This design comes from an exercise in tuning for small area on the open sky130 flow, not from production work.
At most, simulation tests tie the RTL to the original design; equivalence was not proved.
Not every run is shown, and edits may drop behaviour that the tests do not exercise.
No functional check of the RTL was part of runs 5 to 7.
Power figures rest on the tool's default switching activity, not on a simulated workload.

### Wires at chosen ports, followed through buffers, run 1

The bar under the picture is 200 µm long.
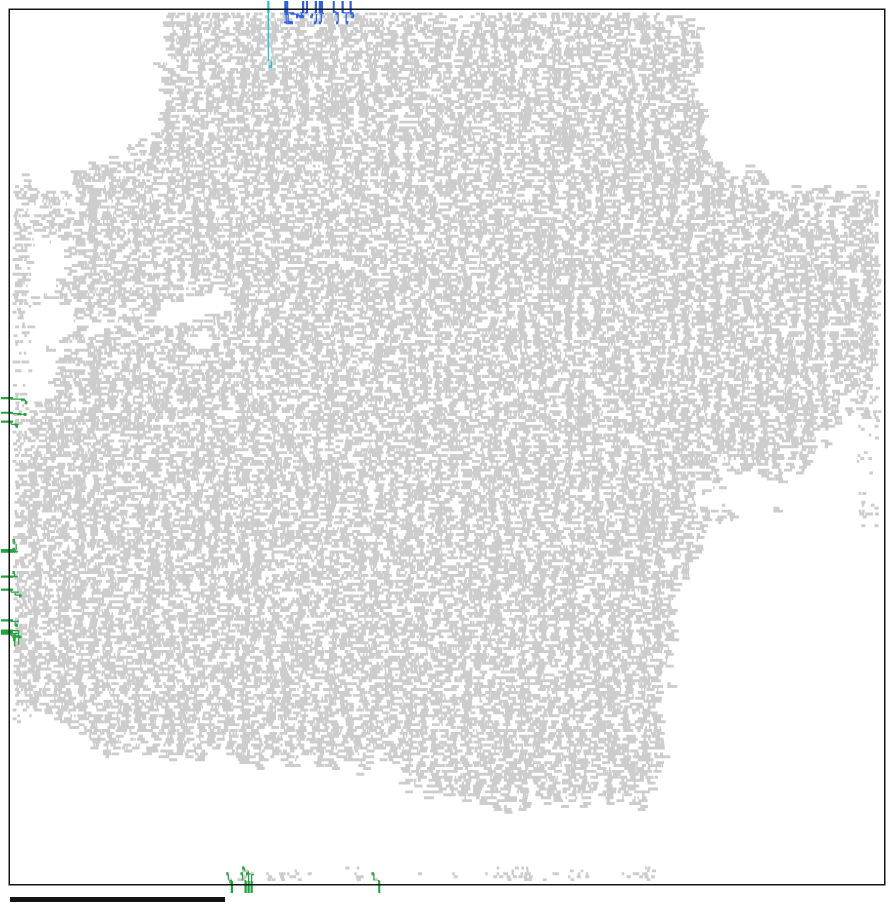
### Signal routing as the flow saved it, run 1

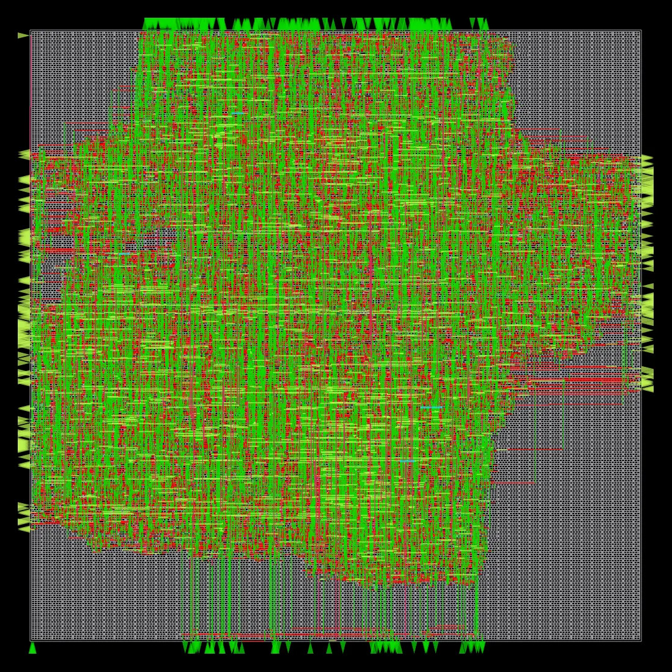
### Metal 2, run 1

Cells faint in the background.
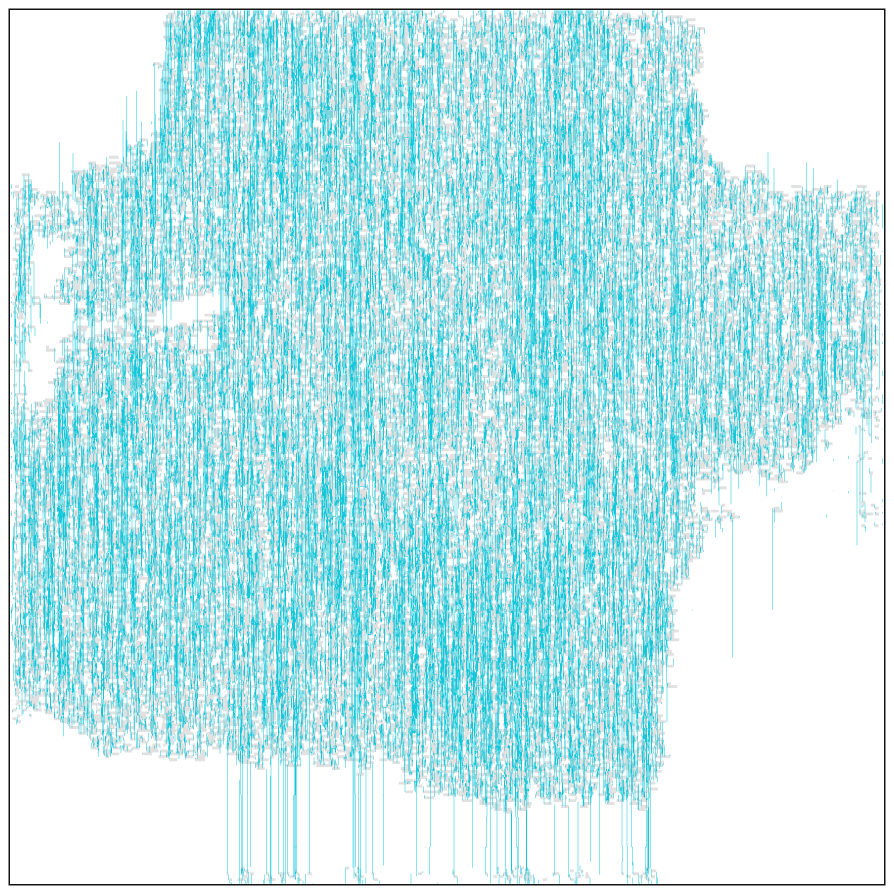
==> flow/design.v, too long to show whole: its modules and the start of the top module <==
// module fpga_agc: 25383 lines
module fpga_agc(BLKUPL_, BMGXM, BMGXP, BMGYM, BMGYP, BMGZM, BMGZP, CAURST, CDUFAL, CDUXM, CDUXP, CDUYM, CDUYP, CDUZM, CDUZP, CNTRL1, CNTRL2, CTLSAT, DBLTST, DKBSNC, DKEND, DKSTRT, DOSCAL, FREFUN, GATEX_, GATEY_, GATEZ_, GCAPCL, GUIREL, HOLFUN, IMUCAG, IMUFAL, IMUOPR, IN3008, IN3212, IN3213, IN3214, IN3216, IN3301, ISSTOR, LEMATT, LFTOFF, LRIN0, LRIN1, LRRLSC, LVDAGD, MAINRS, MAMU, MANRmP, MANRmR, MANRmY, MANRpP, MANRpR, MANRpY, MARK, MDT01, MDT02, MDT03, MDT04, MDT05, MDT06, MDT07, MDT08, MDT09, MDT10, MDT11, MDT12, MDT13, MDT14, MDT15, MDT16, MKEY1, MKEY2, MKEY3, MKEY4, MKEY5, MLDCH, MLOAD, MNHNC, MNHRPT, MNHSBF, MNIMmP, MNIMmR, MNIMmY, MNIMpP, MNIMpR, MNIMpY, MONPAR, MONWBK, MRDCH, MREAD, MRKREJ, MRKRST, MSTP, MSTRT, MTCSAI, NAVRST, NHALGA, NHVFAL, NKEY1, NKEY2, NKEY3, NKEY4, NKEY5, OPCDFL, OPMSW2, OPMSW3, PCHGOF, PIPAXm, PIPAXp, PIPAYm, PIPAYp, PIPAZm, PIPAZp, ROLGOF, RRIN0, RRIN1, RRPONA, RRRLSC, S4BSAB, SBYBUT, SHAFTM, SHAFTP, SIGNX, SIGNY, SIGNZ, SMSEPR, SPSRDY, STRPRS, TEMPIN, TRANmX, TRANmY, TRANmZ, TRANpX, TRANpY, TRANpZ, TRNM, TRNP, TRST10, TRST9, ULLTHR, UPL0, UPL1, WD167, WD168, XLNK0, XLNK1, ZEROP, mstpeven, mstpodd, ALGA, ALRT0, ALRT1, ALT0, ALT1, ALTSNC, BPLSSW, BPLUS, CDUCLK, CDUXDM, CDUXDP, CDUYDM, CDUYDP, CDUZDM, CDUZDP, CGCWAR, CLK, COARSE, COMACT, DISDAC, DKDATA, DKDATB, ELSNCM, ELSNCN, EMSm, EMSp, ENERIM, ENEROP, GYENAB, GYRRST, GYRSET, GYXM, GYXP, GYYM, GYYP, GYZM, GYZP, ISSTDC, ISSWAR, KYRLS, LRRANG, LRRST, LRSYNC, LRXVEL, LRYVEL, LRZVEL, MBR1, MBR2, MCTRAL_, MGOJAM, MGP_, MIIP, MINHL, MINKL, MNISQ, MON800, MONWT, MOSCAL_, MPAL_, MPIPAL_, MRAG, MRCH, MREQIN, MRGG, MRLG, MROLGT, MRPTAL_, MRSC, MRULOG, MSCAFL_, MSCDBL_, MSP, MSQ10, MSQ11, MSQ12, MSQ13, MSQ14, MSQ16, MSQEXT, MST1, MST2, MST3, MSTPIT_, MT01, MT02, MT03, MT04, MT05, MT06, MT07, MT08, MT09, MT10, MT11, MT12, MTCAL_, MTCSA_, MVFAIL_, MWAG, MWARNF_, MWATCH_, MWBBEG, MWBG, MWCH, MWEBG, MWFBG, MWG, MWL01, MWL02, MWL03, MWL04, MWL05, MWL06, MWL07, MWL08, MWL09, MWL10, MWL11, MWL12, MWL13, MWL14, MWL15, MWL16, MWLG, MWQG, MWSG, MWYG, MWZG, OPEROR, OT1108, OT1110, OT1111, OT1112, OT1113, OT1114, OT1116, OT1207, OT1207_, OTLNK0, OTLNK1, OUTCOM, PIPASW, PIPDAT, PIPINT, RCmXmP, RCmXmY, RCmXpP, RCmXpY, RCmYmR, RCmYpR, RCmZmR, RCmZpR, RCpXmP, RCpXmY, RCpXpP, RCpXpY, RCpYmR, RCpYpR, RCpZmR, RCpZpR, RESTRT, RHCGO, RLYB01, RLYB02, RLYB03, RLYB04, RLYB05, RLYB06, RLYB07, RLYB08, RLYB09, RLYB10, RLYB11, RRRANG, RRRARA, RRRST, RRSYNC, RYWD12, RYWD13, RYWD14, RYWD16, S4BOFF, S4BSEQ, S4BTAK, SBYLIT, SHFTDM, SHFTDP, STARON, STNDBY, STRT1, STRT2, THRSTm, THRSTp, TMPCAU, TRNDM, TRNDP, TVCNAB, UPLACT, VNFLSH, ZEROPT, ZIMCDU, ZOPCDU, n12KPPS, n25KPPS, n3200A, n3200B, n3200C, n3200D, n800RST, n800SET, p28COM, p4SW, p4VDC, clk, reset, rope_addr, rope_data, core_addr, core_we, core_wdata, core_rdata);
  // ...
==> flow/run.sh <==
#!/bin/bash
# synth_recipe.tcl (not shown) runs the flow's synth.tcl, then flattens the netlist and writes it again
# the make line also repeats each setting of config.mk as NAME=value (left out here)
make -C /OpenROAD-flow-scripts/flow DESIGN_CONFIG=/design/flow/config.mk WORK_HOME=/design/flow/orfs CLKGATE_MAP_FILE= SYNTH_SCRIPT=/design/flow/synth_recipe.tcl finish
==> flow/config.mk <==
export PLATFORM = sky130hd
export DESIGN_NAME = fpga_agc
export DESIGN_NICKNAME = fpga_agc
export VERILOG_FILES = /design/flow/design.v
export SDC_FILE = /design/flow/constraint.sdc
export NUM_CORES = 8
export LEC_CHECK = 0
export CAP_MARGIN = 20
export CORE_MARGIN = 2
export CORE_UTILIZATION = 40
export SLEW_MARGIN = 20
==> flow/constraint.sdc <==
create_clock -name core_clock -period 19.5 [get_ports {clk}]
set_input_delay 3.9000 -clock core_clock [delete_from_list [all_inputs] [get_ports {clk}]]
set_output_delay 3.9000 -clock core_clock [all_outputs]
set_load 0.01 [all_outputs]
==> impl_metrics.csv, run 1 <==
group,metric,value,unit
sta,hold_viol_final,0,
logic_synthesis,synthCells,22300,
sta,fin_skew,75.4,ps
final_layout,drive_above_1_share,6.96,%
grt,grt_pass1_vias,158000,
floorplanning,chipWidth,813,µm
floorplanning,std_cell_rows,297,
grt,grt_pass1_wl,1050000,µm
logic_synthesis,synthArstFlopShare,0.0729,%
flow_run,drv_cap,0,
clock_network,tritoncts,"done",
sta,max_slew_margin,19.3,%
setup_path,end_kind,"output port",
routing,drcViolationCount,0,
setup_path,r2r_cells,8,
final_layout,area_growth_syn_to_layout,15.8,%
logic_synthesis,ys_ff_latch,9603,
clock_network,cts_resized,0,
clock_network,cts_hold_buf,0,
sta,fmax,86.1,MHz
final_layout,nets,22800,
grt,grt-ovfl-total,0,
logic_synthesis,yosysSeqAreaShare,73.5,%
pwr,leakagePower,118,nW
routing,viasPerCell,5.19,
sta,period_share,59.6,%
sta,hold_slack,307,ps
routing,firstDrtPassIters,6,
sta,final.setup.worst_slack,7880,ps
placement,place_ws,7880,ps
logic_synthesis,netlist_area,262000,µm²
hold_path,hold_path_depth,0,
setup_path,crit_required,15600,ps
logic_synthesis,synth_edf_count,0,
setup_path,startpoint_type,"input port",
logic_synthesis,synth_compound_area_share,14.5,%
clock_network,worstSkewPairLatency,1140,ps
sta,post-route-min-period,11620,ps
grt,antenna_found_initial,86,
setup_path,path_max_fanout,139,
floorplanning,die_y,813,µm
setup_path,crit_arrival,7720,ps
setup_path,critPathKind,"input port to output port",
logic_synthesis,synth_ff_type,"dfxtp_1",
final_layout,mostFrequentLayoutCell,"dfxtp_1",
floorplanning,initial_utilization,40.1,%
clock_network,post_cts_buffers,0,
logic_synthesis,yosys.area_share.simple,10.1,%
logic_synthesis,syn_avg_cell_area,11.8,µm²
final_layout,largest_register_ffs,7,
logic_synthesis,synth-adder-area-share,0.0383,%
routing,wire_per_inst,22.2,µm
floorplanning,core_area,653000,µm²
final_layout,layout_common_cells,"9588 x dfxtp_1, 4781 x nor2_1, 2134 x a211oi_1",
logic_synthesis,synth_cell_types,57,
grt,grt_max_degree,211,
pwr,p_per_area,123,nW/µm²
clock_network,clock-root-buffer,"clkbuf_16",
logic_synthesis,muxShareOfSynthArea,0,%
logic_synthesis,synth-xor-area-share,0.0167,%
logic_synthesis,yosysWarnings,1,
sta,setup_viol,0,
final_layout,stdcell_area,303000,µm²
setup_path,reg2reg_slack,14270,ps
sta,rsz0062_at_grt,"no",
sta,drv_slew,0,
placement,dpl_cell_area,274000,µm²
pwr,vdd_drop_max,0.000103,V
sta,worst_pin_slew,1210,ps
placement,hpwlAfterDp,456000,µm
sta,tns,0,ps
clock_network,cts.htree.levels,6,
outcome,status,"complete, no violations",
clock_network,clkSinkCount,9603,
hold_path,hold_path_class,"flip-flop to flip-flop",
placement,place_congestion,0.794,
routing,final_antenna_net_count,0,
logic_synthesis,synth_top_family_by_area,"compound AO/OA/AOI/OAI gates",
About 'Wires at chosen ports, followed through buffers':
Cyan shows IN3212, bits 1, direction input, end cells 1, buffers 1, wire 52.3 µm. Blue shows core_addr, bits 11, direction output, end cells 11, buffers 11, wire 154 µm. Green shows core_wdata, bits 16, direction output, end cells 16, buffers 16, wire 234 µm.
I/O Pins: 441
Port Buffers: 436

About 'Signal routing as the flow saved it':
Highest Signal Layer: met5
met3 wire len: 30300 µm
GRT Util Overall: 20.6%

About 'Metal 2':
The layer holds 45% of the routed length. 18272 nets have wire on it. The layer carries 323 mm of wire. The longest straight run is 317 µm. The wires run mostly vertical.
WL final: 711000 µm
via count: 166000

run 1: critical path: stages:
cell and delay, ps:
clkdlybuf4s50_1 640, nand4bb_4 520, clkinv_16 420, buf_4 480
buf_4 620, and3_1 250, clkdlybuf4s50_1 540
run 1: metrics by stage:
| stage | total power, mW | cells | util (%) |
|---|---|---|---|
| 3_3_place_gp | 20.5 | 30400 | 41.9 |
| 3_5_place_dp | 20.5 | 30400 | 41.9 |
| 2_1_floorplan | 20.3 | 22300 | - |
| 4_1_cts | 37.6 | 32000 | 46.4 |
| 6_report | 37.3 | 32000 | 46.4 |
| 5_1_grt | 38.4 | 32000 | 46.4 |
run 1: where the power goes:
part	switching [mW]	leakage, nW	internal [mW]	total [mW]
clock	7.41	14.4	9.85	17.3
sequential	0.0869	77.5	19.7	19.8
combinational	0.164	25.6	0.0899	0.254
total	7.66	118	29.7	37.3
run 1: layout make-up:
class,count,area [µm²]
Tap cell,8671,10800
Antenna cell,41,103
Clock buffer,1292,25500
Fill cell,58400,350000
Timing Repair Buffer,599,5790
Inverter,35,160
Sequential cell,9603,192000
Clock inverter,276,3880
Multi-Input combinational cell,11500,64500
run 1: synthesized netlist by cell type, drive strengths merged, types with 2 or more instances:
library cell,n,area [µm²]
a211oi,2134,16000
or4,161,1210
nand2,406,1520
nand3,42,210
nor3,109,546
a21o,3,22.5
nor3b,80,601
or2,4,25.0
and4,5,43.8
and2,243,1520
nor4,27,169
o31ai,3,22.5
a22o,3,26.3
o311ai,154,1350
nor4b,17,149
o211ai,7,52.6
and3,36,225
nand2b,227,1500
a221o,20,200
a221oi,133,1160
clkbuf,772,2900
nand4,31,194
or3,68,425
inv,34,133
dfrtp,7,175
buf,375,2020
a311oi,11,96.3
nor2,4781,17900
xnor2,4,35.0
a2111oi,1248,11100
dfxtp,9596,192000
a21oi,888,4440
a2111o,2,22.5
a211o,69,604
o21ai,547,2740
ha,8,100
run 1: kinds of logic after synthesis:
group,count (synthesis)
compound gates,5226
xor+xnor,5
fa+ha+maj,8
buf+inv,1182
flops,9603
other cells,1
simple gates,6240
run 1: per-layer routing:
layer	vias to the layer above	track usage, %	wire [µm]
met5	-	0	69
met4	8	5.22	16900
met3	875	2.34	30300
met2	3246	32.9	323000
met1	82500	29.9	341000
li1	79300	-	-
==> inputs of run 2 (changes only) <==
--- a/flow/config.mk
+++ b/flow/config.mk
@@ -8,4 +8,6 @@
 export CAP_MARGIN = 20
 export CORE_MARGIN = 2
 export CORE_UTILIZATION = 40
+export CTS_BUF_LIST = sky130_fd_sc_hd__clkbuf_4
+export CTS_CLUSTER_SIZE = 20
 export SLEW_MARGIN = 20
### Signal routing as the flow saved it, run 2

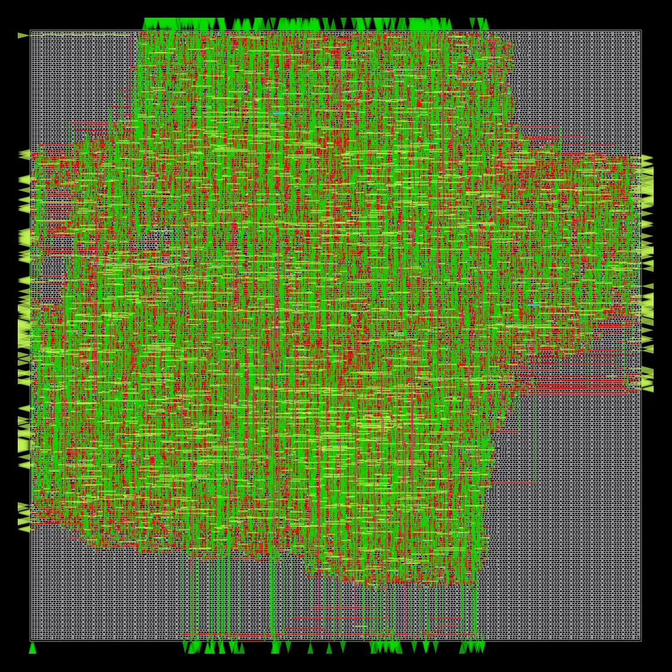
via count: 175000
met2 WL post-DR: 331000 µm
GRT Util Overall: 21.3%
met3 wire len: 34900 µm

==> run 2 against run 1 <==
Compared with the run above: still clean on timing, DRC and antenna; flip-flop and latch count is the same; via count grew 5.3%; final cell count grew 7.0%; fmax is essentially flat; sequential power is essentially flat; clock power shrank 9%; die area is the same; hold slack lost 61 ps; setup slack gained 8.1 ps; routed wire length grew 1.8%; largest cell class unchanged.
==> impl_metrics.csv, run 2 <==
group,metric,value,unit
outcome,status,"complete, no violations",
clock_network,cts.htree.levels,8,
logic_synthesis,synthCells,22300,
setup_path,crit_arrival,7710,ps
clock_network,cts.clk_slew.worst_paths,60,ps
flow_run,drv_cap,0,
setup_path,startpoint_type,"input port",
grt,grt_pass1_vias,170000,
clock_network,clk_path_buf_depth,5,
hold_path,hold_path_depth,0,
final_layout,fin_cells,34200,
clock_network,tritoncts,"done",
routing,viasPerCell,5.10,
routing,drcViolationCount,0,
pwr,leakagePower,120,nW
placement,portBuffers,436,
final_layout,layout_common_cells,"9588 x dfxtp_1, 4781 x nor2_1, 3302 x clkbuf_4",
final_layout,drive_above_1_share,14.5,%
sta,fmax,86.1,MHz
floorplanning,ioPinCount,441,
sta,tns,0,ps
logic_synthesis,yosysSeqAreaShare,73.5,%
clock_network,cts_hold_buf,0,
routing,drt-initial-drc-count,12400,
clock_network,numCtsBuffers,2355,
setup_path,r2r_cells,8,
logic_synthesis,synth.area.top_cells,"dfxtp_1 73%, nor2_1 6.9%, a211oi_1 6.1%",
sta,fin_skew,187,ps
routing,wire_per_inst,21.2,µm
clock_network,cts_resized,0,
sta,setup_viol,0,
final_layout,largest_register_ffs,7,
logic_synthesis,syn_avg_cell_area,11.8,µm²
clock_network,clkSinkCount,9603,
grt,grt_max_degree,211,
grt,grt_pass1_wl,1070000,µm
clock_network,post_cts_buffers,0,
placement,place_congestion,0.794,
placement,dp_cells,30400,
sta,drv_slew,0,
sta,hold_viol_final,0,
sta,max_slew_margin,19.0,%
sta,post-route-min-period,11610,ps
logic_synthesis,synthTopCellsByCount,"9596 x dfxtp_1, 4781 x nor2_1, 2134 x a211oi_1",
pwr,vdd_drop_max,0.0000744,V
logic_synthesis,synth_ff_type,"dfxtp_1",
sta,worst_pin_slew,1210,ps
logic_synthesis,ys_ff_latch,9603,
logic_synthesis,yosysMostFrequentCell,"dfxtp_1",
setup_path,reg2reg_slack,14310,ps
logic_synthesis,synth_cell_types,57,
hold_path,hold_path_class,"flip-flop to flip-flop",
final_layout,mostFrequentLayoutCell,"dfxtp_1",
sta,rsz0062_at_grt,"no",
logic_synthesis,netlist_area,262000,µm²
logic_synthesis,synthArstFlopShare,0.0729,%
grt,antenna_found_initial,91,
logic_synthesis,synth_top_area_share,73.4,%
clock_network,clock-root-buffer,"clkbuf_4",
clock_network,worstSkewPairLatency,1910,ps
routing,firstDrtPassIters,5,
setup_path,crit_required,15600,ps
floorplanning,design.die.area,661000,µm²
logic_synthesis,yosysTopAreaCell,"dfxtp_1",
final_layout,nets,24300,
setup_path,critPathKind,"input port to output port",
final_layout,area_growth_syn_to_layout,15.2,%
sta,period_share,59.5,%
setup_path,path_max_fanout,139,
grt,grt-ovfl-total,0,
routing,final_antenna_net_count,0,
floorplanning,chipWidth,813,µm
placement,hpwlAfterDp,456000,µm
floorplanning,std_cell_rows,297,
pwr,p_per_area,119,nW/µm²
logic_synthesis,synth_edf_count,0,
floorplanning,core_area,653000,µm²
setup_path,end_kind,"output port",
floorplanning,die_y,813,µm
logic_synthesis,yosysWarnings,1,
floorplanning,initial_utilization,40.1,%
### Metal 2, run 2

Cells faint in the background.
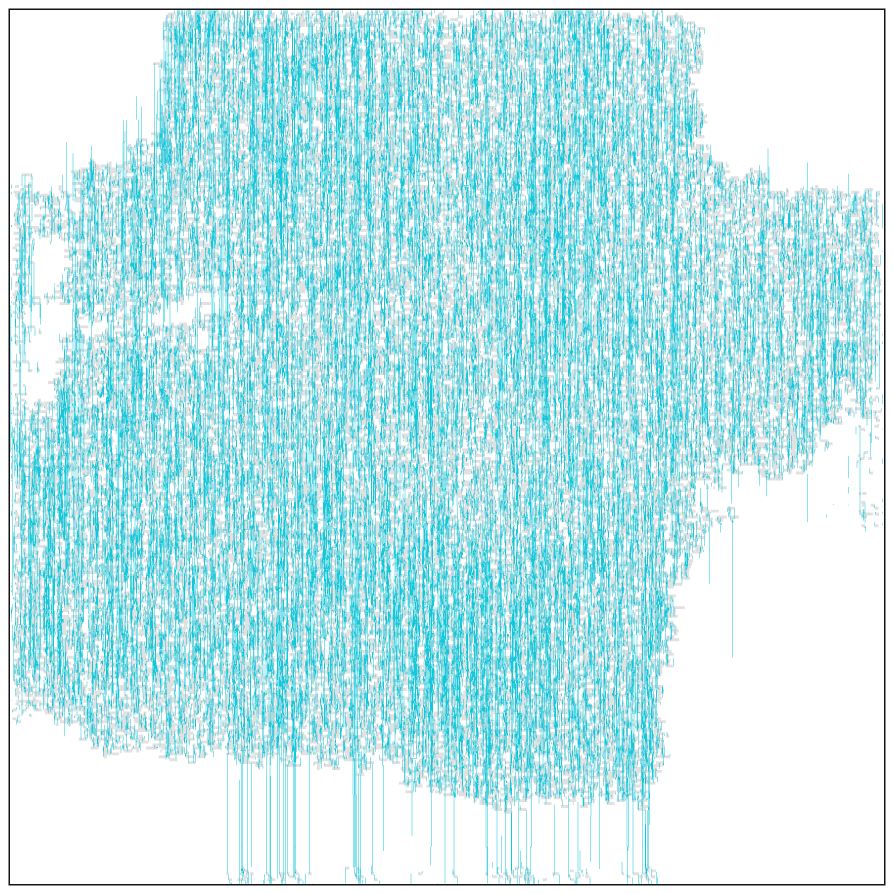
The layer holds 46% of the routed length. 19725 nets have wire on it. The wires run mostly vertical. The layer carries 331 mm of wire.
met2 global-route usage: 33.4%
WL final: 724000 µm

[run 2: cell counts after synthesis]
No cell type changed its count.
[run 2: through the flow]
step / power, mW / util (%) / setup slack, ps / hold WS [ps] / cell area (µm²)
final: 35.9 / 46.2 / 7890 / 246 / 302000
after global routing: 37.3 / 46.2 / 7670 / 251 / 301000
after CTS: 36.2 / 46.2 / 7860 / 239 / 301000
after detailed placement: 20.5 / 41.9 / 7880 / 352 / 274000
after global placement: 20.5 / 41.9 / 7930 / 347 / 274000
after floorplan: 20.3 / - / 10110 / 326 / 262000
[run 2: final cells by class]
cell class	instances	area [µm²]
diodes	70	175
clock buffers	3302	24800
clock inverters	468	2950
fillers	59800	351000
inverters	35	160
multi-input cells	11500	64500
flip-flops and latches	9603	192000
well taps	8671	10800
repair buffers	599	5790
[run 2: cell families after synthesis]
family                     after synthesis  synth area share [%]
buffers and inverters                 1182                  1.93
other                                    1               0.00143
DFF                                   9603                  73.5
xor gates and xnor gates                 5                0.0167
adders and majority gates                8                0.0383
AOI/OAI and AO/OA                     5226                  14.5
and+or+nand+nor                       6240                  10.1
[run 2: power by group]
part / switching (mW) / total (mW) / internal (mW)
combinational: 0.164 / 0.254 / 0.0899
sequential: 0.0871 / 19.8 / 19.7
clock: 7.54 / 15.8 / 8.28
[run 2: worst max-delay path, stage by stage]
cell and delay (ps):
clkdlybuf4s50_1 650, nand4bb_4 520, clkinv_16 420, buf_4 650
buf_4 640, and2_1 230, clkdlybuf4s50_1 530
[run 2: layer usage]
layer / up-vias / part of all wire [%] / wire, µm / global-route usage [%]
met1: 85700 / 47 / 343000 / 29.6
met5: - / 0.0037 / 27 / 0
met2: 4365 / 46 / 331000 / 33.4
li1: 83600 / - / - / -
met3: 923 / 4.8 / 34900 / 4.23
met4: 4 / 2.2 / 15900 / 7.24
==> inputs of run 3 (changes only) <==
--- a/flow/config.mk
+++ b/flow/config.mk
@@ -8,6 +8,7 @@
 export CAP_MARGIN = 20
 export CORE_MARGIN = 2
 export CORE_UTILIZATION = 40
-export CTS_BUF_LIST = sky130_fd_sc_hd__clkbuf_4
-export CTS_CLUSTER_SIZE = 20
+export CTS_BUF_LIST = sky130_fd_sc_hd__clkbuf_16
+export CTS_CLUSTER_DIAMETER = 60
+export CTS_CLUSTER_SIZE = 26
 export SLEW_MARGIN = 20
### Wires at chosen ports, followed through buffers, run 3

The bar under the picture is 200 µm long.
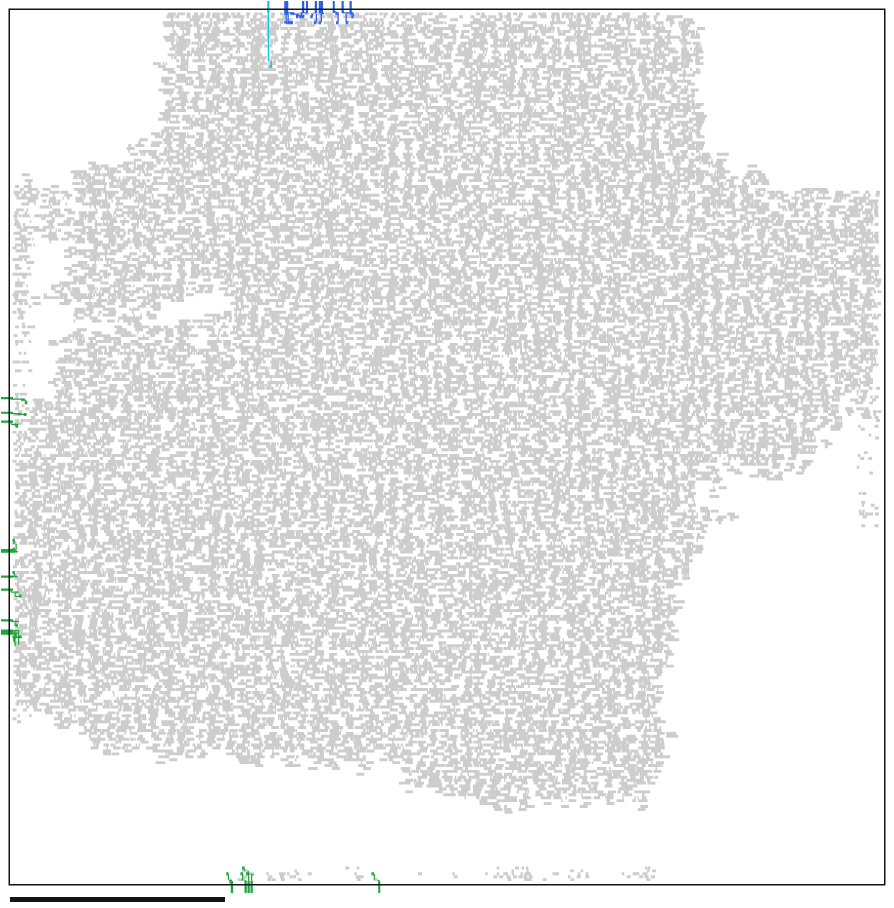
Green shows core_wdata, bits 16, direction output, end cells 16, buffers 16, wire 237 µm. Blue shows core_addr, bits 11, direction output, end cells 11, buffers 11, wire 153 µm. Cyan shows IN3212, bits 1, direction input, end cells 1, buffers 1, wire 52.3 µm.

==> run 3 against run 2 <==
Compared with the run above: still clean; first-iteration DRC count rose by 12%; die area did not move; clock-buffer cell count fell by 2833; non-clock buffer count did not move; synthesized cell count did not move; power fell by 12%; critical path depth did not move; global-route usage fell by 1.1 points; register-to-register slack barely moved; flip-flop and latch count did not move.
==> impl_metrics.csv, run 3 <==
group,metric,value,unit
logic_synthesis,synth_compound_area_share,14.5,%
logic_synthesis,ys_ff_latch,9603,
logic_synthesis,synthTopCellsByCount,"9596 x dfxtp_1, 4781 x nor2_1, 2134 x a211oi_1",
setup_path,critPathKind,"input port to output port",
sta,hold_slack,313,ps
final_layout,stdcell_area,289000,µm²
routing,drt-initial-drc-count,13800,
sta,period_share,59.5,%
setup_path,path_max_fanout,140,
setup_path,cp_top_family,"buffers and inverters",
sta,fmax,86.2,MHz
pwr,vdd_drop_max,0.0000903,V
routing,wirelength,699000,µm
placement,place_ws,7880,ps
floorplanning,ioPinCount,441,
pwr,clkPwrFrac,36.4,%
floorplanning,chipWidth,813,µm
floorplanning,die_y,813,µm
sta,setup_viol,0,
grt,antenna_found_initial,118,
logic_synthesis,synth_edf_count,0,
sta,post-route-min-period,11600,ps
hold_path,hold_path_depth,0,
floorplanning,std_cell_rows,297,
outcome,status,"complete, no violations",
grt,grt_max_degree,211,
clock_network,cts.clk_slew.worst_paths,100,ps
logic_synthesis,yosysMostFrequentCell,"dfxtp_1",
placement,place_congestion,0.794,
final_layout,nets,22400,
pwr,swShare,21.4,%
setup_path,reg2reg_slack,14320,ps
final_layout,largest_register_ffs,7,
logic_synthesis,synth_top_family_by_area,"compound AO/OA/AOI/OAI gates",
pwr,p_int,24.8,mW
sta,rsz0062_at_grt,"no",
placement,portBuffers,436,
logic_synthesis,synthCells,22300,
logic_synthesis,synth_top_area_share,73.4,%
final_layout,layout_common_cells,"9588 x dfxtp_1, 4781 x nor2_1, 2134 x a211oi_1",
final_layout,mostFrequentLayoutCell,"dfxtp_1",
routing,final_antenna_net_count,0,
setup_path,startpoint_type,"input port",
grt,grt-ovfl-total,0,
floorplanning,initial_utilization,40.1,%
pwr,pwr-share-seq,62.8,%
setup_path,crit_required,15600,ps
final_layout,area_growth_syn_to_layout,10.4,%
logic_synthesis,synth-xor-area-share,0.0167,%
routing,firstDrtPassIters,5,
logic_synthesis,yosysSeqAreaShare,73.5,%
clock_network,clock-root-buffer,"clkbuf_16",
sta,max_slew_margin,19.9,%
final_layout,fin_cells,31200,
clock_network,worstSkewPairLatency,1140,ps
routing,viasPerCell,5.22,
logic_synthesis,synth_cell_types,57,
sta,fin_skew,110,ps
logic_synthesis,synth_ff_type,"dfxtp_1",
pwr,p_per_area,109,nW/µm²
clock_network,cts_hold_buf,0,
clock_network,cts.htree.levels,5,
pwr,total_power,31.5,mW
sta,final.setup.worst_slack,7900,ps
setup_path,end_kind,"output port",
routing,drcViolationCount,0,
floorplanning,core_area,653000,µm²
logic_synthesis,yosys.area_share.simple,10.1,%
final_layout,utilization,44.2,%
clock_network,cts_resized,0,
setup_path,crit_arrival,7700,ps
clock_network,clk_path_buf_depth,4,
logic_synthesis,yosysWarnings,1,
logic_synthesis,netlist_area,262000,µm²
setup_path,crit_chain,"clkdlybuf4s50_1 -> nand4bb_4 -> clkinv_16 -> buf_4 -> buf_4 -> and3_1 -> clkdlybuf4s50_1",
logic_synthesis,synth.area.top_cells,"dfxtp_1 73%, nor2_1 6.9%, a211oi_1 6.1%",
setup_path,r2r_cells,8,
clock_network,post_cts_buffers,0,
logic_synthesis,muxShareOfSynthArea,0,%
setup_path,crit_cells,7,
grt,grt_pass1_wl,1020000,µm
final_layout,drive_above_1_share,4.14,%
setup_path,critPathMaxStageDelay,640,ps
placement,dp_cells,30400,
logic_synthesis,synthArstFlopShare,0.0729,%
pwr,comb_power_share,0.8,%
logic_synthesis,syn_avg_cell_area,11.8,µm²
sta,drv_slew,0,
setup_path,crit_slowest_cell,"clkdlybuf4s50_1",
sta,tns,0,ps
routing,num_vias,163000,
logic_synthesis,synth-adder-area-share,0.0383,%
clock_network,clkSinkCount,9603,
setup_path,critPathBufInv,5,
logic_synthesis,yosysTopAreaCell,"dfxtp_1",
placement,hpwlAfterDp,456000,µm
clock_network,tritoncts,"done",
clock_network,numCtsBuffers,464,
sta,worst_pin_slew,1200,ps
flow_run,drv_cap,0,
hold_path,hold_path_class,"flip-flop to flip-flop",
floorplanning,design.die.area,661000,µm²
pwr,leakagePower,110,nW
placement,dpl_cell_area,274000,µm²
pwr,p_switching,6.73,mW
sta,hold_viol_final,0,
grt,grt_pass1_vias,152000,
### Metal layers overlaid, run 3

The bar under the picture is 200 µm long.
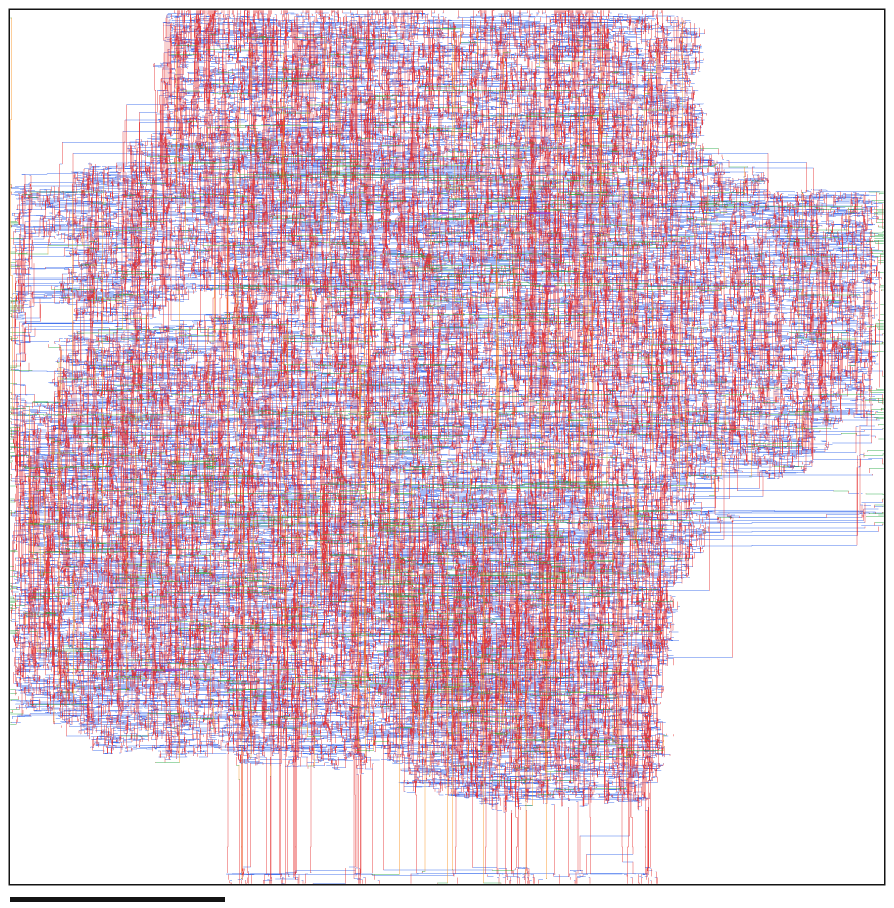
Orange shows M4, wire length 17900 µm. Blue shows M1, wire length 336 mm. Purple shows M5, wire length 81.9 µm. Green shows M3, wire length 29.4 mm. Red shows M2, wire length 317 mm.
GRT Util Overall: 20.3%
routed length per instance: 22.4 µm

==> run 3: changes by cell type in the layout (fill, tap and decap cells not counted), moves of 22 or more <==
cell / change
clkbuf_4: -3302
clkbuf_16: +469
clkinv_1: -301
inv_2: -55
inv_6: +36
inv_1: +31
diode_2: -24
clkinv_8: +22
==> run 3: kinds of logic (layout without fill, tap and decap cells) <==
| group | after synthesis | in the layout |
|---|---|---|
| fa+ha+maj | 8 | 8 |
| xor+xnor | 5 | 5 |
| flops | 9603 | 9603 |
| compound gates | 5226 | 5226 |
| other cells | 1 | 48 |
| buf+inv | 1182 | 1374 |
| simple gates | 6240 | 6240 |
==> run 3: metal layers <==
metal | GRT usage (%) | up-vias | share of wire [%]
met2 | 32.3 | 2856 | 45
met5 | 0 | - | 0.012
met4 | 5.03 | 12 | 2.6
li1 | - | 78100 | -
met1 | 29.7 | 81100 | 48
met3 | 2.00 | 703 | 4.2
==> run 3: power groups by stage <==
stage	combinational [mW]	clock (mW)	sequential (mW)
final	0.253	11.5	19.8
after global routing	0.278	12.4	19.8
after CTS	0.256	11.6	19.8
after detailed placement	0.255	0	20.2
after global placement	0.252	0	20.2
after floorplan	0.143	0	20.2
==> run 3: area by class of cell <==
cell class,count,area [µm²]
diodes,46,115
clock buffers,469,11700
clock inverters,271,3360
fillers,59600,364000
inverters,35,160
multi-input cells,11500,64500
flip-flops and latches,9603,192000
well taps,8671,10800
repair buffers,599,5790
==> inputs of run 4 (changes only) <==
--- a/flow/config.mk
+++ b/flow/config.mk
@@ -8,7 +8,7 @@
 export CAP_MARGIN = 20
 export CORE_MARGIN = 2
 export CORE_UTILIZATION = 40
-export CTS_BUF_LIST = sky130_fd_sc_hd__clkbuf_16
-export CTS_CLUSTER_DIAMETER = 60
-export CTS_CLUSTER_SIZE = 26
+export CTS_BUF_LIST = sky130_fd_sc_hd__clkbuf_8
+export CTS_CLUSTER_DIAMETER = 50
+export CTS_CLUSTER_SIZE = 18
 export SLEW_MARGIN = 20
### Wires at chosen ports, followed through buffers, run 4

The bar under the picture is 200 µm long.
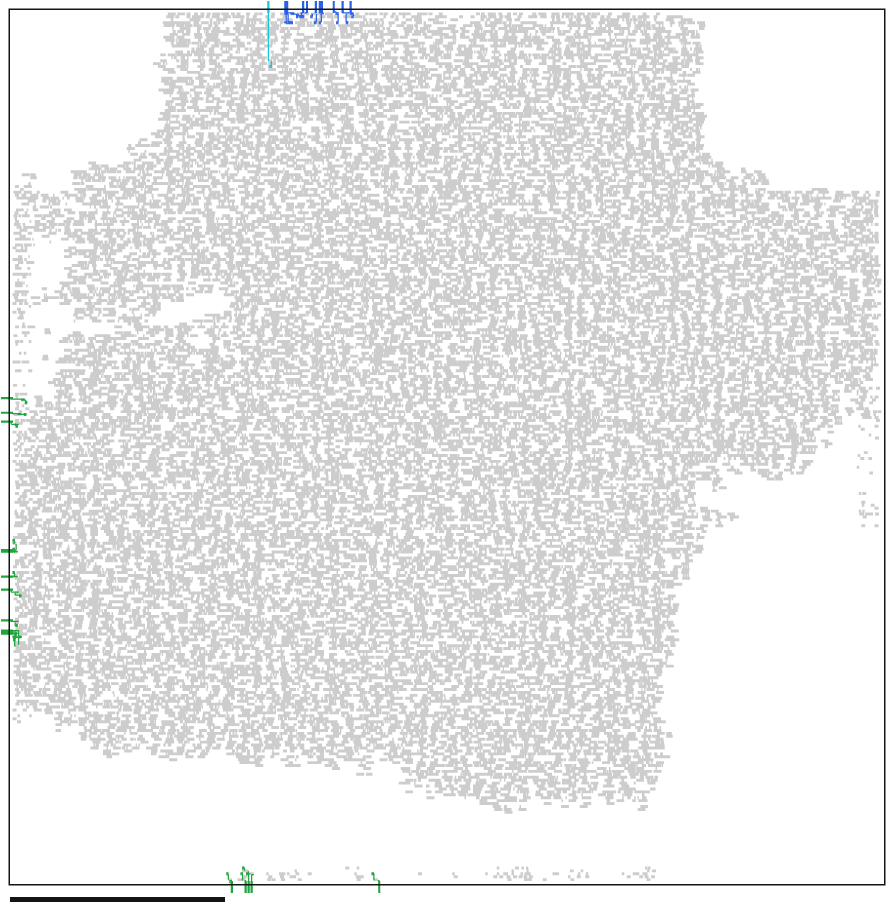
Cyan shows IN3212, bits 1, direction input, end cells 1, buffers 1, wire 52.0 µm. Green shows core_wdata, bits 16, direction output, end cells 16, buffers 16, wire 236 µm. Blue shows core_addr, bits 11, direction output, end cells 11, buffers 11, wire 153 µm.

==> run 4 against run 3 <==
Compared with the run above: clock power down 9%; still clean; die area did not move; critical endpoint unchanged; setup slack worse by 16 ps.
==> impl_metrics.csv, run 4 <==
group,metric,value,unit
outcome,status,"complete, no violations",
setup_path,reg2reg_slack,14320,ps
floorplanning,core_area,653000,µm²
placement,hpwlAfterDp,456000,µm
setup_path,r2r_cells,8,
floorplanning,chipWidth,813,µm
sta,fmax,86.1,MHz
routing,drt-initial-drc-count,13100,
final_layout,area_growth_syn_to_layout,9.62,%
clock_network,tritoncts,"done",
final_layout,nets,22600,
logic_synthesis,synthCells,22300,
clock_network,post_cts_buffers,0,
grt,grt_pass1_vias,154000,
sta,tns,0,ps
routing,drcViolationCount,0,
final_layout,fin_cells,31500,
final_layout,seqCellArea,192000,µm²
floorplanning,ioPinCount,441,
grt,use_met3,2.39,%
final_layout,drive_above_1_share,5.22,%
grt,antenna_found_initial,114,
clock_network,cts_resized,0,
sta,hold_viol_final,0,
logic_synthesis,synth_cell_types,57,
sta,worst_pin_slew,1180,ps
clock_network,clock-root-buffer,"clkbuf_8",
clock_network,worstSkewPairLatency,1360,ps
clock_network,clkSinkCount,9603,
placement,portBuffers,436,
setup_path,end_kind,"output port",
final_layout,utilization,43.9,%
sta,fin_skew,81.7,ps
final_layout,multi_input_area,64500,µm²
logic_synthesis,yosysMostFrequentCell,"dfxtp_1",
logic_synthesis,synthTopCellsByCount,"9596 x dfxtp_1, 4781 x nor2_1, 2134 x a211oi_1",
logic_synthesis,netlist_area,262000,µm²
setup_path,path_max_fanout,139,
pwr,leakagePower,110,nW
clock_network,clk_path_buf_depth,4,
placement,dp_cells,30400,
logic_synthesis,yosysTopAreaCell,"dfxtp_1",
logic_synthesis,yosysSeqAreaShare,73.5,%
pwr,vdd_drop_max,0.0000763,V
logic_synthesis,syn_avg_cell_area,11.8,µm²
clock_network,cts_hold_buf,0,
grt,met1_usage,29.6,%
floorplanning,die_y,813,µm
clock_network,cts.htree.levels,6,
grt,grt_max_degree,211,
clock_network,cts.clk_slew.worst_paths,110,ps
setup_path,startpoint_type,"input port",
logic_synthesis,synth_ff_type,"dfxtp_1",
final_layout,mostFrequentLayoutCell,"dfxtp_1",
routing,final_antenna_net_count,0,
logic_synthesis,synth_edf_count,0,
final_layout,n_fill_cell,60100,
sta,max_slew_margin,21.1,%
sta,setup_viol,0,
sta,drv_slew,0,
final_layout,largest_register_ffs,7,
grt,grt_pass1_wl,1030000,µm
setup_path,crit_required,15600,ps
setup_path,crit_arrival,7720,ps
logic_synthesis,yosysWarnings,1,
clock_network,numCtsBuffers,665,
grt,met2_usage,32.5,%
floorplanning,std_cell_rows,297,
hold_path,hold_path_depth,0,
placement,place_congestion,0.794,
routing,firstDrtPassIters,5,
logic_synthesis,synth.area.top_cells,"dfxtp_1 73%, nor2_1 6.9%, a211oi_1 6.1%",
floorplanning,design.die.area,661000,µm²
final_layout,layout_common_cells,"9588 x dfxtp_1, 4781 x nor2_1, 2134 x a211oi_1",
grt,grt-busiest-layer,"met2",
pwr,p_per_area,106,nW/µm²
setup_path,critPathKind,"input port to output port",
logic_synthesis,synthArstFlopShare,0.0729,%
logic_synthesis,ys_ff_latch,9603,
grt,grt-ovfl-total,0,
sta,hold_slack,333,ps
floorplanning,initial_utilization,40.1,%
sta,rsz0062_at_grt,"no",
sta,post-route-min-period,11620,ps
logic_synthesis,synth_top_area_share,73.4,%
flow_run,drv_cap,0,
sta,period_share,59.6,%
hold_path,hold_path_class,"flip-flop to flip-flop",
routing,viasPerCell,5.20,
### Metal layers overlaid, run 4

The bar under the picture is 200 µm long.
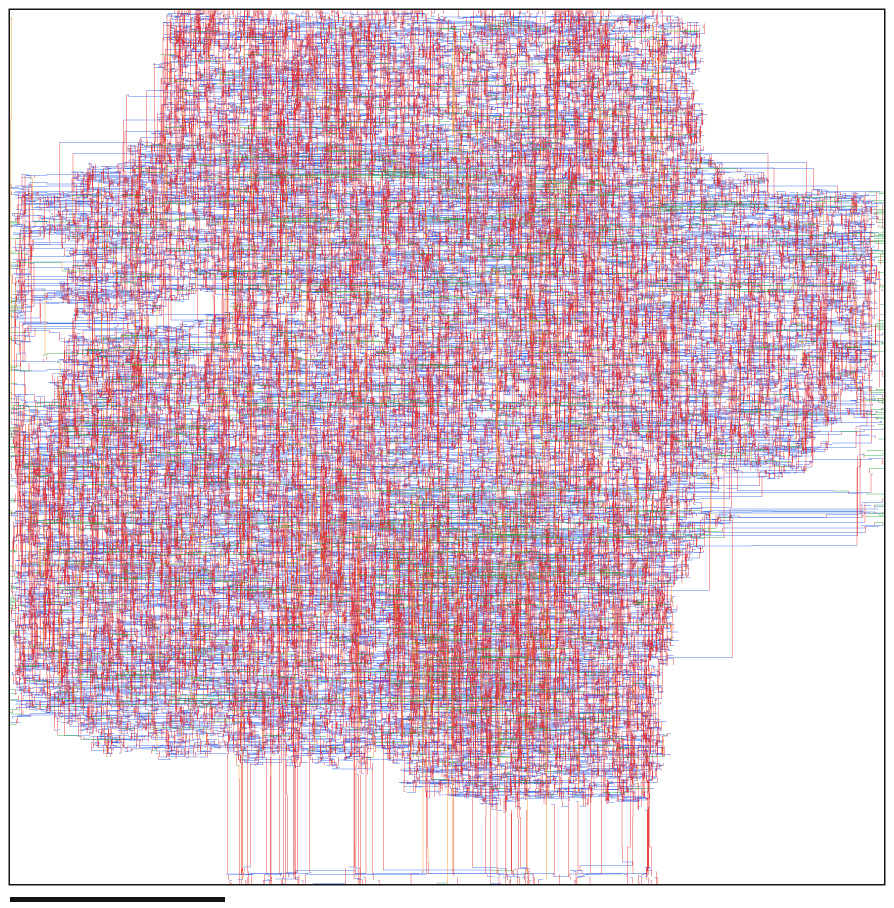
Orange shows M4, wire length 17200 µm. Blue shows M1, wire length 336 mm. Purple shows M5, wire length 71.8 µm. Green shows M3, wire length 32.7 mm. Red shows M2, wire length 317 mm.
via count: 164000
routed length per instance: 22.4 µm
GRT Util Overall: 20.4%
WL final: 703000 µm

==> run 4: kinds of logic after synthesis <==
| family | Yosys count | synth area share [%] |
|---|---|---|
| xor+xnor | 5 | 0.0167 |
| compound gates | 5226 | 14.5 |
| buf+inv | 1182 | 1.93 |
| fa+ha+maj | 8 | 0.0383 |
| simple gates | 6240 | 10.1 |
| flops | 9603 | 73.5 |
| other cells | 1 | 0.00143 |
==> run 4: power by group <==
part           internal [mW]  total [mW]  switching, mW
registers               19.7        19.8         0.0865
logic                 0.0898       0.253          0.164
clock network           4.07        10.5           6.39
==> run 4: cell type report <==
cell class,count,area share (%)
flip-flops and latches,9603,67.0
multi-input cells,11500,22.5
well taps,8671,3.78
clock buffers,725,3.48
repair buffers,599,2.02
clock inverters,287,1.10
inverters,35,0.0558
diodes,50,0.0436
==> run 4: layer usage <==
metal | up-vias | wire length, µm
li1 | 78400 | -
met3 | 828 | 32700
met1 | 81200 | 336000
met2 | 3173 | 317000
met5 | - | 71
met4 | 10 | 17200
==> run 4: worst max-delay path, cell delays in order <==
cell	delay, ps
clkdlybuf4s50_1	640
nand4bb_4	510
clkinv_16	410
buf_4	470
buf_4	630
and3_1	260
clkdlybuf4s50_1	540
==> run 4: per-stage QoR <==
stage	instance area (µm²)	setup WS (ps)	power [mW]
2_1_floorplan	262000	10110	20.3
3_3_place_gp	274000	7930	20.5
3_5_place_dp	274000	7880	20.5
4_1_cts	287000	7870	30.7
5_1_grt	287000	7670	31.5
6_report	287000	7880	30.5
--- run 5: outline of the changes from run 4 ---
flow/design.v: 25383 -> 24921 lines; modules unchanged: 0
  fpga_agc: edited, 25383 -> 24921 lines
--- a/flow/config.mk
+++ b/flow/config.mk
@@ -8,5 +8,5 @@
 export CAP_MARGIN = 20
 export CORE_MARGIN = 2
-export CORE_UTILIZATION = 40
+export CORE_UTILIZATION = 60
 export CTS_BUF_LIST = sky130_fd_sc_hd__clkbuf_8
 export CTS_CLUSTER_DIAMETER = 50
### Signal routing as the flow saved it, run 5

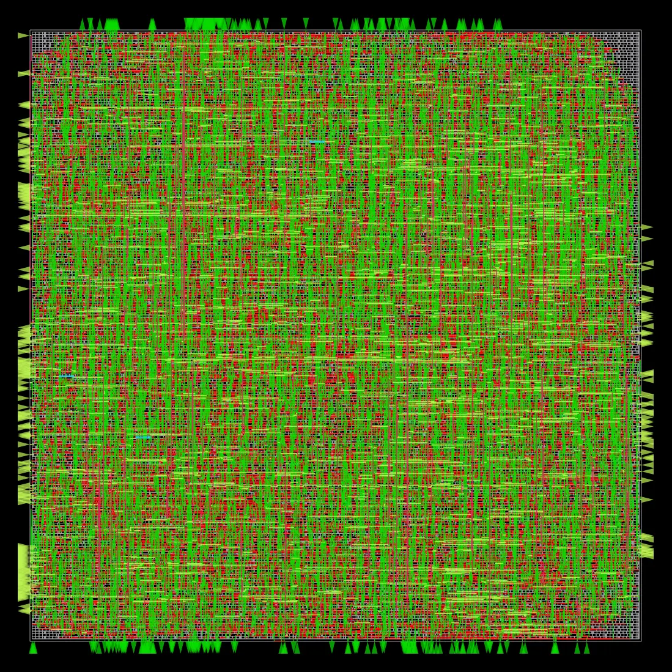
met3 wire len: 32000 µm
via count: 157000

==> run 5 against run 4 <==
Compared with the run above: clock-buffer cell count fell by 5; power is 5.3% lower; setup slack better by 270 ps; synthesized cell count down 6.2%; final area fell by 6.2%; routed wire length is 6.5% lower; flip-flop and latch count decreased by 533; hold slack improved by 16 ps; synthesized area down 5.3%; register-to-register slack got worse by 430 ps; clock power decreased by 5%.
==> impl_metrics.csv, run 5 <==
group,metric,value,unit
sta,hold_slack,350,ps
clock_network,clock-root-buffer,"clkbuf_8",
routing,routed.top_layer,"met5",
routing,drcViolationCount,0,
logic_synthesis,netlist_area,248000,µm²
clock_network,clk_path_buf_depth,4,
logic_synthesis,synthTopCellsByCount,"9063 x dfxtp_1, 3858 x nor2_1, 2008 x a211oi_1",
clock_network,clkSinkCount,9070,
sta,rsz0062_at_grt,"no",
routing,firstDrtPassIters,6,
pwr,leakagePower,101,nW
setup_path,crit_arrival,7450,ps
placement,hpwlAfterDp,426000,µm
logic_synthesis,syn_avg_cell_area,11.9,µm²
sta,drv_slew,0,
outcome,status,"complete, no violations",
setup_path,path_max_fanout,66,
routing,drt-initial-drc-count,13000,
routing,final_antenna_net_count,0,
setup_path,reg2reg_slack,13890,ps
routing,met2_length,304000,µm
sta,post-route-min-period,11350,ps
logic_synthesis,synth_ff_type,"dfxtp_1",
logic_synthesis,synth.area.top_cells,"dfxtp_1 73%, a211oi_1 6.1%, nor2_1 5.8%",
sta,max_slew_margin,21.7,%
setup_path,end_kind,"output port",
grt,grt_max_degree,189,
final_layout,drive_above_1_share,5.57,%
pwr,total_power,28.9,mW
routing,drt-met1-wl,306000,µm
floorplanning,core_area,412000,µm²
final_layout,utilization,65.3,%
final_layout,mostFrequentLayoutCell,"dfxtp_1",
flow_run,drv_cap,0,
logic_synthesis,ys_ff_latch,9070,
logic_synthesis,synth_cell_types,63,
logic_synthesis,yosysSeqAreaShare,73.2,%
logic_synthesis,synthCells,20900,
logic_synthesis,synth_edf_count,0,
floorplanning,chipWidth,647,µm
clock_network,numCtsBuffers,631,
grt,grt-ovfl-total,0,
placement,place_congestion,0.794,
routing,viasPerCell,5.83,
grt,grt_pass1_vias,148000,
setup_path,startpoint_type,"input port",
grt,antenna_found_initial,76,
pwr,p_per_area,107,nW/µm²
clock_network,cts.htree.levels,6,
final_layout,largest_register_ffs,7,
sta,tns,0,ps
logic_synthesis,yosysWarnings,1,
hold_path,hold_path_class,"flip-flop to flip-flop",
logic_synthesis,yosysTopAreaCell,"dfxtp_1",
sta,worst_pin_slew,1170,ps
logic_synthesis,yosysMostFrequentCell,"dfxtp_1",
floorplanning,design.die.area,418000,µm²
floorplanning,ioPinCount,441,
setup_path,r2r_cells,8,
sta,hold_viol_final,0,
hold_path,hold_path_depth,0,
sta,fmax,88.1,MHz
clock_network,worstSkewPairLatency,1280,ps
clock_network,tritoncts,"done",
### Metal layers overlaid, run 5

The bar under the picture is 200 µm long.
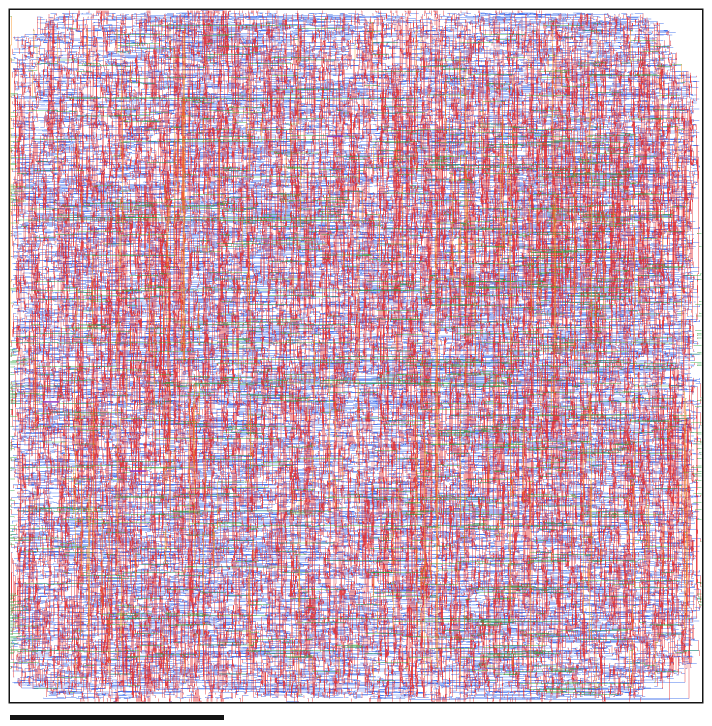
Red shows M2, wire length 304 mm. Purple shows M5, wire length 41.4 µm. Green shows M3, wire length 32.0 mm. Orange shows M4, wire length 15300 µm. Blue shows M1, wire length 306 mm.
WL final: 657000 µm
GRT Util Overall: 30.5%
routed length per instance: 24.5 µm

==> run 5: cells by family (layout without fill, tap and decap cells) <==
logic type | Yosys count | in the layout | share of synthesized area, %
simple gates | 5823 | 5823 | 10.1
xor+xnor | 5 | 5 | 0.0177
compound gates | 4640 | 4640 | 14.4
buf+inv | 1319 | 1805 | 2.16
other cells | 1 | 39 | 0.00151
fa+ha+maj | 8 | 8 | 0.0404
flops | 9070 | 9070 | 73.2
mux | 12 | 12 | 0.0484
==> run 5: metal layers <==
| layer | GRT usage [%] | vias to the layer above |
|---|---|---|
| li1 | - | 74400 |
| met1 | 43.9 | 78000 |
| met2 | 49.1 | 3457 |
| met3 | 3.77 | 758 |
| met4 | 7.39 | 6 |
| met5 | 0 | - |
==> run 5: worst max-delay path: stages <==
cell and delay, ps:
clkdlybuf4s50_1 680, nand4bb_4 450, inv_8 470, buf_4 490, buf_4 570, and2_1 220
clkdlybuf4s50_1 540
==> run 5: where the power goes <==
| part | leakage, nW | internal, mW | switching (mW) |
|---|---|---|---|
| Clock | 6.54 | 4.04 | 5.90 |
| Sequential | 73.2 | 18.6 | 0.0812 |
| Combinational | 21.0 | 0.0926 | 0.161 |
==> run 5: final cells by class <==
class | count | area, µm²
repair buffers | 630 | 6010
flip-flops and latches | 9070 | 182000
inverters | 199 | 772
clock buffers | 720 | 9910
fillers | 32000 | 143000
multi-input cells | 10500 | 61100
clock inverters | 256 | 2740
well taps | 5474 | 6850
diodes | 37 | 92.6
==> run 5: through the flow <==
stage,cells,area [µm²],setup WS [ps]
5_1_grt,26900,269000,7960
3_3_place_gp,25900,256000,8150
2_1_floorplan,20900,248000,10050
4_1_cts,26800,269000,8120
6_report,26900,269000,8150
3_5_place_dp,25900,256000,8120
==> inputs of run 6 (changes only) <==
--- a/flow/config.mk
+++ b/flow/config.mk
@@ -7,7 +7,7 @@
 export LEC_CHECK = 0
 export CAP_MARGIN = 20
 export CORE_MARGIN = 2
-export CORE_UTILIZATION = 60
+export CORE_UTILIZATION = 75
 export CTS_BUF_LIST = sky130_fd_sc_hd__clkbuf_8
 export CTS_CLUSTER_DIAMETER = 50
 export CTS_CLUSTER_SIZE = 18
### Signal routing as the flow saved it, run 6

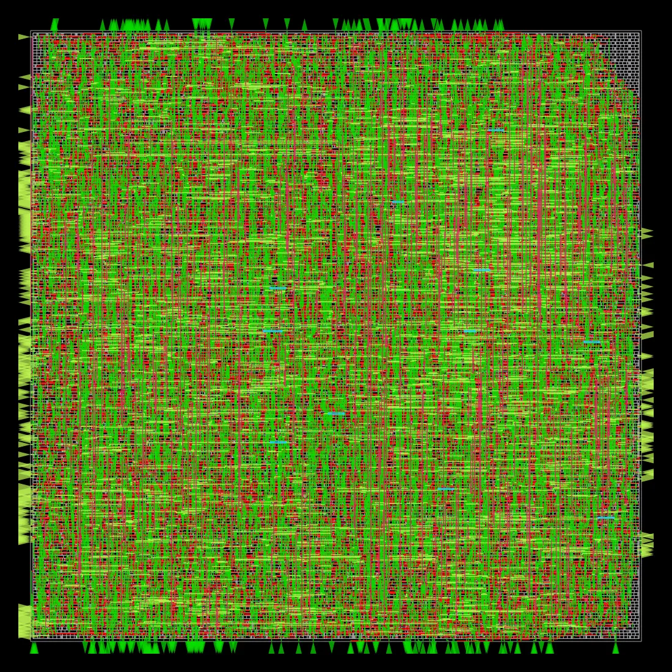
met1 wire length: 273000 µm
via count: 161000
routed length per instance: 24.7 µm
WL final: 631000 µm

==> run 6 against run 5 <==
Compared with the run above: via count is 2.6% higher; final cell count is 5.0% lower; synthesized area stayed put; non-clock buffer count is 9 lower; critical endpoint is now core_wdata[8]; largest power group unchanged.
==> impl_metrics.csv, run 6 <==
group,metric,value,unit
clock_network,tritoncts,"done",
final_layout,n_fill_cell,20000,
setup_path,path_max_fanout,109,
pwr,p_switching,5.76,mW
clock_network,cts_resized,0,
floorplanning,core_area,330000,µm²
sta,tns,0,ps
setup_path,r2r_cells,10,
placement,dp_cells,24700,
sta,max_slew_margin,16.9,%
logic_synthesis,syn_avg_cell_area,11.9,µm²
logic_synthesis,netlist_area,248000,µm²
sta,post-route-min-period,11540,ps
pwr,clkPwrFrac,31.4,%
final_layout,drive_above_1_share,4.50,%
pwr,leakagePower,99.4,nW
logic_synthesis,synth_top_area_share,73.2,%
logic_synthesis,yosysSeqAreaShare,73.2,%
clock_network,numCtsBuffers,591,
sta,final.setup.worst_slack,7960,ps
sta,setup_viol,0,
final_layout,layout_common_cells,"9059 x dfxtp_1, 3858 x nor2_1, 2008 x a211oi_1",
logic_synthesis,yosysMostFrequentCell,"dfxtp_1",
setup_path,startpoint_type,"input port",
logic_synthesis,yosysWarnings,1,
placement,place_congestion,0.861,
hold_path,hold_path_depth,0,
setup_path,reg2reg_slack,11820,ps
clock_network,post_cts_buffers,0,
final_layout,largest_register_ffs,7,
placement,hpwlAfterDp,412000,µm
sta,hold_viol_final,0,
logic_synthesis,synthCells,20900,
clock_network,clock-root-buffer,"clkbuf_8",
setup_path,crit_required,15600,ps
clock_network,worstSkewPairLatency,1280,ps
logic_synthesis,synth_cell_types,63,
placement,portBuffers,436,
sta,fmax,86.6,MHz
clock_network,cts_hold_buf,0,
clock_network,clkSinkCount,9070,
sta,rsz0062_at_grt,"no",
routing,viasPerCell,6.29,
sta,fin_skew,50.0,ps
pwr,p_int,21.9,mW
sta,drv_slew,0,
routing,drcViolationCount,0,
logic_synthesis,ys_ff_latch,9070,
floorplanning,design.die.area,335000,µm²
grt,grt_max_degree,212,
clock_network,cts.htree.levels,6,
floorplanning,chipWidth,579,µm
sta,worst_pin_slew,1250,ps
grt,grtUsageTotal,36.6,%
grt,use_met3,4.88,%
routing,final_antenna_net_count,0,
setup_path,end_kind,"output port",
floorplanning,std_cell_rows,211,
sta,hold_slack,349,ps
pwr,comb_power_share,0.9,%
logic_synthesis,synthArstFlopShare,0.0772,%
final_layout,nets,21200,
grt,grt_pass1_wl,941000,µm
clock_network,clk_path_buf_depth,4,
logic_synthesis,synth.area.top_cells,"dfxtp_1 73%, a211oi_1 6.1%, nor2_1 5.8%",
pwr,pwr-share-seq,67.7,%
final_layout,mostFrequentLayoutCell,"dfxtp_1",
setup_path,crit_arrival,7640,ps
pwr,total_power,27.6,mW
logic_synthesis,synth_ff_type,"dfxtp_1",
sta,period_share,59.2,%
floorplanning,initial_utilization,75.2,%
outcome,status,"complete, no violations",
pwr,swShare,20.8,%
pwr,p_per_area,104,nW/µm²
grt,grt-busiest-layer,"met2",
hold_path,hold_path_class,"flip-flop to flip-flop",
pwr,vdd_drop_max,0.0000855,V
grt,antenna_found_initial,57,
placement,place_ws,7980,ps
routing,drt-initial-drc-count,15600,
setup_path,critPathKind,"input port to output port",
grt,met2_usage,57.1,%
grt,grt_pass1_vias,153000,
clock_network,cts.clk_slew.worst_paths,100,ps
grt,met1_usage,51.6,%
grt,grt-ovfl-total,0,
flow_run,drv_cap,0,
logic_synthesis,synthTopCellsByCount,"9063 x dfxtp_1, 3858 x nor2_1, 2008 x a211oi_1",
routing,firstDrtPassIters,7,
final_layout,area_growth_syn_to_layout,6.75,%
floorplanning,die_y,579,µm
logic_synthesis,yosysTopAreaCell,"dfxtp_1",
final_layout,fin_cells,25500,
logic_synthesis,synth_edf_count,0,
floorplanning,ioPinCount,441,
### Wires at chosen ports, followed through buffers, run 6

The bar under the picture is 200 µm long.
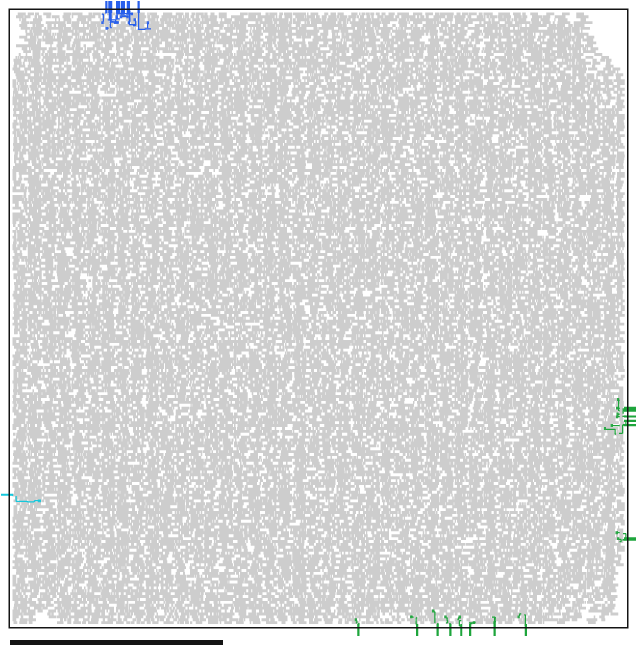
Cyan shows IN3212, bits 1, direction input, end cells 1, buffers 1, wire 31.6 µm. Blue shows core_addr, bits 11, direction output, end cells 11, buffers 11, wire 203 µm. Green shows core_wdata, bits 16, direction output, end cells 16, buffers 16, wire 198 µm.

==> run 6: cell counts after synthesis <==
No cell type changed its count.
==> run 6: cells by family after synthesis <==
kind of cell / after synthesis / synth area share (%)
other cells: 1 / 0.00151
fa+ha+maj: 8 / 0.0404
buf+inv: 1319 / 2.16
compound gates: 4640 / 14.4
mux: 12 / 0.0484
simple gates: 5823 / 10.1
flops: 9070 / 73.2
xor+xnor: 5 / 0.0177
==> run 6: metrics by stage <==
stage | utilization [%] | instance area [µm²]
after floorplan | - | 248000
after global placement | 77.3 | 255000
after detailed placement | 77.3 | 255000
after CTS | 80.2 | 265000
after global routing | 80.3 | 265000
final | 80.3 | 265000
==> run 6: power by group through the flow <==
| stage | Sequential (mW) | Combinational (mW) | Clock (mW) |
|---|---|---|---|
| 6_report | 18.7 | 0.248 | 8.67 |
| 5_1_grt | 18.7 | 0.268 | 9.36 |
| 4_1_cts | 18.7 | 0.246 | 8.70 |
| 3_5_place_dp | 19.1 | 0.244 | 0 |
| 3_3_place_gp | 19.1 | 0.238 | 0 |
| 2_1_floorplan | 19.1 | 0.140 | 0 |
==> run 6: per-layer routing <==
layer / vias up / share of wire [%]
li1: 74000 / -
met1: 80100 / 43
met2: 5394 / 45
met3: 1109 / 6.8
met4: 22 / 4.7
met5: - / 0.023
==> run 6: layout make-up <==
| cell class | instances | area (µm²) | share of cell area, % |
|---|---|---|---|
| Timing Repair Buffer | 621 | 5900 | 2.23 |
| Sequential cell | 9070 | 182000 | 68.6 |
| Inverter | 199 | 769 | 0.291 |
| Multi-Input combinational cell | 10500 | 61100 | 23.1 |
| Clock inverter | 121 | 941 | 0.356 |
| Antenna cell | 22 | 55.1 | 0.0208 |
| Tap cell | 4366 | 5460 | 2.06 |
| Clock buffer | 643 | 8850 | 3.34 |
==> run 6: critical path: stages <==
cell and delay (ps):
clkdlybuf4s50_1 690, nand4bb_4 430, inv_8 540, buf_4 440, buf_4 640, and3_1 260, clkdlybuf4s50_1 540
==> inputs of run 7 (changes only) <==
==> flow/flow/run.sh (new file) <==
#!/bin/bash
# Own flow: the standard ORFS layout, with two changes to how the layout is made:
#  - ports are buffered with sky130_fd_sc_hd__buf_1 instead of ORFS's default buffer;
#  - clock tree synthesis uses small clusters of clkbuf_8 leaf buffers and no dummy loads.
# Everything else (synthesis, floorplan, power grid, placement, routing) is standard.sh.
set -euo pipefail
export BUFFER_PORTS_ARGS="-buffer_cell sky130_fd_sc_hd__buf_1"
export CTS_ARGS="-sink_clustering_enable -repair_clock_nets -dont_use_dummy_load -buf_list sky130_fd_sc_hd__clkbuf_8 -sink_clustering_size 18 -sink_clustering_max_diameter 50"
bash standard.sh > standard_flow.log 2>&1
==> flow/standard.sh (new file) <==
#!/bin/bash
# synth_recipe.tcl (not shown) runs the flow's synth.tcl, then flattens the netlist and writes it again
# the make line also repeats each setting of config.mk as NAME=value (left out here)
make -C /OpenROAD-flow-scripts/flow DESIGN_CONFIG=/design/flow/config.mk WORK_HOME=/design/flow/orfs CLKGATE_MAP_FILE= SYNTH_SCRIPT=/design/flow/synth_recipe.tcl "${@:-finish}"
==> flow/config.mk (replaced) <==
export PLATFORM = sky130hd
export DESIGN_NAME = fpga_agc
export DESIGN_NICKNAME = fpga_agc
export VERILOG_FILES = /design/flow/design.v
export SDC_FILE = /design/flow/constraint.sdc
export NUM_CORES = 8
export LEC_CHECK = 0
export CAP_MARGIN = 20
export CORE_MARGIN = 2
export CORE_UTILIZATION = 60
export SLEW_MARGIN = 20
removed: flow/run.sh
### Signal routing as the flow saved it, run 7

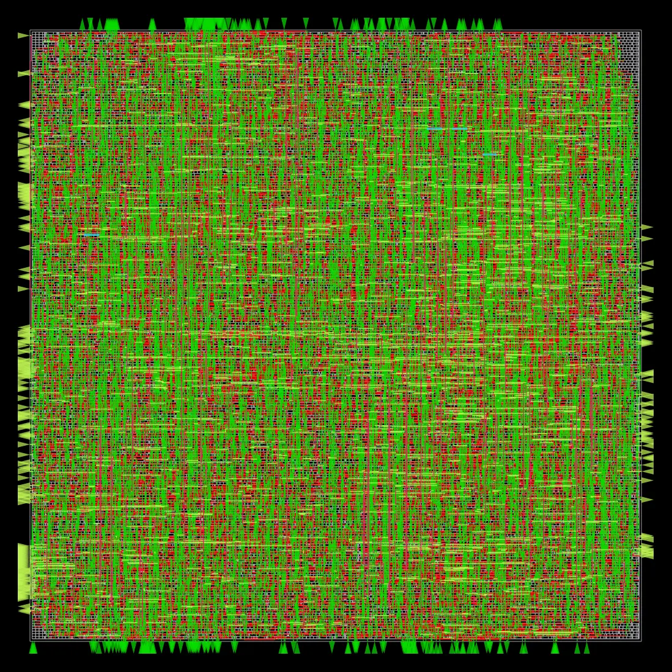
routed length per instance: 24.8 µm
met3 wire len: 29200 µm
GRT Util Overall: 30.5%
WL final: 657000 µm

==> run 7 against run 6 <==
Compared with the run above: highest routed layer unchanged; hold slack got worse by 33 ps; largest power group unchanged; sequential power about the same; final area decreased by 0.82%; core utilization decreased by 17 points; non-clock buffer count increased by 23; synthesized cell count unchanged; clock-buffer cell count decreased by 9; sequential share of layout area increased by 0.57 points; fmax increased by 6.8%; clock skew increased by 20 ps; clock power decreased by 3.1%; global-route usage decreased by 6.1 points.
==> impl_metrics.csv, run 7 <==
group,metric,value,unit
sta,tns,0,ps
logic_synthesis,synth_cell_types,63,
clock_network,cts.htree.levels,6,
sta,period_share,55.4,%
routing,firstDrtPassIters,6,
grt,grt_pass1_vias,145000,
hold_path,hold_path_class,"flip-flop to flip-flop",
placement,place_congestion,0.802,
outcome,status,"complete, no violations",
floorplanning,ioPinCount,441,
sta,fin_skew,69.6,ps
clock_network,cts.clk_slew.worst_paths,100,ps
final_layout,fin_cells,26500,
placement,hpwlAfterDp,426000,µm
sta,drv_slew,0,
routing,drt-initial-drc-count,12800,
setup_path,crit_arrival,6900,ps
logic_synthesis,netlist_area,248000,µm²
placement,dp_cells,25900,
pwr,total_power,27.3,mW
clock_network,cts_hold_buf,0,
flow_run,drv_cap,0,
logic_synthesis,synth_ff_type,"dfxtp_1",
sta,worst_pin_slew,1290,ps
final_layout,drive_above_1_share,4.34,%
setup_path,reg2reg_slack,13450,ps
final_layout,mostFrequentLayoutCell,"dfxtp_1",
final_layout,largest_register_ffs,7,
logic_synthesis,synth_edf_count,0,
final_layout,n_fill_cell,32600,
sta,post-route-min-period,10800,ps
logic_synthesis,synthCells,20900,
clock_network,worstSkewPairLatency,1260,ps
floorplanning,std_cell_rows,236,
setup_path,startpoint_type,"input port",
pwr,p_per_area,104,nW/µm²
routing,viasPerCell,5.87,
logic_synthesis,yosysSeqAreaShare,73.2,%
pwr,vdd_drop_max,0.0000707,V
setup_path,crit_required,15600,ps
grt,grt-ovfl-total,0,
logic_synthesis,synthTopCellsByCount,"9063 x dfxtp_1, 3858 x nor2_1, 2008 x a211oi_1",
logic_synthesis,synth.area.top_cells,"dfxtp_1 73%, a211oi_1 6.1%, nor2_1 5.8%",
sta,setup_viol,0,
grt,antenna_found_initial,80,
sta,hold_slack,316,ps
floorplanning,die_y,647,µm
placement,portBuffers,436,
setup_path,r2r_cells,9,
setup_path,critPathKind,"input port to output port",
pwr,leakagePower,97.8,nW
final_layout,layout_common_cells,"9056 x dfxtp_1, 3858 x nor2_1, 2008 x a211oi_1",
floorplanning,core_area,412000,µm²
floorplanning,initial_utilization,60.1,%
sta,max_slew_margin,13.5,%
clock_network,numCtsBuffers,634,
sta,rsz0062_at_grt,"no",
logic_synthesis,synth_top_area_share,73.2,%
logic_synthesis,yosysTopAreaCell,"dfxtp_1",
logic_synthesis,yosysMostFrequentCell,"dfxtp_1",
hold_path,hold_path_depth,0,
clock_network,cts_resized,0,
final_layout,nets,21200,
floorplanning,design.die.area,418000,µm²
logic_synthesis,syn_avg_cell_area,11.9,µm²
final_layout,area_growth_syn_to_layout,5.87,%
clock_network,tritoncts,"done",
clock_network,clkSinkCount,9070,
routing,final_antenna_net_count,0,
logic_synthesis,ys_ff_latch,9070,
sta,hold_viol_final,0,
clock_network,clk_path_buf_depth,4,
### Wires at chosen ports, followed through buffers, run 7

The bar under the picture is 200 µm long.
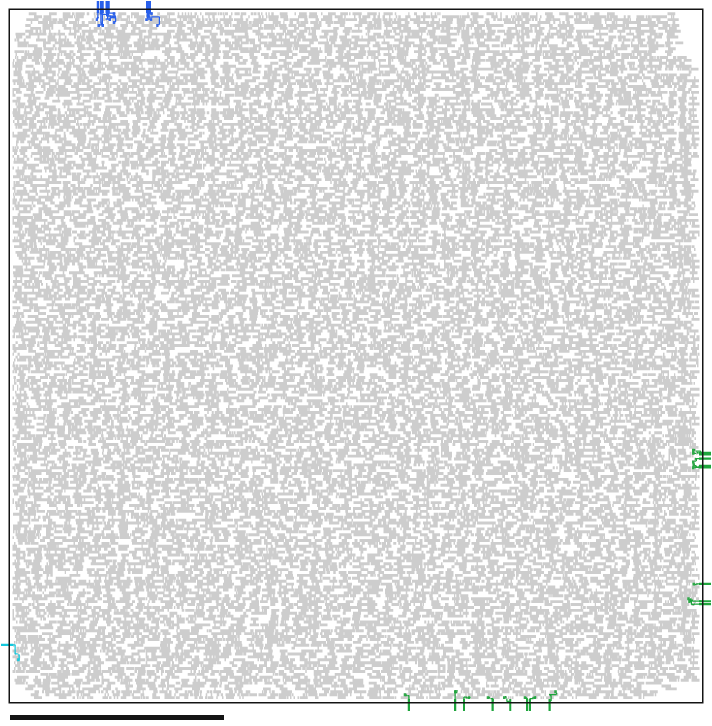
Cyan shows IN3212, bits 1, direction input, end cells 1, buffers 1, wire 19.9 µm. Green shows core_wdata, bits 16, direction output, end cells 16, buffers 16, wire 159 µm. Blue shows core_addr, bits 11, direction output, end cells 11, buffers 11, wire 162 µm.

## run 7: power breakdown
| part | leakage, nW | internal, mW | total [mW] | switching [mW] |
|---|---|---|---|---|
| Combinational | 20.0 | 0.0676 | 0.227 | 0.159 |
| Sequential | 73.2 | 18.6 | 18.7 | 0.0821 |
| Clock | 4.56 | 2.92 | 8.40 | 5.48 |
| Total | 97.8 | 21.6 | 27.3 | 5.72 |
## run 7: cell type report
cell class | count | area (µm²) | share of cell area, %
sequential | 9070 | 182000 | 69.2
multi-input combinational | 10500 | 61100 | 23.3
clock buffer | 634 | 8730 | 3.32
tap | 5474 | 6850 | 2.61
timing repair buffer | 644 | 3330 | 1.27
inverter | 199 | 772 | 0.294
antenna | 28 | 70.1 | 0.0267
## run 7: logic make-up (layout without fill, tap and decap cells)
family / count (synthesis) / count (layout) / share of synthesized area (%)
DFF: 9070 / 9070 / 73.2
and+or+nand+nor: 5823 / 5823 / 10.1
AOI/OAI and AO/OA: 4640 / 4640 / 14.4
buffers and inverters: 1319 / 1477 / 2.16
muxes: 12 / 12 / 0.0484
adders and majority gates: 8 / 8 / 0.0404
xor gates and xnor gates: 5 / 5 / 0.0177
other: 1 / 30 / 0.00151
## run 7: critical path: stages
cell,delay (ps)
buf_1,270
nand4bb_4,360
inv_8,420
buf_4,600
buf_12,330
buf_4,530
and2_1,220
buf_1,150
## run 7: layer usage
layer  share of wire (%)  global-route usage, %  vias up
met1                  47                   44.5    77700
met2                  46                   48.7     3267
met5              0.0082                      0        -
li1                    -                      -    74000
met4                 2.7                   7.85        8
met3                 4.5                   2.96      793
## run 7: per-stage QoR
stage	worst slack (ps)	cell area, µm²
after floorplan	10050	248000
after global placement	8660	254000
after detailed placement	8570	254000
after CTS	8560	262000
after global routing	8490	262000
final	8700	262000
## Run 8: large edit since run 7, in outline
flow/design.v: 24921 -> 24921 lines; modules unchanged: 0
  fpga_agc: edited, 24921 -> 24921 lines
==> flow/run.sh (new file) <==
#!/bin/bash
# synth_recipe.tcl (not shown) runs the flow's synth.tcl, then flattens the netlist and writes it again
# the make line also repeats each setting of config.mk as NAME=value (left out here)
make -C /OpenROAD-flow-scripts/flow DESIGN_CONFIG=/design/flow/config.mk WORK_HOME=/design/flow/orfs CLKGATE_MAP_FILE= SYNTH_SCRIPT=/design/flow/synth_recipe.tcl finish
--- a/flow/config.mk
+++ b/flow/config.mk
@@ -9,3 +9,6 @@
 export CORE_MARGIN = 2
 export CORE_UTILIZATION = 60
+export CTS_BUF_LIST = sky130_fd_sc_hd__clkbuf_8
+export CTS_CLUSTER_DIAMETER = 50
+export CTS_CLUSTER_SIZE = 18
 export SLEW_MARGIN = 20
removed: flow/flow/run.sh
removed: flow/standard.sh
### Metal layers overlaid, run 8

The bar under the picture is 200 µm long.
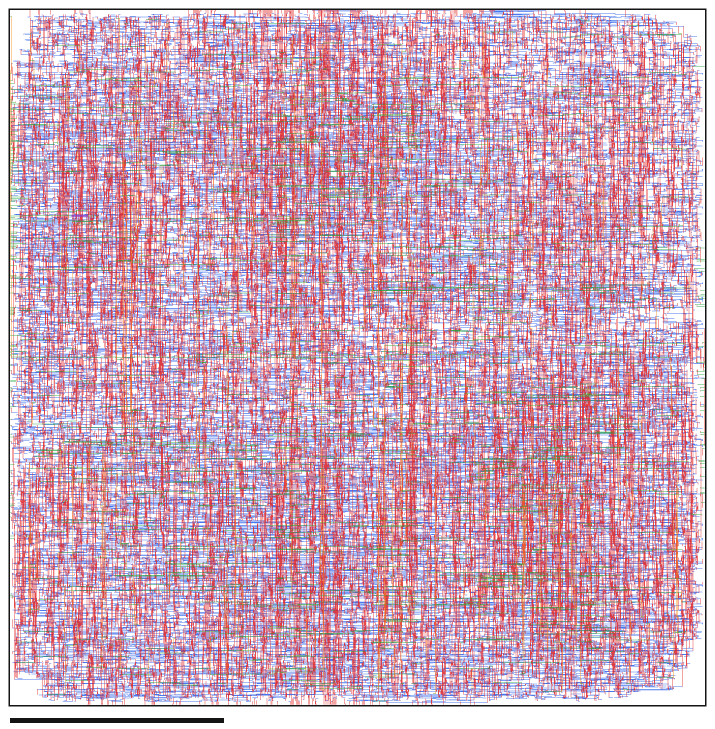
Green shows M3, wire length 26.7 mm. Blue shows M1, wire length 312 mm. Purple shows M5, wire length 13.8 µm. Orange shows M4, wire length 14900 µm. Red shows M2, wire length 295 mm.
routed length per instance: 23.7 µm
via count: 158000
GRT Util Overall: 29.7%
WL final: 648000 µm

==> run 8 against run 7 <==
Compared with the run above: still clean; register-to-register slack better by 580 ps; fmax is 5.8% lower; die area is 0.96% higher; power is 6.0% higher; largest power group unchanged.
==> impl_metrics.csv, run 8 <==
group,metric,value,unit
routing,final_antenna_net_count,0,
clock_network,post_cts_buffers,0,
final_layout,utilization,65.1,%
logic_synthesis,synthTopCellsByCount,"9147 x dfxtp_1, 4406 x nor2_1, 2021 x a211oi_1",
final_layout,n_fill_cell,32600,
sta,hold_viol_final,0,
floorplanning,design.die.area,422000,µm²
grt,grt_pass1_vias,147000,
clock_network,cts.clk_slew.worst_paths,100,ps
routing,drcViolationCount,0,
clock_network,clock-root-buffer,"clkbuf_8",
logic_synthesis,ys_ff_latch,9154,
flow_run,drv_cap,0,
clock_network,worstSkewPairLatency,1260,ps
pwr,vdd_drop_max,0.0000670,V
clock_network,numCtsBuffers,635,
sta,tns,0,ps
hold_path,hold_path_depth,0,
logic_synthesis,netlist_area,250000,µm²
sta,post-route-min-period,11470,ps
sta,period_share,58.8,%
logic_synthesis,yosysMostFrequentCell,"dfxtp_1",
final_layout,multi_input_area,62200,µm²
final_layout,layout_common_cells,"9140 x dfxtp_1, 4406 x nor2_1, 2021 x a211oi_1",
pwr,p_per_area,107,nW/µm²
floorplanning,die_y,650,µm
sta,max_slew_margin,17.8,%
clock_network,cts_hold_buf,0,
floorplanning,core_area,416000,µm²
placement,portBuffers,436,
sta,worst_pin_slew,1230,ps
grt,antenna_found_initial,65,
sta,fin_skew,37.5,ps
clock_network,clk_path_buf_depth,4,
logic_synthesis,synth_edf_count,0,
floorplanning,initial_utilization,60.2,%
clock_network,tritoncts,"done",
logic_synthesis,synthArstFlopShare,0.0765,%
outcome,status,"complete, no violations",
grt,grt_pass1_wl,962000,µm
setup_path,path_max_fanout,94,
logic_synthesis,synthCells,21300,
sta,fmax,87.2,MHz
grt,grt-ovfl-total,0,
logic_synthesis,syn_avg_cell_area,11.7,µm²
logic_synthesis,synth_top_area_share,73.2,%
floorplanning,ioPinCount,441,
logic_synthesis,yosysSeqAreaShare,73.2,%
placement,place_congestion,0.802,
floorplanning,chipWidth,650,µm
grt,grt_max_degree,204,
final_layout,largest_register_ffs,7,
logic_synthesis,yosysTopAreaCell,"dfxtp_1",
final_layout,nets,21700,
sta,rsz0062_at_grt,"no",
final_layout,seqCellArea,183000,µm²
routing,drt-initial-drc-count,13000,
logic_synthesis,yosysWarnings,1,
sta,drv_slew,0,
clock_network,cts_resized,0,
placement,hpwlAfterDp,423000,µm
final_layout,drive_above_1_share,5.46,%
routing,viasPerCell,5.77,
setup_path,critPathKind,"input port to output port",
logic_synthesis,synth_cell_types,60,
setup_path,end_kind,"output port",
logic_synthesis,synth_ff_type,"dfxtp_1",
clock_network,clkSinkCount,9154,
floorplanning,std_cell_rows,237,
routing,firstDrtPassIters,5,
sta,setup_viol,0,
setup_path,startpoint_type,"input port",
pwr,leakagePower,105,nW
setup_path,crit_required,15600,ps
setup_path,r2r_cells,7,
final_layout,mostFrequentLayoutCell,"dfxtp_1",
setup_path,reg2reg_slack,14030,ps
logic_synthesis,synth.area.top_cells,"dfxtp_1 73%, nor2_1 6.6%, a211oi_1 6.1%",
clock_network,cts.htree.levels,6,
setup_path,crit_arrival,7570,ps
final_layout,area_growth_syn_to_layout,8.23,%
hold_path,hold_path_class,"flip-flop to flip-flop",
### Wires at chosen ports, followed through buffers, run 8

The bar under the picture is 200 µm long.
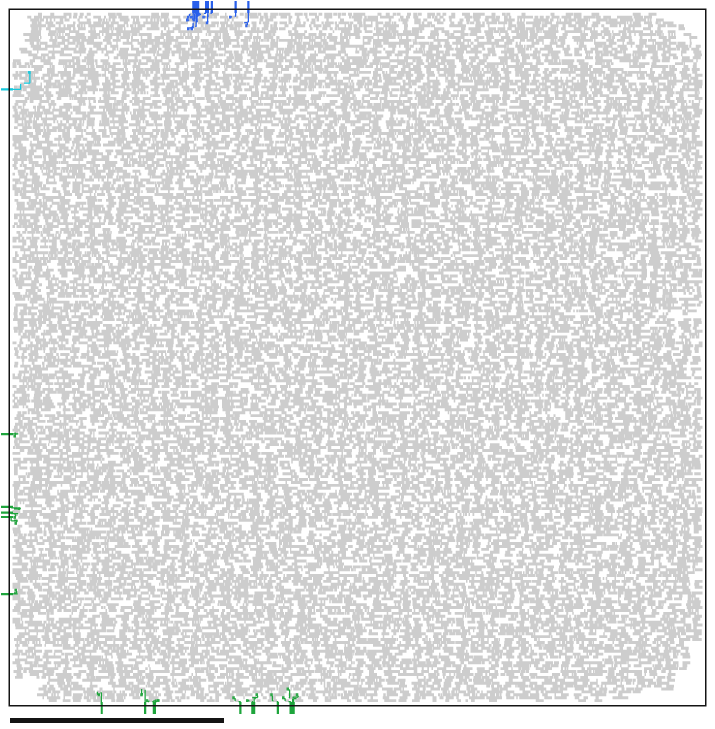
Green shows core_wdata, bits 16, direction output, end cells 16, buffers 16, wire 184 µm. Blue shows core_addr, bits 11, direction output, end cells 11, buffers 11, wire 116 µm. Cyan shows IN3212, bits 1, direction input, end cells 1, buffers 1, wire 29.7 µm.

[run 8: report_power, final]
part / switching, mW / internal (mW)
logic: 0.153 / 0.0868
registers: 0.0854 / 18.8
clock network: 5.90 / 3.95
total: 6.14 / 22.8
[run 8: metrics by stage]
stage                     setup WS, ps  hold WS, ps  std cells  instance area, µm²  power, mW
final                             8030          356      27300              271000       29.0
after global routing              7940          342      27300              271000       29.8
after CTS                         8100          342      27300              271000       29.1
after detailed placement          8110          348      26300              258000       19.5
after global placement            8140          345      26300              258000       19.5
after floorplan                  10180          326      21300              250000       19.4
[run 8: layout make-up]
| class | count | share of cell area (%) |
|---|---|---|
| Antenna cell | 42 | 0.0388 |
| Clock buffer | 703 | 3.57 |
| Clock inverter | 253 | 1.00 |
| Inverter | 41 | 0.0656 |
| Multi-Input combinational cell | 11000 | 23.0 |
| Sequential cell | 9154 | 67.7 |
| Tap cell | 5497 | 2.54 |
| Timing Repair Buffer | 613 | 2.16 |
[run 8: kinds of logic after synthesis]
family          synth area share (%)
compound gates                  14.4
xor+xnor                      0.0175
fa+ha+maj                     0.0400
buf+inv                         1.98
flops                           73.2
other cells                  0.00150
simple gates                    10.4
[run 8: routing by layer]
layer  share of wire (%)  up-vias  wire length [µm]  global-route usage [%]
li1                    -    75400                 -                       -
met1                  48    78400            312000                    44.2
met2                  45     3154            295000                    46.9
met3                 4.1      732             26700                    2.68
met4                 2.3        2             14900                    7.10
met5              0.0020        -                13                       0
[run 8: worst max-delay path, cell delays in order]
cell and delay [ps]:
clkdlybuf4s50_1 710, nand4bb_4 460, inv_16 350, buf_4 440
buf_4 530, and3_1 230, clkdlybuf4s50_1 530
==> inputs of run 9 (changes only) <==
==> flow/flow/run.sh (new file) <==
#!/bin/bash
# Own flow: the standard ORFS layout, with two changes to how the layout is made:
#  - ports are buffered with sky130_fd_sc_hd__buf_1 instead of ORFS's default buffer;
#  - clock tree synthesis uses small clusters of clkbuf_8 leaf buffers and no dummy loads.
# Everything else (synthesis, floorplan, power grid, placement, routing) is standard.sh.
set -euo pipefail
export BUFFER_PORTS_ARGS="-buffer_cell sky130_fd_sc_hd__buf_1"
export CTS_ARGS="-sink_clustering_enable -repair_clock_nets -dont_use_dummy_load -buf_list sky130_fd_sc_hd__clkbuf_8 -sink_clustering_size 18 -sink_clustering_max_diameter 50"
bash standard.sh > standard_flow.log 2>&1
==> flow/standard.sh (new file) <==
#!/bin/bash
# synth_recipe.tcl (not shown) runs the flow's synth.tcl, then flattens the netlist and writes it again
# the make line also repeats each setting of config.mk as NAME=value (left out here)
make -C /OpenROAD-flow-scripts/flow DESIGN_CONFIG=/design/flow/config.mk WORK_HOME=/design/flow/orfs CLKGATE_MAP_FILE= SYNTH_SCRIPT=/design/flow/synth_recipe.tcl "${@:-finish}"
==> flow/config.mk (replaced) <==
export PLATFORM = sky130hd
export DESIGN_NAME = fpga_agc
export DESIGN_NICKNAME = fpga_agc
export VERILOG_FILES = /design/flow/design.v
export SDC_FILE = /design/flow/constraint.sdc
export NUM_CORES = 8
export LEC_CHECK = 0
export CAP_MARGIN = 20
export CORE_MARGIN = 2
export CORE_UTILIZATION = 80
export SLEW_MARGIN = 20
removed: flow/run.sh
### Wires at chosen ports, followed through buffers, run 9

The bar under the picture is 200 µm long.
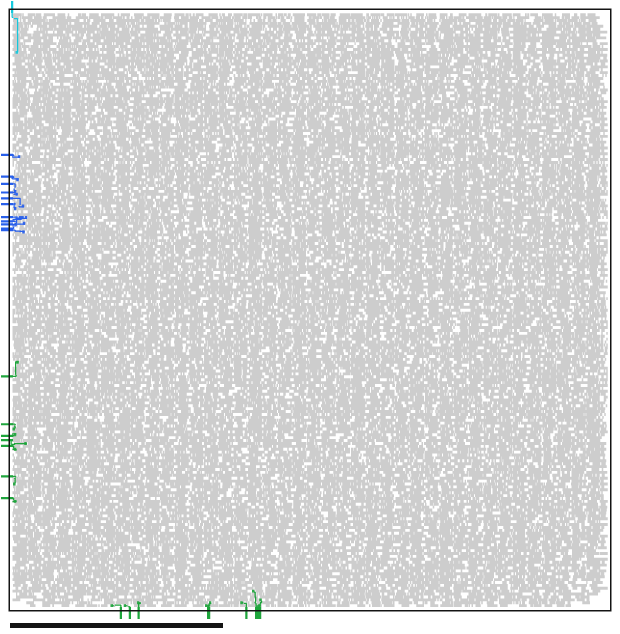
Green shows core_wdata, bits 16, direction output, end cells 16, buffers 16, wire 176 µm. Blue shows core_addr, bits 11, direction output, end cells 11, buffers 11, wire 159 µm. Cyan shows IN3212, bits 1, direction input, end cells 1, buffers 1, wire 42.5 µm.

==> run 9 against run 8 <==
Compared with the run above: critical path depth did not move; sequential power barely moved; fmax rose by 5.5%; power fell by 6.2%; non-clock buffer count fell by 11.
==> impl_metrics.csv, run 9 <==
group,metric,value,unit
outcome,status,"complete, no violations",
setup_path,critPathKind,"input port to output port",
routing,firstDrtPassIters,8,
pwr,vdd_drop_max,0.0000876,V
logic_synthesis,synthCells,21300,
final_layout,layout_common_cells,"9143 x dfxtp_1, 4406 x nor2_1, 2021 x a211oi_1",
sta,worst_pin_slew,1250,ps
logic_synthesis,ys_ff_latch,9154,
clock_network,clock-root-buffer,"clkbuf_8",
setup_path,crit_arrival,6970,ps
setup_path,end_kind,"output port",
logic_synthesis,netlist_area,250000,µm²
logic_synthesis,synthArstFlopShare,0.0765,%
routing,final_antenna_net_count,0,
sta,post-route-min-period,10870,ps
setup_path,crit_slowest_cell,"inv_4",
routing,drt-initial-drc-count,16600,
clock_network,clk_path_buf_depth,4,
sta,hold_viol_final,0,
routing,viasPerCell,6.35,
clock_network,cts_resized,0,
routing,wire_per_inst,24.4,µm
final_layout,mostFrequentLayoutCell,"dfxtp_1",
logic_synthesis,syn_avg_cell_area,11.7,µm²
clock_network,tritoncts,"done",
sta,tns,0,ps
floorplanning,initial_utilization,80.3,%
final_layout,nets,21600,
grt,grt_pass1_wl,932000,µm
flow_run,drv_cap,0,
clock_network,numCtsBuffers,591,
clock_network,cts_hold_buf,0,
logic_synthesis,yosysTopAreaCell,"dfxtp_1",
grt,grtUsageTotal,38.2,%
logic_synthesis,yosysWarnings,1,
routing,drcViolationCount,0,
clock_network,cts.clk_slew.worst_paths,100,ps
logic_synthesis,yosysMostFrequentCell,"dfxtp_1",
sta,period_share,55.7,%
grt,antenna_found_initial,56,
final_layout,drive_above_1_share,3.99,%
logic_synthesis,yosysSeqAreaShare,73.2,%
pwr,leakagePower,101,nW
placement,portBuffers,436,
pwr,p_per_area,104,nW/µm²
clock_network,worstSkewPairLatency,1270,ps
setup_path,reg2reg_slack,13620,ps
setup_path,crit_chain,"buf_1 -> or3b_4 -> buf_4 -> inv_4 -> buf_4 -> and3_1 -> buf_1",
logic_synthesis,synthTopCellsByCount,"9147 x dfxtp_1, 4406 x nor2_1, 2021 x a211oi_1",
routing,wirelength,623000,µm
floorplanning,design.die.area,317000,µm²
logic_synthesis,synth_top_area_share,73.2,%
final_layout,largest_register_ffs,7,
setup_path,startpoint_type,"input port",
logic_synthesis,synth_cell_types,60,
floorplanning,die_y,563,µm
final_layout,area_growth_syn_to_layout,4.69,%
clock_network,post_cts_buffers,0,
setup_path,path_max_fanout,69,
grt,grt_max_degree,213,
placement,hpwlAfterDp,409000,µm
grt,grt_pass1_vias,153000,
floorplanning,std_cell_rows,205,
sta,drv_slew,0,
floorplanning,chipWidth,563,µm
setup_path,r2r_cells,8,
sta,rsz0062_at_grt,"no",
hold_path,hold_path_class,"flip-flop to flip-flop",
logic_synthesis,synth.area.top_cells,"dfxtp_1 73%, nor2_1 6.6%, a211oi_1 6.1%",
sta,setup_viol,0,
logic_synthesis,synth_ff_type,"dfxtp_1",
sta,fin_skew,96.4,ps
final_layout,utilization,84.1,%
setup_path,crit_required,15600,ps
clock_network,clkSinkCount,9154,
clock_network,cts.htree.levels,6,
setup_path,critPathMaxStageDelay,660,ps
floorplanning,ioPinCount,441,
floorplanning,core_area,312000,µm²
sta,fmax,92.0,MHz
sta,max_slew_margin,16.6,%
logic_synthesis,synth_edf_count,0,
placement,place_congestion,0.859,
hold_path,hold_path_depth,0,
grt,grt-ovfl-total,0,
### Signal routing as the flow saved it, run 9

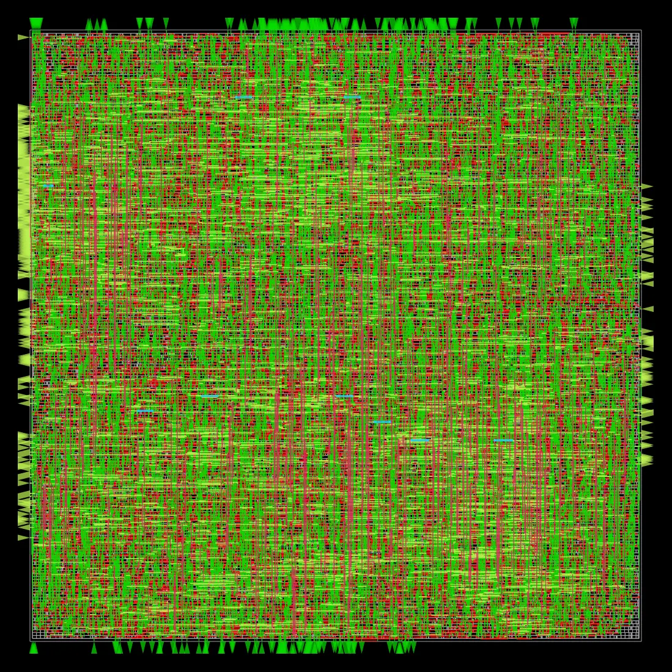
via count: 162000
met3 wire len: 47100 µm
met1 wire length: 266000 µm

==> run 9: cell families (layout without fill, tap and decap cells) <==
family,Yosys count,after routing,share of synthesized area [%]
XOR/XNOR,5,5,0.0175
flip-flops,9154,9154,73.2
AO/OA/AOI/OAI,4937,4937,14.4
other,1,34,0.00150
adder cells (fa/ha/maj),8,8,0.0400
AND/OR/NAND/NOR,6068,6068,10.4
buffers and inverters,1166,1234,1.98
==> run 9: area by class of cell <==
cell class	instances	area, µm²
antenna	32	80.1
clock buffer	591	8130
fill	17200	49600
inverter	41	178
multi-input combinational	11000	62200
sequential	9154	183000
tap	4140	5180
timing repair buffer	602	3010
==> run 9: layer usage <==
metal,part of all wire [%],track usage (%),up-vias
met1,43,54.2,80600
met5,0.019,0,-
li1,-,-,74900
met4,5.2,17.7,18
met2,45,58.4,5731
met3,7.6,5.64,1244
==> run 9: worst max-delay path, delay by kind of cell <==
kind | cells | cell delay (ps)
buf+inv | 5 | 2090
simple gates | 2 | 880
==> run 9: through the flow <==
| stage | hold slack, ps | setup slack (ps) | std cells | total power, mW | instance area (µm²) |
|---|---|---|---|---|---|
| global placement | 344 | 8780 | 25000 | 19.5 | 254000 |
| detailed placement | 348 | 8730 | 25000 | 19.5 | 254000 |
| CTS | 296 | 8710 | 25500 | 27.2 | 262000 |
| finish | 312 | 8630 | 25600 | 27.2 | 262000 |
| floorplan | 326 | 10180 | 21300 | 19.4 | 250000 |
| global route | 318 | 8570 | 25600 | 27.9 | 262000 |
==> run 9: power breakdown <==
group | switching, mW | internal [mW] | leakage [nW]
Clock | 5.35 | 2.74 | 4.25
Combinational | 0.151 | 0.0615 | 23.3
Sequential | 0.0840 | 18.8 | 73.9
Total | 5.58 | 21.6 | 101
==> inputs of run 10 (changes only) <==
--- a/flow/config.mk
+++ b/flow/config.mk
@@ -7,5 +7,5 @@
 export LEC_CHECK = 0
 export CAP_MARGIN = 20
 export CORE_MARGIN = 2
-export CORE_UTILIZATION = 80
+export CORE_UTILIZATION = 60
 export SLEW_MARGIN = 20
### I/O pins on the die edge, run 10

The bar under the picture is 200 µm long. Pins as bars across the die edge, other pins in gray.
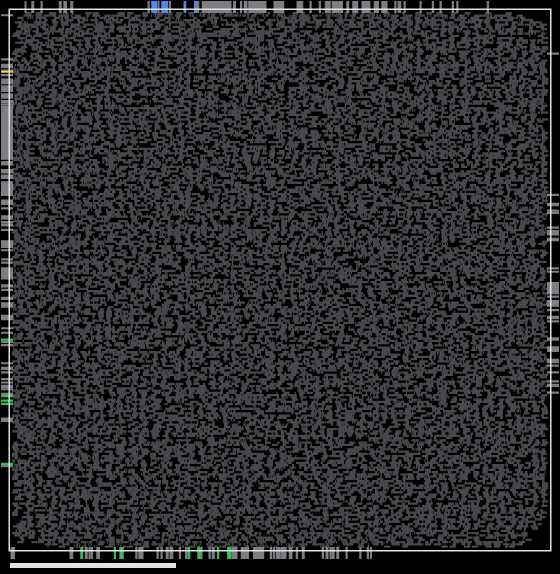
Blue shows core_addr, pins 11, direction output, edge top. Yellow shows IN3212, pins 1, direction input, edge left. Green shows core_wdata, pins 16, direction output, edge 11 bottom, 5 left.
All pins by edge: 159 top, 147 left, 92 bottom, 43 right.
Die Wd: 650 µm
die height: 650 µm

==> run 10 against run 9 <==
Compared with the run above: first-iteration DRC count fell by 23%; non-clock buffer count fell by 2; synthesized area did not move; power rose by 1.3%; die area rose by 33%; critical path type unchanged.
==> impl_metrics.csv, run 10 <==
group,metric,value,unit
sta,tns,0,ps
clock_network,cts_resized,0,
final_layout,nets,21600,
floorplanning,design.die.area,422000,µm²
clock_network,clock-root-buffer,"clkbuf_8",
clock_network,cts_hold_buf,0,
sta,max_slew_margin,20.8,%
floorplanning,initial_utilization,60.2,%
final_layout,mostFrequentLayoutCell,"dfxtp_1",
logic_synthesis,synth.area.top_cells,"dfxtp_1 73%, nor2_1 6.6%, a211oi_1 6.1%",
logic_synthesis,synthArstFlopShare,0.0765,%
sta,worst_pin_slew,1190,ps
setup_path,crit_required,15600,ps
placement,dp_cells,26300,
clock_network,clk_path_buf_depth,4,
pwr,pwr-share-seq,68.5,%
clock_network,cts.htree.levels,6,
pwr,comb_power_share,0.8,%
hold_path,hold_path_depth,0,
pwr,leakagePower,102,nW
final_layout,stdcell_area,265000,µm²
placement,dpl_cell_area,256000,µm²
setup_path,critPathKind,"input port to output port",
sta,period_share,56.1,%
grt,grt_pass1_vias,145000,
clock_network,cts.clk_slew.worst_paths,100,ps
clock_network,numCtsBuffers,638,
floorplanning,ioPinCount,441,
clock_network,clkSinkCount,9154,
outcome,status,"complete, no violations",
final_layout,fin_cells,27000,
pwr,p_switching,5.74,mW
final_layout,drive_above_1_share,4.25,%
floorplanning,core_area,416000,µm²
logic_synthesis,netlist_area,250000,µm²
logic_synthesis,yosysSeqAreaShare,73.2,%
sta,fmax,91.4,MHz
sta,setup_viol,0,
placement,place_congestion,0.792,
sta,hold_viol_final,0,
pwr,total_power,27.5,mW
final_layout,area_growth_syn_to_layout,5.67,%
clock_network,tritoncts,"done",
logic_synthesis,synth_cell_types,60,
setup_path,r2r_cells,9,
grt,grt_pass1_wl,954000,µm
logic_synthesis,synthCells,21300,
logic_synthesis,synth_ff_type,"dfxtp_1",
floorplanning,std_cell_rows,237,
setup_path,crit_arrival,7040,ps
logic_synthesis,ys_ff_latch,9154,
placement,hpwlAfterDp,421000,µm
pwr,clkPwrFrac,30.7,%
grt,antenna_found_initial,86,
pwr,p_int,21.8,mW
routing,viasPerCell,5.78,
logic_synthesis,yosysWarnings,1,
logic_synthesis,syn_avg_cell_area,11.7,µm²
clock_network,worstSkewPairLatency,1260,ps
final_layout,layout_common_cells,"9141 x dfxtp_1, 4406 x nor2_1, 2021 x a211oi_1",
clock_network,post_cts_buffers,0,
routing,drt-initial-drc-count,12800,
setup_path,reg2reg_slack,14030,ps
grt,grt-ovfl-total,0,
pwr,p_per_area,104,nW/µm²
final_layout,largest_register_ffs,7,
setup_path,path_max_fanout,124,
setup_path,end_kind,"output port",
logic_synthesis,synth_top_area_share,73.2,%
sta,fin_skew,69.7,ps
sta,post-route-min-period,10940,ps
logic_synthesis,synthTopCellsByCount,"9147 x dfxtp_1, 4406 x nor2_1, 2021 x a211oi_1",
routing,firstDrtPassIters,5,
setup_path,startpoint_type,"input port",
logic_synthesis,synth_edf_count,0,
routing,drcViolationCount,0,
pwr,swShare,20.8,%
### Metal layers overlaid, run 10

The bar under the picture is 200 µm long.
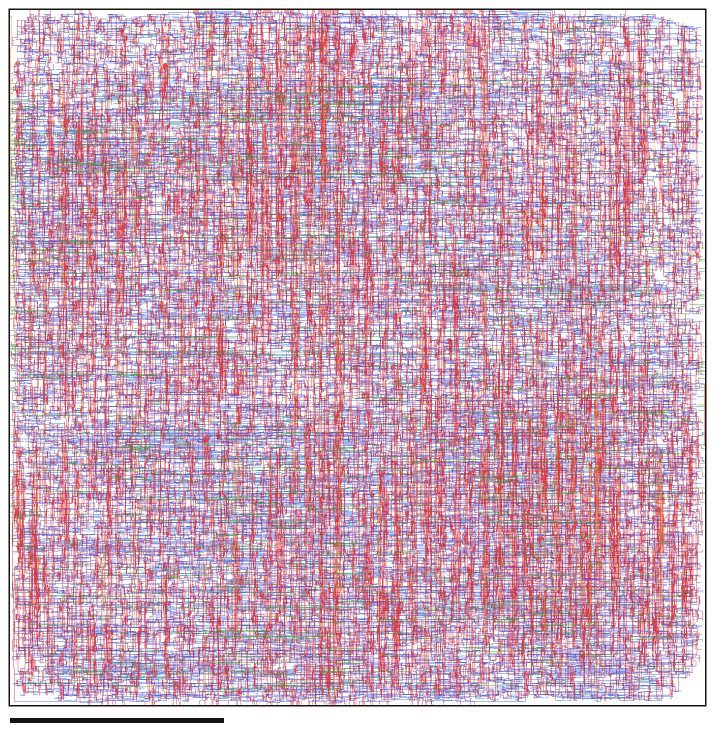
Red shows M2, wire length 293 mm. Green shows M3, wire length 27.0 mm. Purple shows M5, wire length 29.4 µm. Orange shows M4, wire length 15000 µm. Blue shows M1, wire length 311 mm.
via count: 156000
GRT Util Overall: 29.5%
WL final: 646000 µm
routed length per instance: 23.9 µm

[run 10: kinds of logic after synthesis]
kind of cell / synth area share, %
XOR/XNOR: 0.0175
flip-flops: 73.2
AND/OR/NAND/NOR: 10.4
buffers and inverters: 1.98
AO/OA/AOI/OAI: 14.4
other: 0.00150
adder cells (fa/ha/maj): 0.0400
[run 10: power by group through the flow]
stage                     combinational (mW)  sequential [mW]  clock (mW)
after floorplan                        0.136             19.3           0
after global placement                 0.211             19.3           0
after detailed placement               0.215             19.3           0
after CTS                              0.216             18.9        8.60
after global routing                   0.237             18.9        9.27
final                                  0.215             18.9        8.44
[run 10: worst max-delay path, stage by stage]
cell and delay [ps]:
buf_1 320, nand4bb_4 510, inv_16 320, buf_12 540
buf_4 600, and3_1 240, buf_1 150
[run 10: final cells by class]
cell class	count	area, µm²
flip-flops and latches	9154	183000
clock buffers	638	8780
multi-input cells	11000	62200
well taps	5497	6880
inverters	41	178
fillers	33100	152000
diodes	36	90.1
repair buffers	600	3040
[run 10: routing by layer]
layer / wire, µm / vias up / GRT usage (%)
met2: 293000 / 2963 / 46.8
met5: 29 / - / 0
met3: 27000 / 719 / 2.82
met4: 15000 / 4 / 6.87
met1: 311000 / 77400 / 43.9
li1: - / 75000 / -
[run 10: metrics by stage]
stage,hold WS (ps),setup WS (ps),utilization (%)
final,302,8560,63.6
after global routing,309,8410,63.6
after CTS,303,8600,63.6
after detailed placement,351,8610,61.4
after global placement,348,8670,61.4
after floorplan,326,10180,-
--- run 11: outline of the changes from run 10 ---
flow/design.v: 24921 -> 24813 lines; modules unchanged: 0
  fpga_agc: edited, 24921 -> 24813 lines
### I/O pins on the die edge, run 11

The bar under the picture is 200 µm long. Pins as bars across the die edge, other pins in gray.
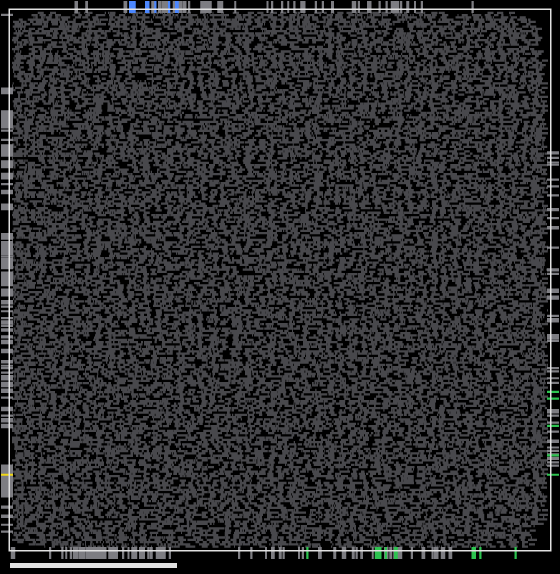
Green shows core_wdata, pins 16, direction output, edge 11 bottom, 5 right. Yellow shows IN3212, pins 1, direction input, edge left. Blue shows core_addr, pins 11, direction output, edge top.
Die Wd: 647 µm
die height: 647 µm

==> run 11 against run 10 <==
Compared with the run above: global-route usage increased by 0.62 points; setup slack gained 170 ps; routed wire length up 0.50%; final cell count decreased by 2.0%; hold slack better by 20 ps; still clean; clock power down 1%; largest power group unchanged; via count shrank 0.78%.
==> impl_metrics.csv, run 11 <==
group,metric,value,unit
logic_synthesis,synthTopCellsByCount,"9027 x dfxtp_1, 3810 x nor2_1, 1980 x a211oi_1",
pwr,vdd_drop_max,0.0000746,V
clock_network,tritoncts,"done",
final_layout,layout_common_cells,"9020 x dfxtp_1, 3810 x nor2_1, 1980 x a211oi_1",
sta,tns,0,ps
outcome,status,"complete, no violations",
grt,grt_max_degree,199,
clock_network,post_cts_buffers,0,
placement,place_ws,8770,ps
sta,hold_viol_final,0,
final_layout,drive_above_1_share,4.78,%
setup_path,path_max_fanout,84,
final_layout,nets,21100,
setup_path,r2r_cells,9,
final_layout,largest_register_ffs,7,
grt,grt_pass1_wl,958000,µm
routing,firstDrtPassIters,5,
final_layout,mostFrequentLayoutCell,"dfxtp_1",
sta,worst_pin_slew,1200,ps
pwr,leakagePower,97.2,nW
clock_network,worstSkewPairLatency,1280,ps
logic_synthesis,synth_cell_types,65,
setup_path,crit_slowest_cell,"buf_4",
logic_synthesis,yosysMostFrequentCell,"dfxtp_1",
sta,fin_skew,70.1,ps
setup_path,end_kind,"output port",
grt,antenna_found_initial,81,
logic_synthesis,yosysSeqAreaShare,73.0,%
setup_path,critPathKind,"input port to output port",
grt,grt-ovfl-total,0,
floorplanning,design.die.area,418000,µm²
setup_path,crit_top_cell,"buf_1",
routing,final_antenna_net_count,0,
setup_path,cp_top_family,"buffers and inverters",
clock_network,clkSinkCount,9034,
flow_run,drv_cap,0,
floorplanning,std_cell_rows,236,
logic_synthesis,syn_avg_cell_area,11.9,µm²
sta,drv_slew,0,
logic_synthesis,netlist_area,248000,µm²
placement,place_congestion,0.801,
sta,fmax,92.9,MHz
setup_path,crit_cells,7,
logic_synthesis,yosysTopAreaCell,"dfxtp_1",
clock_network,clock-root-buffer,"clkbuf_8",
routing,viasPerCell,5.86,
sta,period_share,55.2,%
routing,wire_per_inst,24.6,µm
sta,setup_viol,0,
logic_synthesis,synthCells,20800,
sta,max_slew_margin,19.9,%
logic_synthesis,synth_ff_type,"dfxtp_1",
final_layout,area_growth_syn_to_layout,5.79,%
floorplanning,initial_utilization,60.1,%
clock_network,cts_hold_buf,0,
setup_path,critPathBufInv,5,
sta,hold_slack,322,ps
clock_network,cts_resized,0,
sta,final.setup.worst_slack,8730,ps
grt,grtUsageTotal,30.2,%
pwr,total_power,27.2,mW
logic_synthesis,synthArstFlopShare,0.0775,%
sta,rsz0062_at_grt,"no",
routing,drt-initial-drc-count,12600,
logic_synthesis,yosysWarnings,1,
setup_path,crit_chain,"buf_1 -> nand4bb_4 -> inv_8 -> buf_12 -> buf_4 -> and3_1 -> buf_1",
logic_synthesis,synth_edf_count,0,
hold_path,hold_path_class,"flip-flop to flip-flop",
clock_network,cts.clk_slew.worst_paths,90,ps
logic_synthesis,ys_ff_latch,9034,
setup_path,startpoint_type,"input port",
hold_path,hold_path_depth,0,
setup_path,crit_arrival,6870,ps
pwr,p_per_area,104,nW/µm²
setup_path,crit_required,15600,ps
placement,portBuffers,436,
floorplanning,ioPinCount,441,
setup_path,reg2reg_slack,12650,ps
routing,drcViolationCount,0,
placement,hpwlAfterDp,422000,µm
grt,grt_pass1_vias,146000,
clock_network,numCtsBuffers,628,
floorplanning,core_area,412000,µm²
setup_path,critPathMaxStageDelay,530,ps
clock_network,cts.htree.levels,6,
logic_synthesis,synth.area.top_cells,"dfxtp_1 73%, a211oi_1 6.0%, nor2_1 5.8%",
clock_network,clk_path_buf_depth,4,
logic_synthesis,synth_top_area_share,72.9,%
sta,post-route-min-period,10770,ps
### Metal 2, run 11

Cells faint in the background.
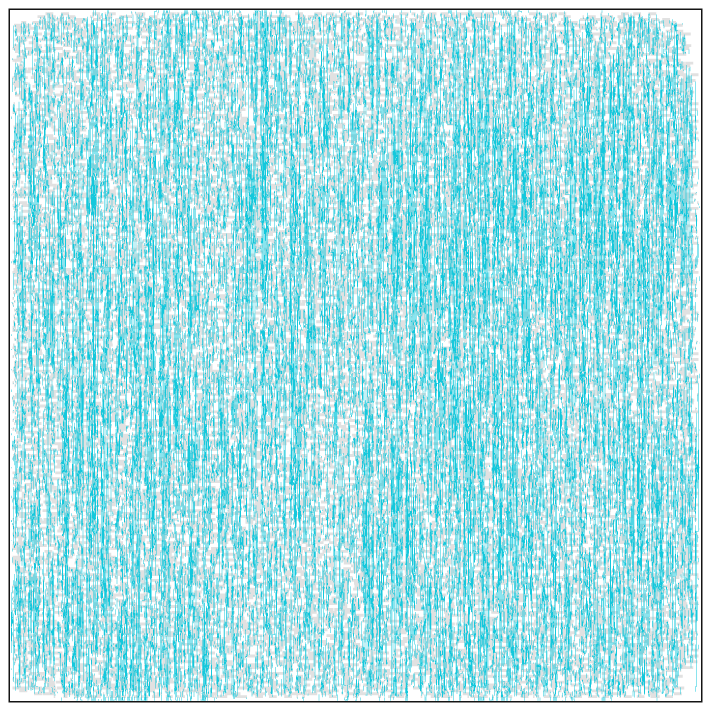
The layer carries 296 mm of wire. The wires run mostly vertical.
WL final: 649000 µm
via count: 155000
met2 global-route usage: 47.9%

==> run 11: cell types whose count changed in the layout (fill, tap and decap cells not counted), moves of 106 or more <==
cell	delta
o221ai_1	+354
dfxtp_1	-121
nor2_1	-596
nand3_1	+106
inv_1	+165
nand2_1	+199
a2111oi_0	-118
o21ai_0	-342
a21oi_1	-336
==> run 11: power by group <==
part	internal, mW	switching [mW]	total (mW)
sequential	18.5	0.0816	18.6
clock	2.90	5.44	8.34
combinational	0.0682	0.161	0.229
total	21.5	5.68	27.2
==> run 11: routing by layer <==
layer / share of wire (%) / GRT usage [%] / wire (µm)
met1: 48 / 44.3 / 309000
met4: 2.5 / 7.84 / 16400
met3: 4.2 / 2.92 / 27500
met2: 46 / 47.9 / 296000
met5: 0.012 / 0 / 76
==> run 11: final cells by class <==
type | count | area (µm²)
Antenna cell | 35 | 87.6
Clock buffer | 628 | 8640
Fill cell | 32600 | 150000
Inverter | 207 | 802
Multi-Input combinational cell | 10400 | 61700
Sequential cell | 9034 | 181000
Tap cell | 5474 | 6850
Timing Repair Buffer | 622 | 3270
==> run 11: cells by family (layout without fill, tap and decap cells) <==
logic type / count (synthesis) / count (layout) / share of synthesized area, %
adders and majority gates: 8 / 8 / 0.0404
DFF: 9034 / 9034 / 73.0
xor gates and xnor gates: 5 / 5 / 0.0177
AOI/OAI and AO/OA: 4600 / 4600 / 14.5
and+or+nand+nor: 5813 / 5813 / 10.2
buffers and inverters: 1324 / 1457 / 2.21
muxes: 9 / 9 / 0.0363
other: 1 / 37 / 0.00151
==> run 11: per-stage QoR <==
stage	cell area [µm²]	utilization (%)	instances
after floorplan	248000	-	20800
after global placement	253000	61.5	25800
after detailed placement	253000	61.5	25800
after CTS	262000	63.6	26400
after global routing	262000	63.6	26400
final	262000	63.6	26400
--- run 12: outline of the changes from run 11 ---
flow/design.v: 24813 -> 24855 lines; modules unchanged: 0
  fpga_agc: edited, 24813 -> 24855 lines
--- a/flow/flow/run.sh
+++ b/flow/flow/run.sh
@@ -6,4 +6,4 @@
 set -euo pipefail
 export BUFFER_PORTS_ARGS="-buffer_cell sky130_fd_sc_hd__buf_1"
-export CTS_ARGS="-sink_clustering_enable -repair_clock_nets -dont_use_dummy_load -buf_list sky130_fd_sc_hd__clkbuf_8 -sink_clustering_size 18 -sink_clustering_max_diameter 50"
+export CTS_ARGS="-sink_clustering_enable -repair_clock_nets -dont_use_dummy_load -buf_list sky130_fd_sc_hd__clkbuf_8 -sink_clustering_size 20 -sink_clustering_max_diameter 50"
 bash standard.sh > standard_flow.log 2>&1
--- a/flow/config.mk
+++ b/flow/config.mk
@@ -8,4 +8,4 @@
 export CAP_MARGIN = 20
 export CORE_MARGIN = 2
-export CORE_UTILIZATION = 60
+export CORE_UTILIZATION = 70
 export SLEW_MARGIN = 20
### I/O pins on the die edge, run 12

The bar under the picture is 200 µm long. Pins as bars across the die edge, other pins in gray.
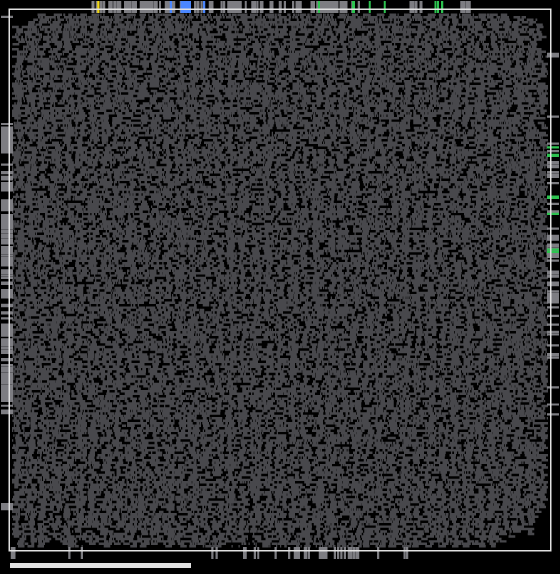
Green shows core_wdata, pins 16, direction output, edge 8 right, 8 top. Yellow shows IN3212, pins 1, direction input, edge top. Blue shows core_addr, pins 11, direction output, edge top.
All pins by edge: 172 top, 157 left, 68 right, 44 bottom.
Die Wd: 597 µm
die height: 597 µm

==> run 12 against run 11 <==
Compared with the run above: largest power group unchanged; clock-buffer cell count is 50 lower; global-route usage is 4.2 points higher; still clean on timing, DRC and antenna; critical path type unchanged; core utilization grew 10 points.
==> impl_metrics.csv, run 12 <==
group,metric,value,unit
final_layout,nets,21100,
routing,num_vias,157000,
sta,rsz0062_at_grt,"no",
pwr,vdd_drop_max,0.0000942,V
logic_synthesis,netlist_area,246000,µm²
sta,post-route-min-period,10840,ps
pwr,p_per_area,103,nW/µm²
logic_synthesis,synth.area.top_cells,"dfxtp_1 73%, a211oi_1 6.1%, nor2_1 5.9%",
clock_network,post_cts_buffers,0,
sta,drv_slew,0,
clock_network,worstSkewPairLatency,1270,ps
routing,viasPerCell,6.16,
clock_network,cts.htree.levels,6,
setup_path,r2r_cells,10,
logic_synthesis,yosysTopAreaCell,"dfxtp_1",
placement,hpwlAfterDp,415000,µm
grt,grtUsageTotal,34.4,%
logic_synthesis,yosysWarnings,1,
sta,worst_pin_slew,1200,ps
clock_network,clk_path_buf_depth,4,
clock_network,cts_resized,0,
flow_run,drv_cap,0,
placement,portBuffers,436,
logic_synthesis,synth_compound_area_share,14.3,%
logic_synthesis,ys_ff_latch,8965,
placement,place_ws,8690,ps
routing,wire_per_inst,24.7,µm
hold_path,hold_path_depth,0,
placement,place_congestion,0.839,
setup_path,reg2reg_slack,13400,ps
floorplanning,core_area,350000,µm²
final_layout,largest_register_ffs,7,
setup_path,critPathKind,"input port to output port",
sta,final.setup.worst_slack,8660,ps
clock_network,clkSinkCount,8965,
pwr,leakagePower,95.8,nW
setup_path,crit_required,15600,ps
routing,drcViolationCount,0,
grt,antenna_found_initial,77,
logic_synthesis,synth-xor-area-share,0.0178,%
sta,tns,0,ps
floorplanning,initial_utilization,70.4,%
sta,hold_viol_final,0,
logic_synthesis,yosysSeqAreaShare,72.9,%
grt,grt_pass1_vias,148000,
grt,grt_max_degree,205,
routing,firstDrtPassIters,5,
final_layout,mostFrequentLayoutCell,"dfxtp_1",
sta,fmax,92.3,MHz
routing,wirelength,630000,µm
routing,final_antenna_net_count,0,
placement,dp_cells,24900,
clock_network,cts.clk_slew.worst_paths,100,ps
logic_synthesis,synth_cell_types,69,
final_layout,stdcell_area,258000,µm²
setup_path,startpoint_type,"input port",
clock_network,tritoncts,"done",
clock_network,clock-root-buffer,"clkbuf_8",
final_layout,fin_cells,25500,
logic_synthesis,yosys.area_share.simple,10.4,%
logic_synthesis,synthArstFlopShare,0.0781,%
sta,max_slew_margin,20.0,%
outcome,status,"complete, no violations",
logic_synthesis,synth_edf_count,0,
logic_synthesis,synth_top_family_by_area,"compound AO/OA/AOI/OAI gates",
sta,fin_skew,63.2,ps
grt,grt-ovfl-total,0,
hold_path,hold_path_class,"flip-flop to flip-flop",
final_layout,layout_common_cells,"8949 x dfxtp_1, 3841 x nor2_1, 1986 x a211oi_1",
setup_path,end_kind,"output port",
logic_synthesis,muxShareOfSynthArea,0.0412,%
final_layout,area_growth_syn_to_layout,5.02,%
logic_synthesis,synth-adder-area-share,0.0407,%
sta,hold_slack,326,ps
sta,period_share,55.6,%
logic_synthesis,synthCells,20800,
logic_synthesis,synthTopCellsByCount,"8958 x dfxtp_1, 3841 x nor2_1, 1986 x a211oi_1",
grt,grt_pass1_wl,935000,µm
clock_network,cts_hold_buf,0,
logic_synthesis,synth_top_area_share,72.9,%
logic_synthesis,synth_ff_type,"dfxtp_1",
placement,dpl_cell_area,250000,µm²
setup_path,path_max_fanout,77,
clock_network,numCtsBuffers,578,
pwr,total_power,26.7,mW
final_layout,drive_above_1_share,4.09,%
logic_synthesis,yosysMostFrequentCell,"dfxtp_1",
floorplanning,ioPinCount,441,
routing,drt-initial-drc-count,14300,
floorplanning,design.die.area,356000,µm²
sta,setup_viol,0,
setup_path,crit_arrival,6940,ps
logic_synthesis,syn_avg_cell_area,11.8,µm²
floorplanning,std_cell_rows,217,
final_layout,utilization,73.9,%
### Wires at chosen ports, followed through buffers, run 12

The bar under the picture is 200 µm long.
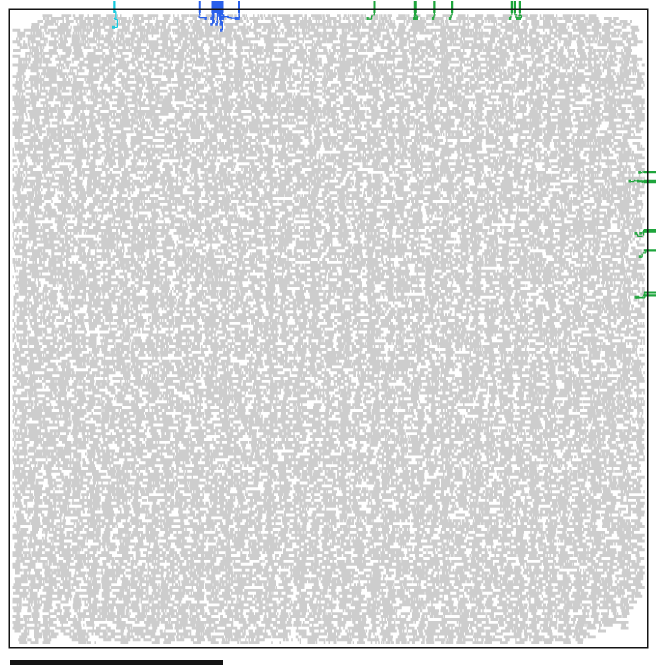
Blue shows core_addr, bits 11, direction output, end cells 11, buffers 11, wire 146 µm. Green shows core_wdata, bits 16, direction output, end cells 16, buffers 16, wire 152 µm. Cyan shows IN3212, bits 1, direction input, end cells 1, buffers 1, wire 23.4 µm.

[run 12: cell count changes after synthesis, moves of 83 or more]
cell and delta:
a2111oi_2 -84, nand2_1 +103, clkbuf_1 -172, a21oi_1 +83, o211ai_1 +123, a31oi_1 -128
o21ai_0 -84, buf_2 +121
[run 12: metal layers]
| layer | wire length (µm) | global-route usage (%) | up-vias |
|---|---|---|---|
| li1 | - | - | 73400 |
| met1 | 283000 | 49.6 | 78200 |
| met2 | 284000 | 53.7 | 4455 |
| met3 | 38200 | 3.98 | 944 |
| met4 | 25200 | 12.7 | 8 |
| met5 | 69 | 0 | - |
[run 12: kinds of logic (layout without fill, tap and decap cells)]
| group | count (synthesis) | in the layout |
|---|---|---|
| flip-flops | 8965 | 8965 |
| AND/OR/NAND/NOR | 5932 | 5932 |
| AO/OA/AOI/OAI | 4558 | 4558 |
| buffers and inverters | 1292 | 1396 |
| multiplexers | 10 | 10 |
| adder cells (fa/ha/maj) | 8 | 8 |
| XOR/XNOR | 5 | 5 |
| other | 1 | 32 |
[run 12: report_power, final]
part	switching [mW]	leakage (nW)	total [mW]	internal [mW]
sequential	0.0837	72.4	18.5	18.4
clock	5.28	4.16	7.96	2.68
combinational	0.153	19.3	0.218	0.0659
total	5.52	95.8	26.7	21.1
[run 12: area by class of cell]
type,instances,area (µm²)
fill,24100,91300
clock buffer,578,7960
tap,4599,5750
timing repair buffer,616,3130
multi-input combinational,10500,61200
antenna,30,75.1
inverter,202,778
sequential,8965,180000
[run 12: critical path, stage by stage]
cell and delay (ps):
buf_1 70, buf_4 180, nand4bb_4 250, inv_8 450, buf_4 440, buf_12 420
buf_4 620, and3_1 250, buf_1 150

==> gallery <==
Metal 2.
Cells faint in the background.
picture 1
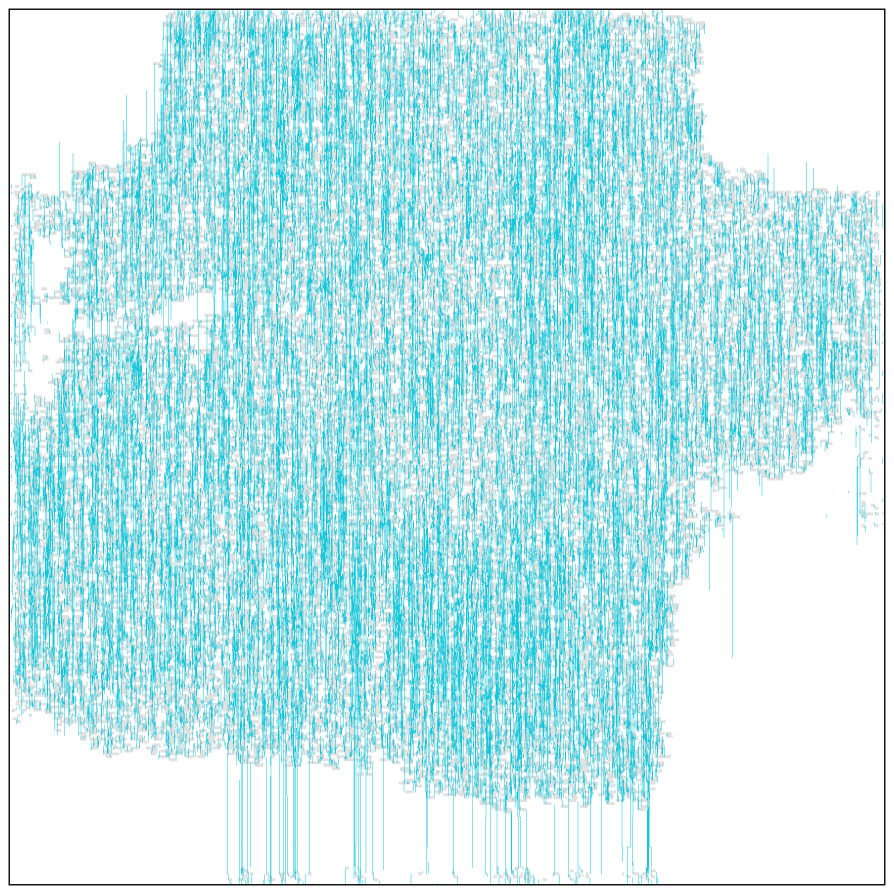
picture 2
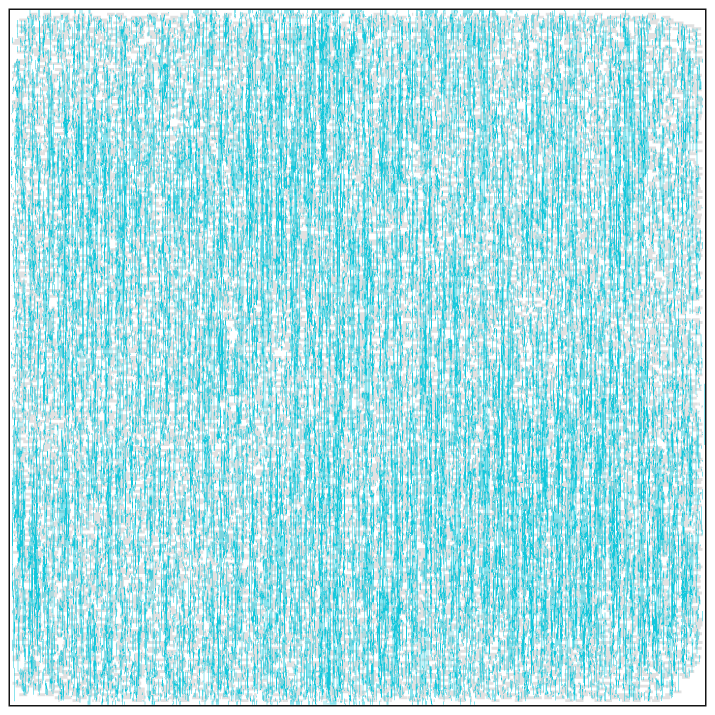
picture 3
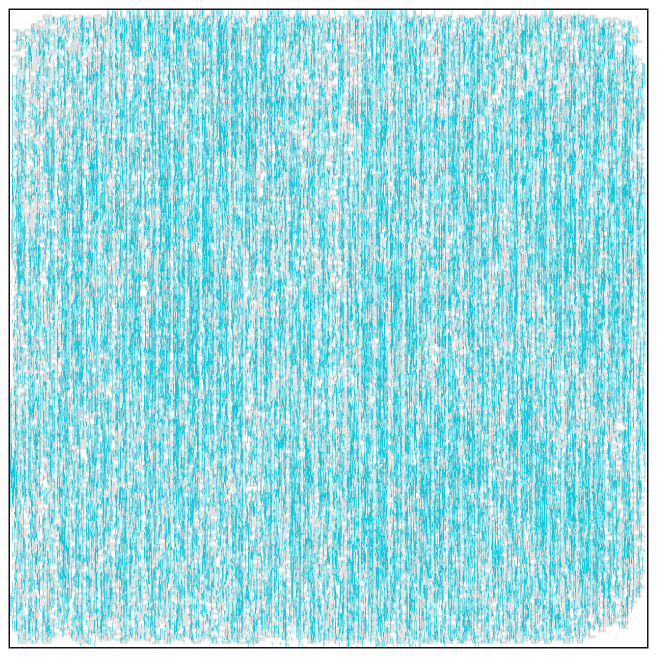
picture 4
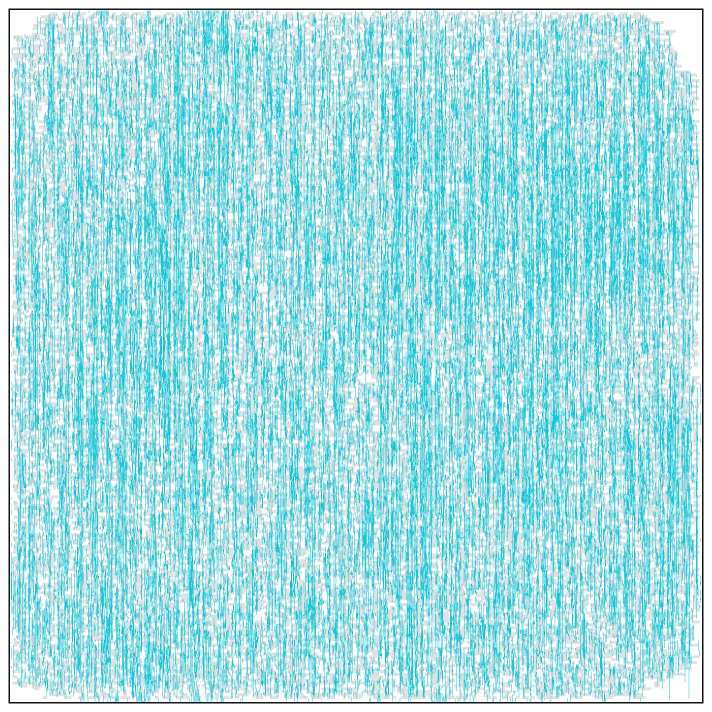
picture 5
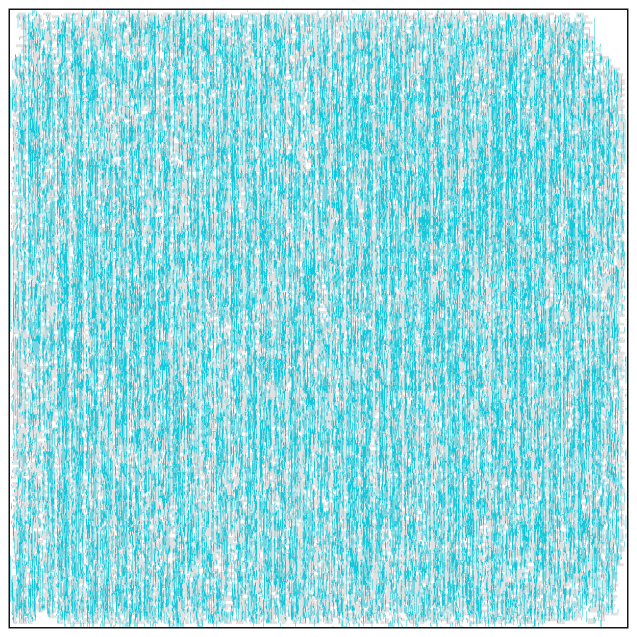
picture 1 -> run 4
picture 2 -> run 10
picture 4 -> run 5
picture 5 -> run 6
picture 3 -> run 12

Key to picture 1:
17983 nets have wire on it. The layer carries 317 mm of wire. The longest straight run is 317 µm.


==> gallery <==
Metal layers overlaid.
The bar under the picture is 200 µm long.
shot_01.png
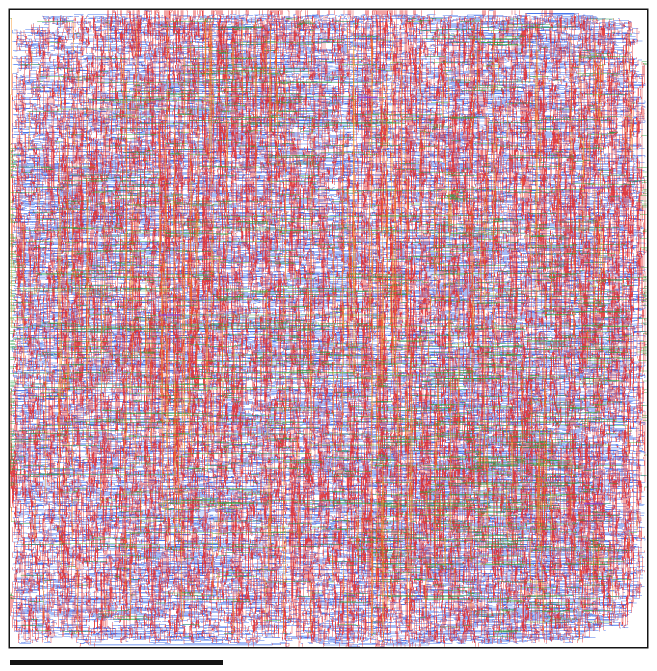
shot_02.png
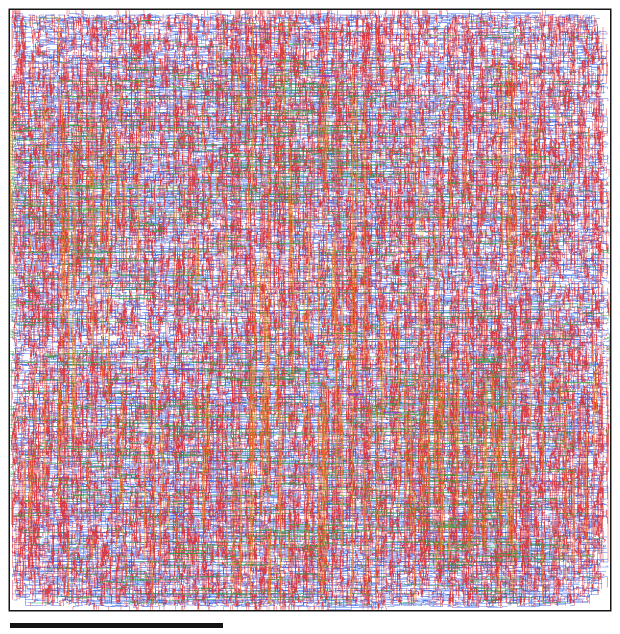
shot_01.png: run 12
shot_02.png: run 9

Key to shot_01.png:
Green shows M3, wire length 38.2 mm. Red shows M2, wire length 284 mm. Blue shows M1, wire length 283 mm. Orange shows M4, wire length 25.2 mm. Purple shows M5, wire length 69.0 µm.

## afterwards: timing with drivers on the ports
In the flow no input, the clock included, has a driving cell. The finished layouts below were timed again as built, in two steps.
Step 1 assumes that a clkbuf_16 drives the clock port and a buf_2 every other input.
Step 2, shift: input delay + t, output delay - t, t = (earliest + latest rising clock arrival at the registers) / 2. This alone moves slack from input paths to output paths.
Three values: ideal ports, drivers, drivers and shift; two values: the first two.
run	shift t [ns]	slack for setup (ns)	latest minus earliest clock arrival (ns)
run 1	1.250	7.883 / 7.855 / 7.855	0.099 / 0.100
run 2	1.948	7.891 / 7.863 / 7.863	0.207 / 0.207
run 3	1.206	7.900 / 7.874 / 7.874	0.124 / 0.124
run 4	1.425	7.884 / 7.858 / 7.858	0.110 / 0.110
run 5	1.379	8.152 / 8.132 / 8.132	0.053 / 0.053
run 6	1.354	7.958 / 7.938 / 7.938	0.056 / 0.056
run 7	1.361	8.697 / 8.677 / 8.677	0.099 / 0.099
run 8	1.360	8.034 / 8.013 / 8.013	0.050 / 0.050
run 9	1.323	8.630 / 8.606 / 8.606	0.120 / 0.120
run 10	1.340	8.564 / 8.544 / 8.544	0.083 / 0.082
run 11	1.355	8.732 / 8.710 / 8.710	0.077 / 0.077
run 12	1.341	8.664 / 8.612 / 8.612	0.080 / 0.080
After both steps every run listed still meets setup and hold. The setup slack of run 12, which loses most, moves by -0.052 ns with the drivers and by -0.052 ns with both steps.
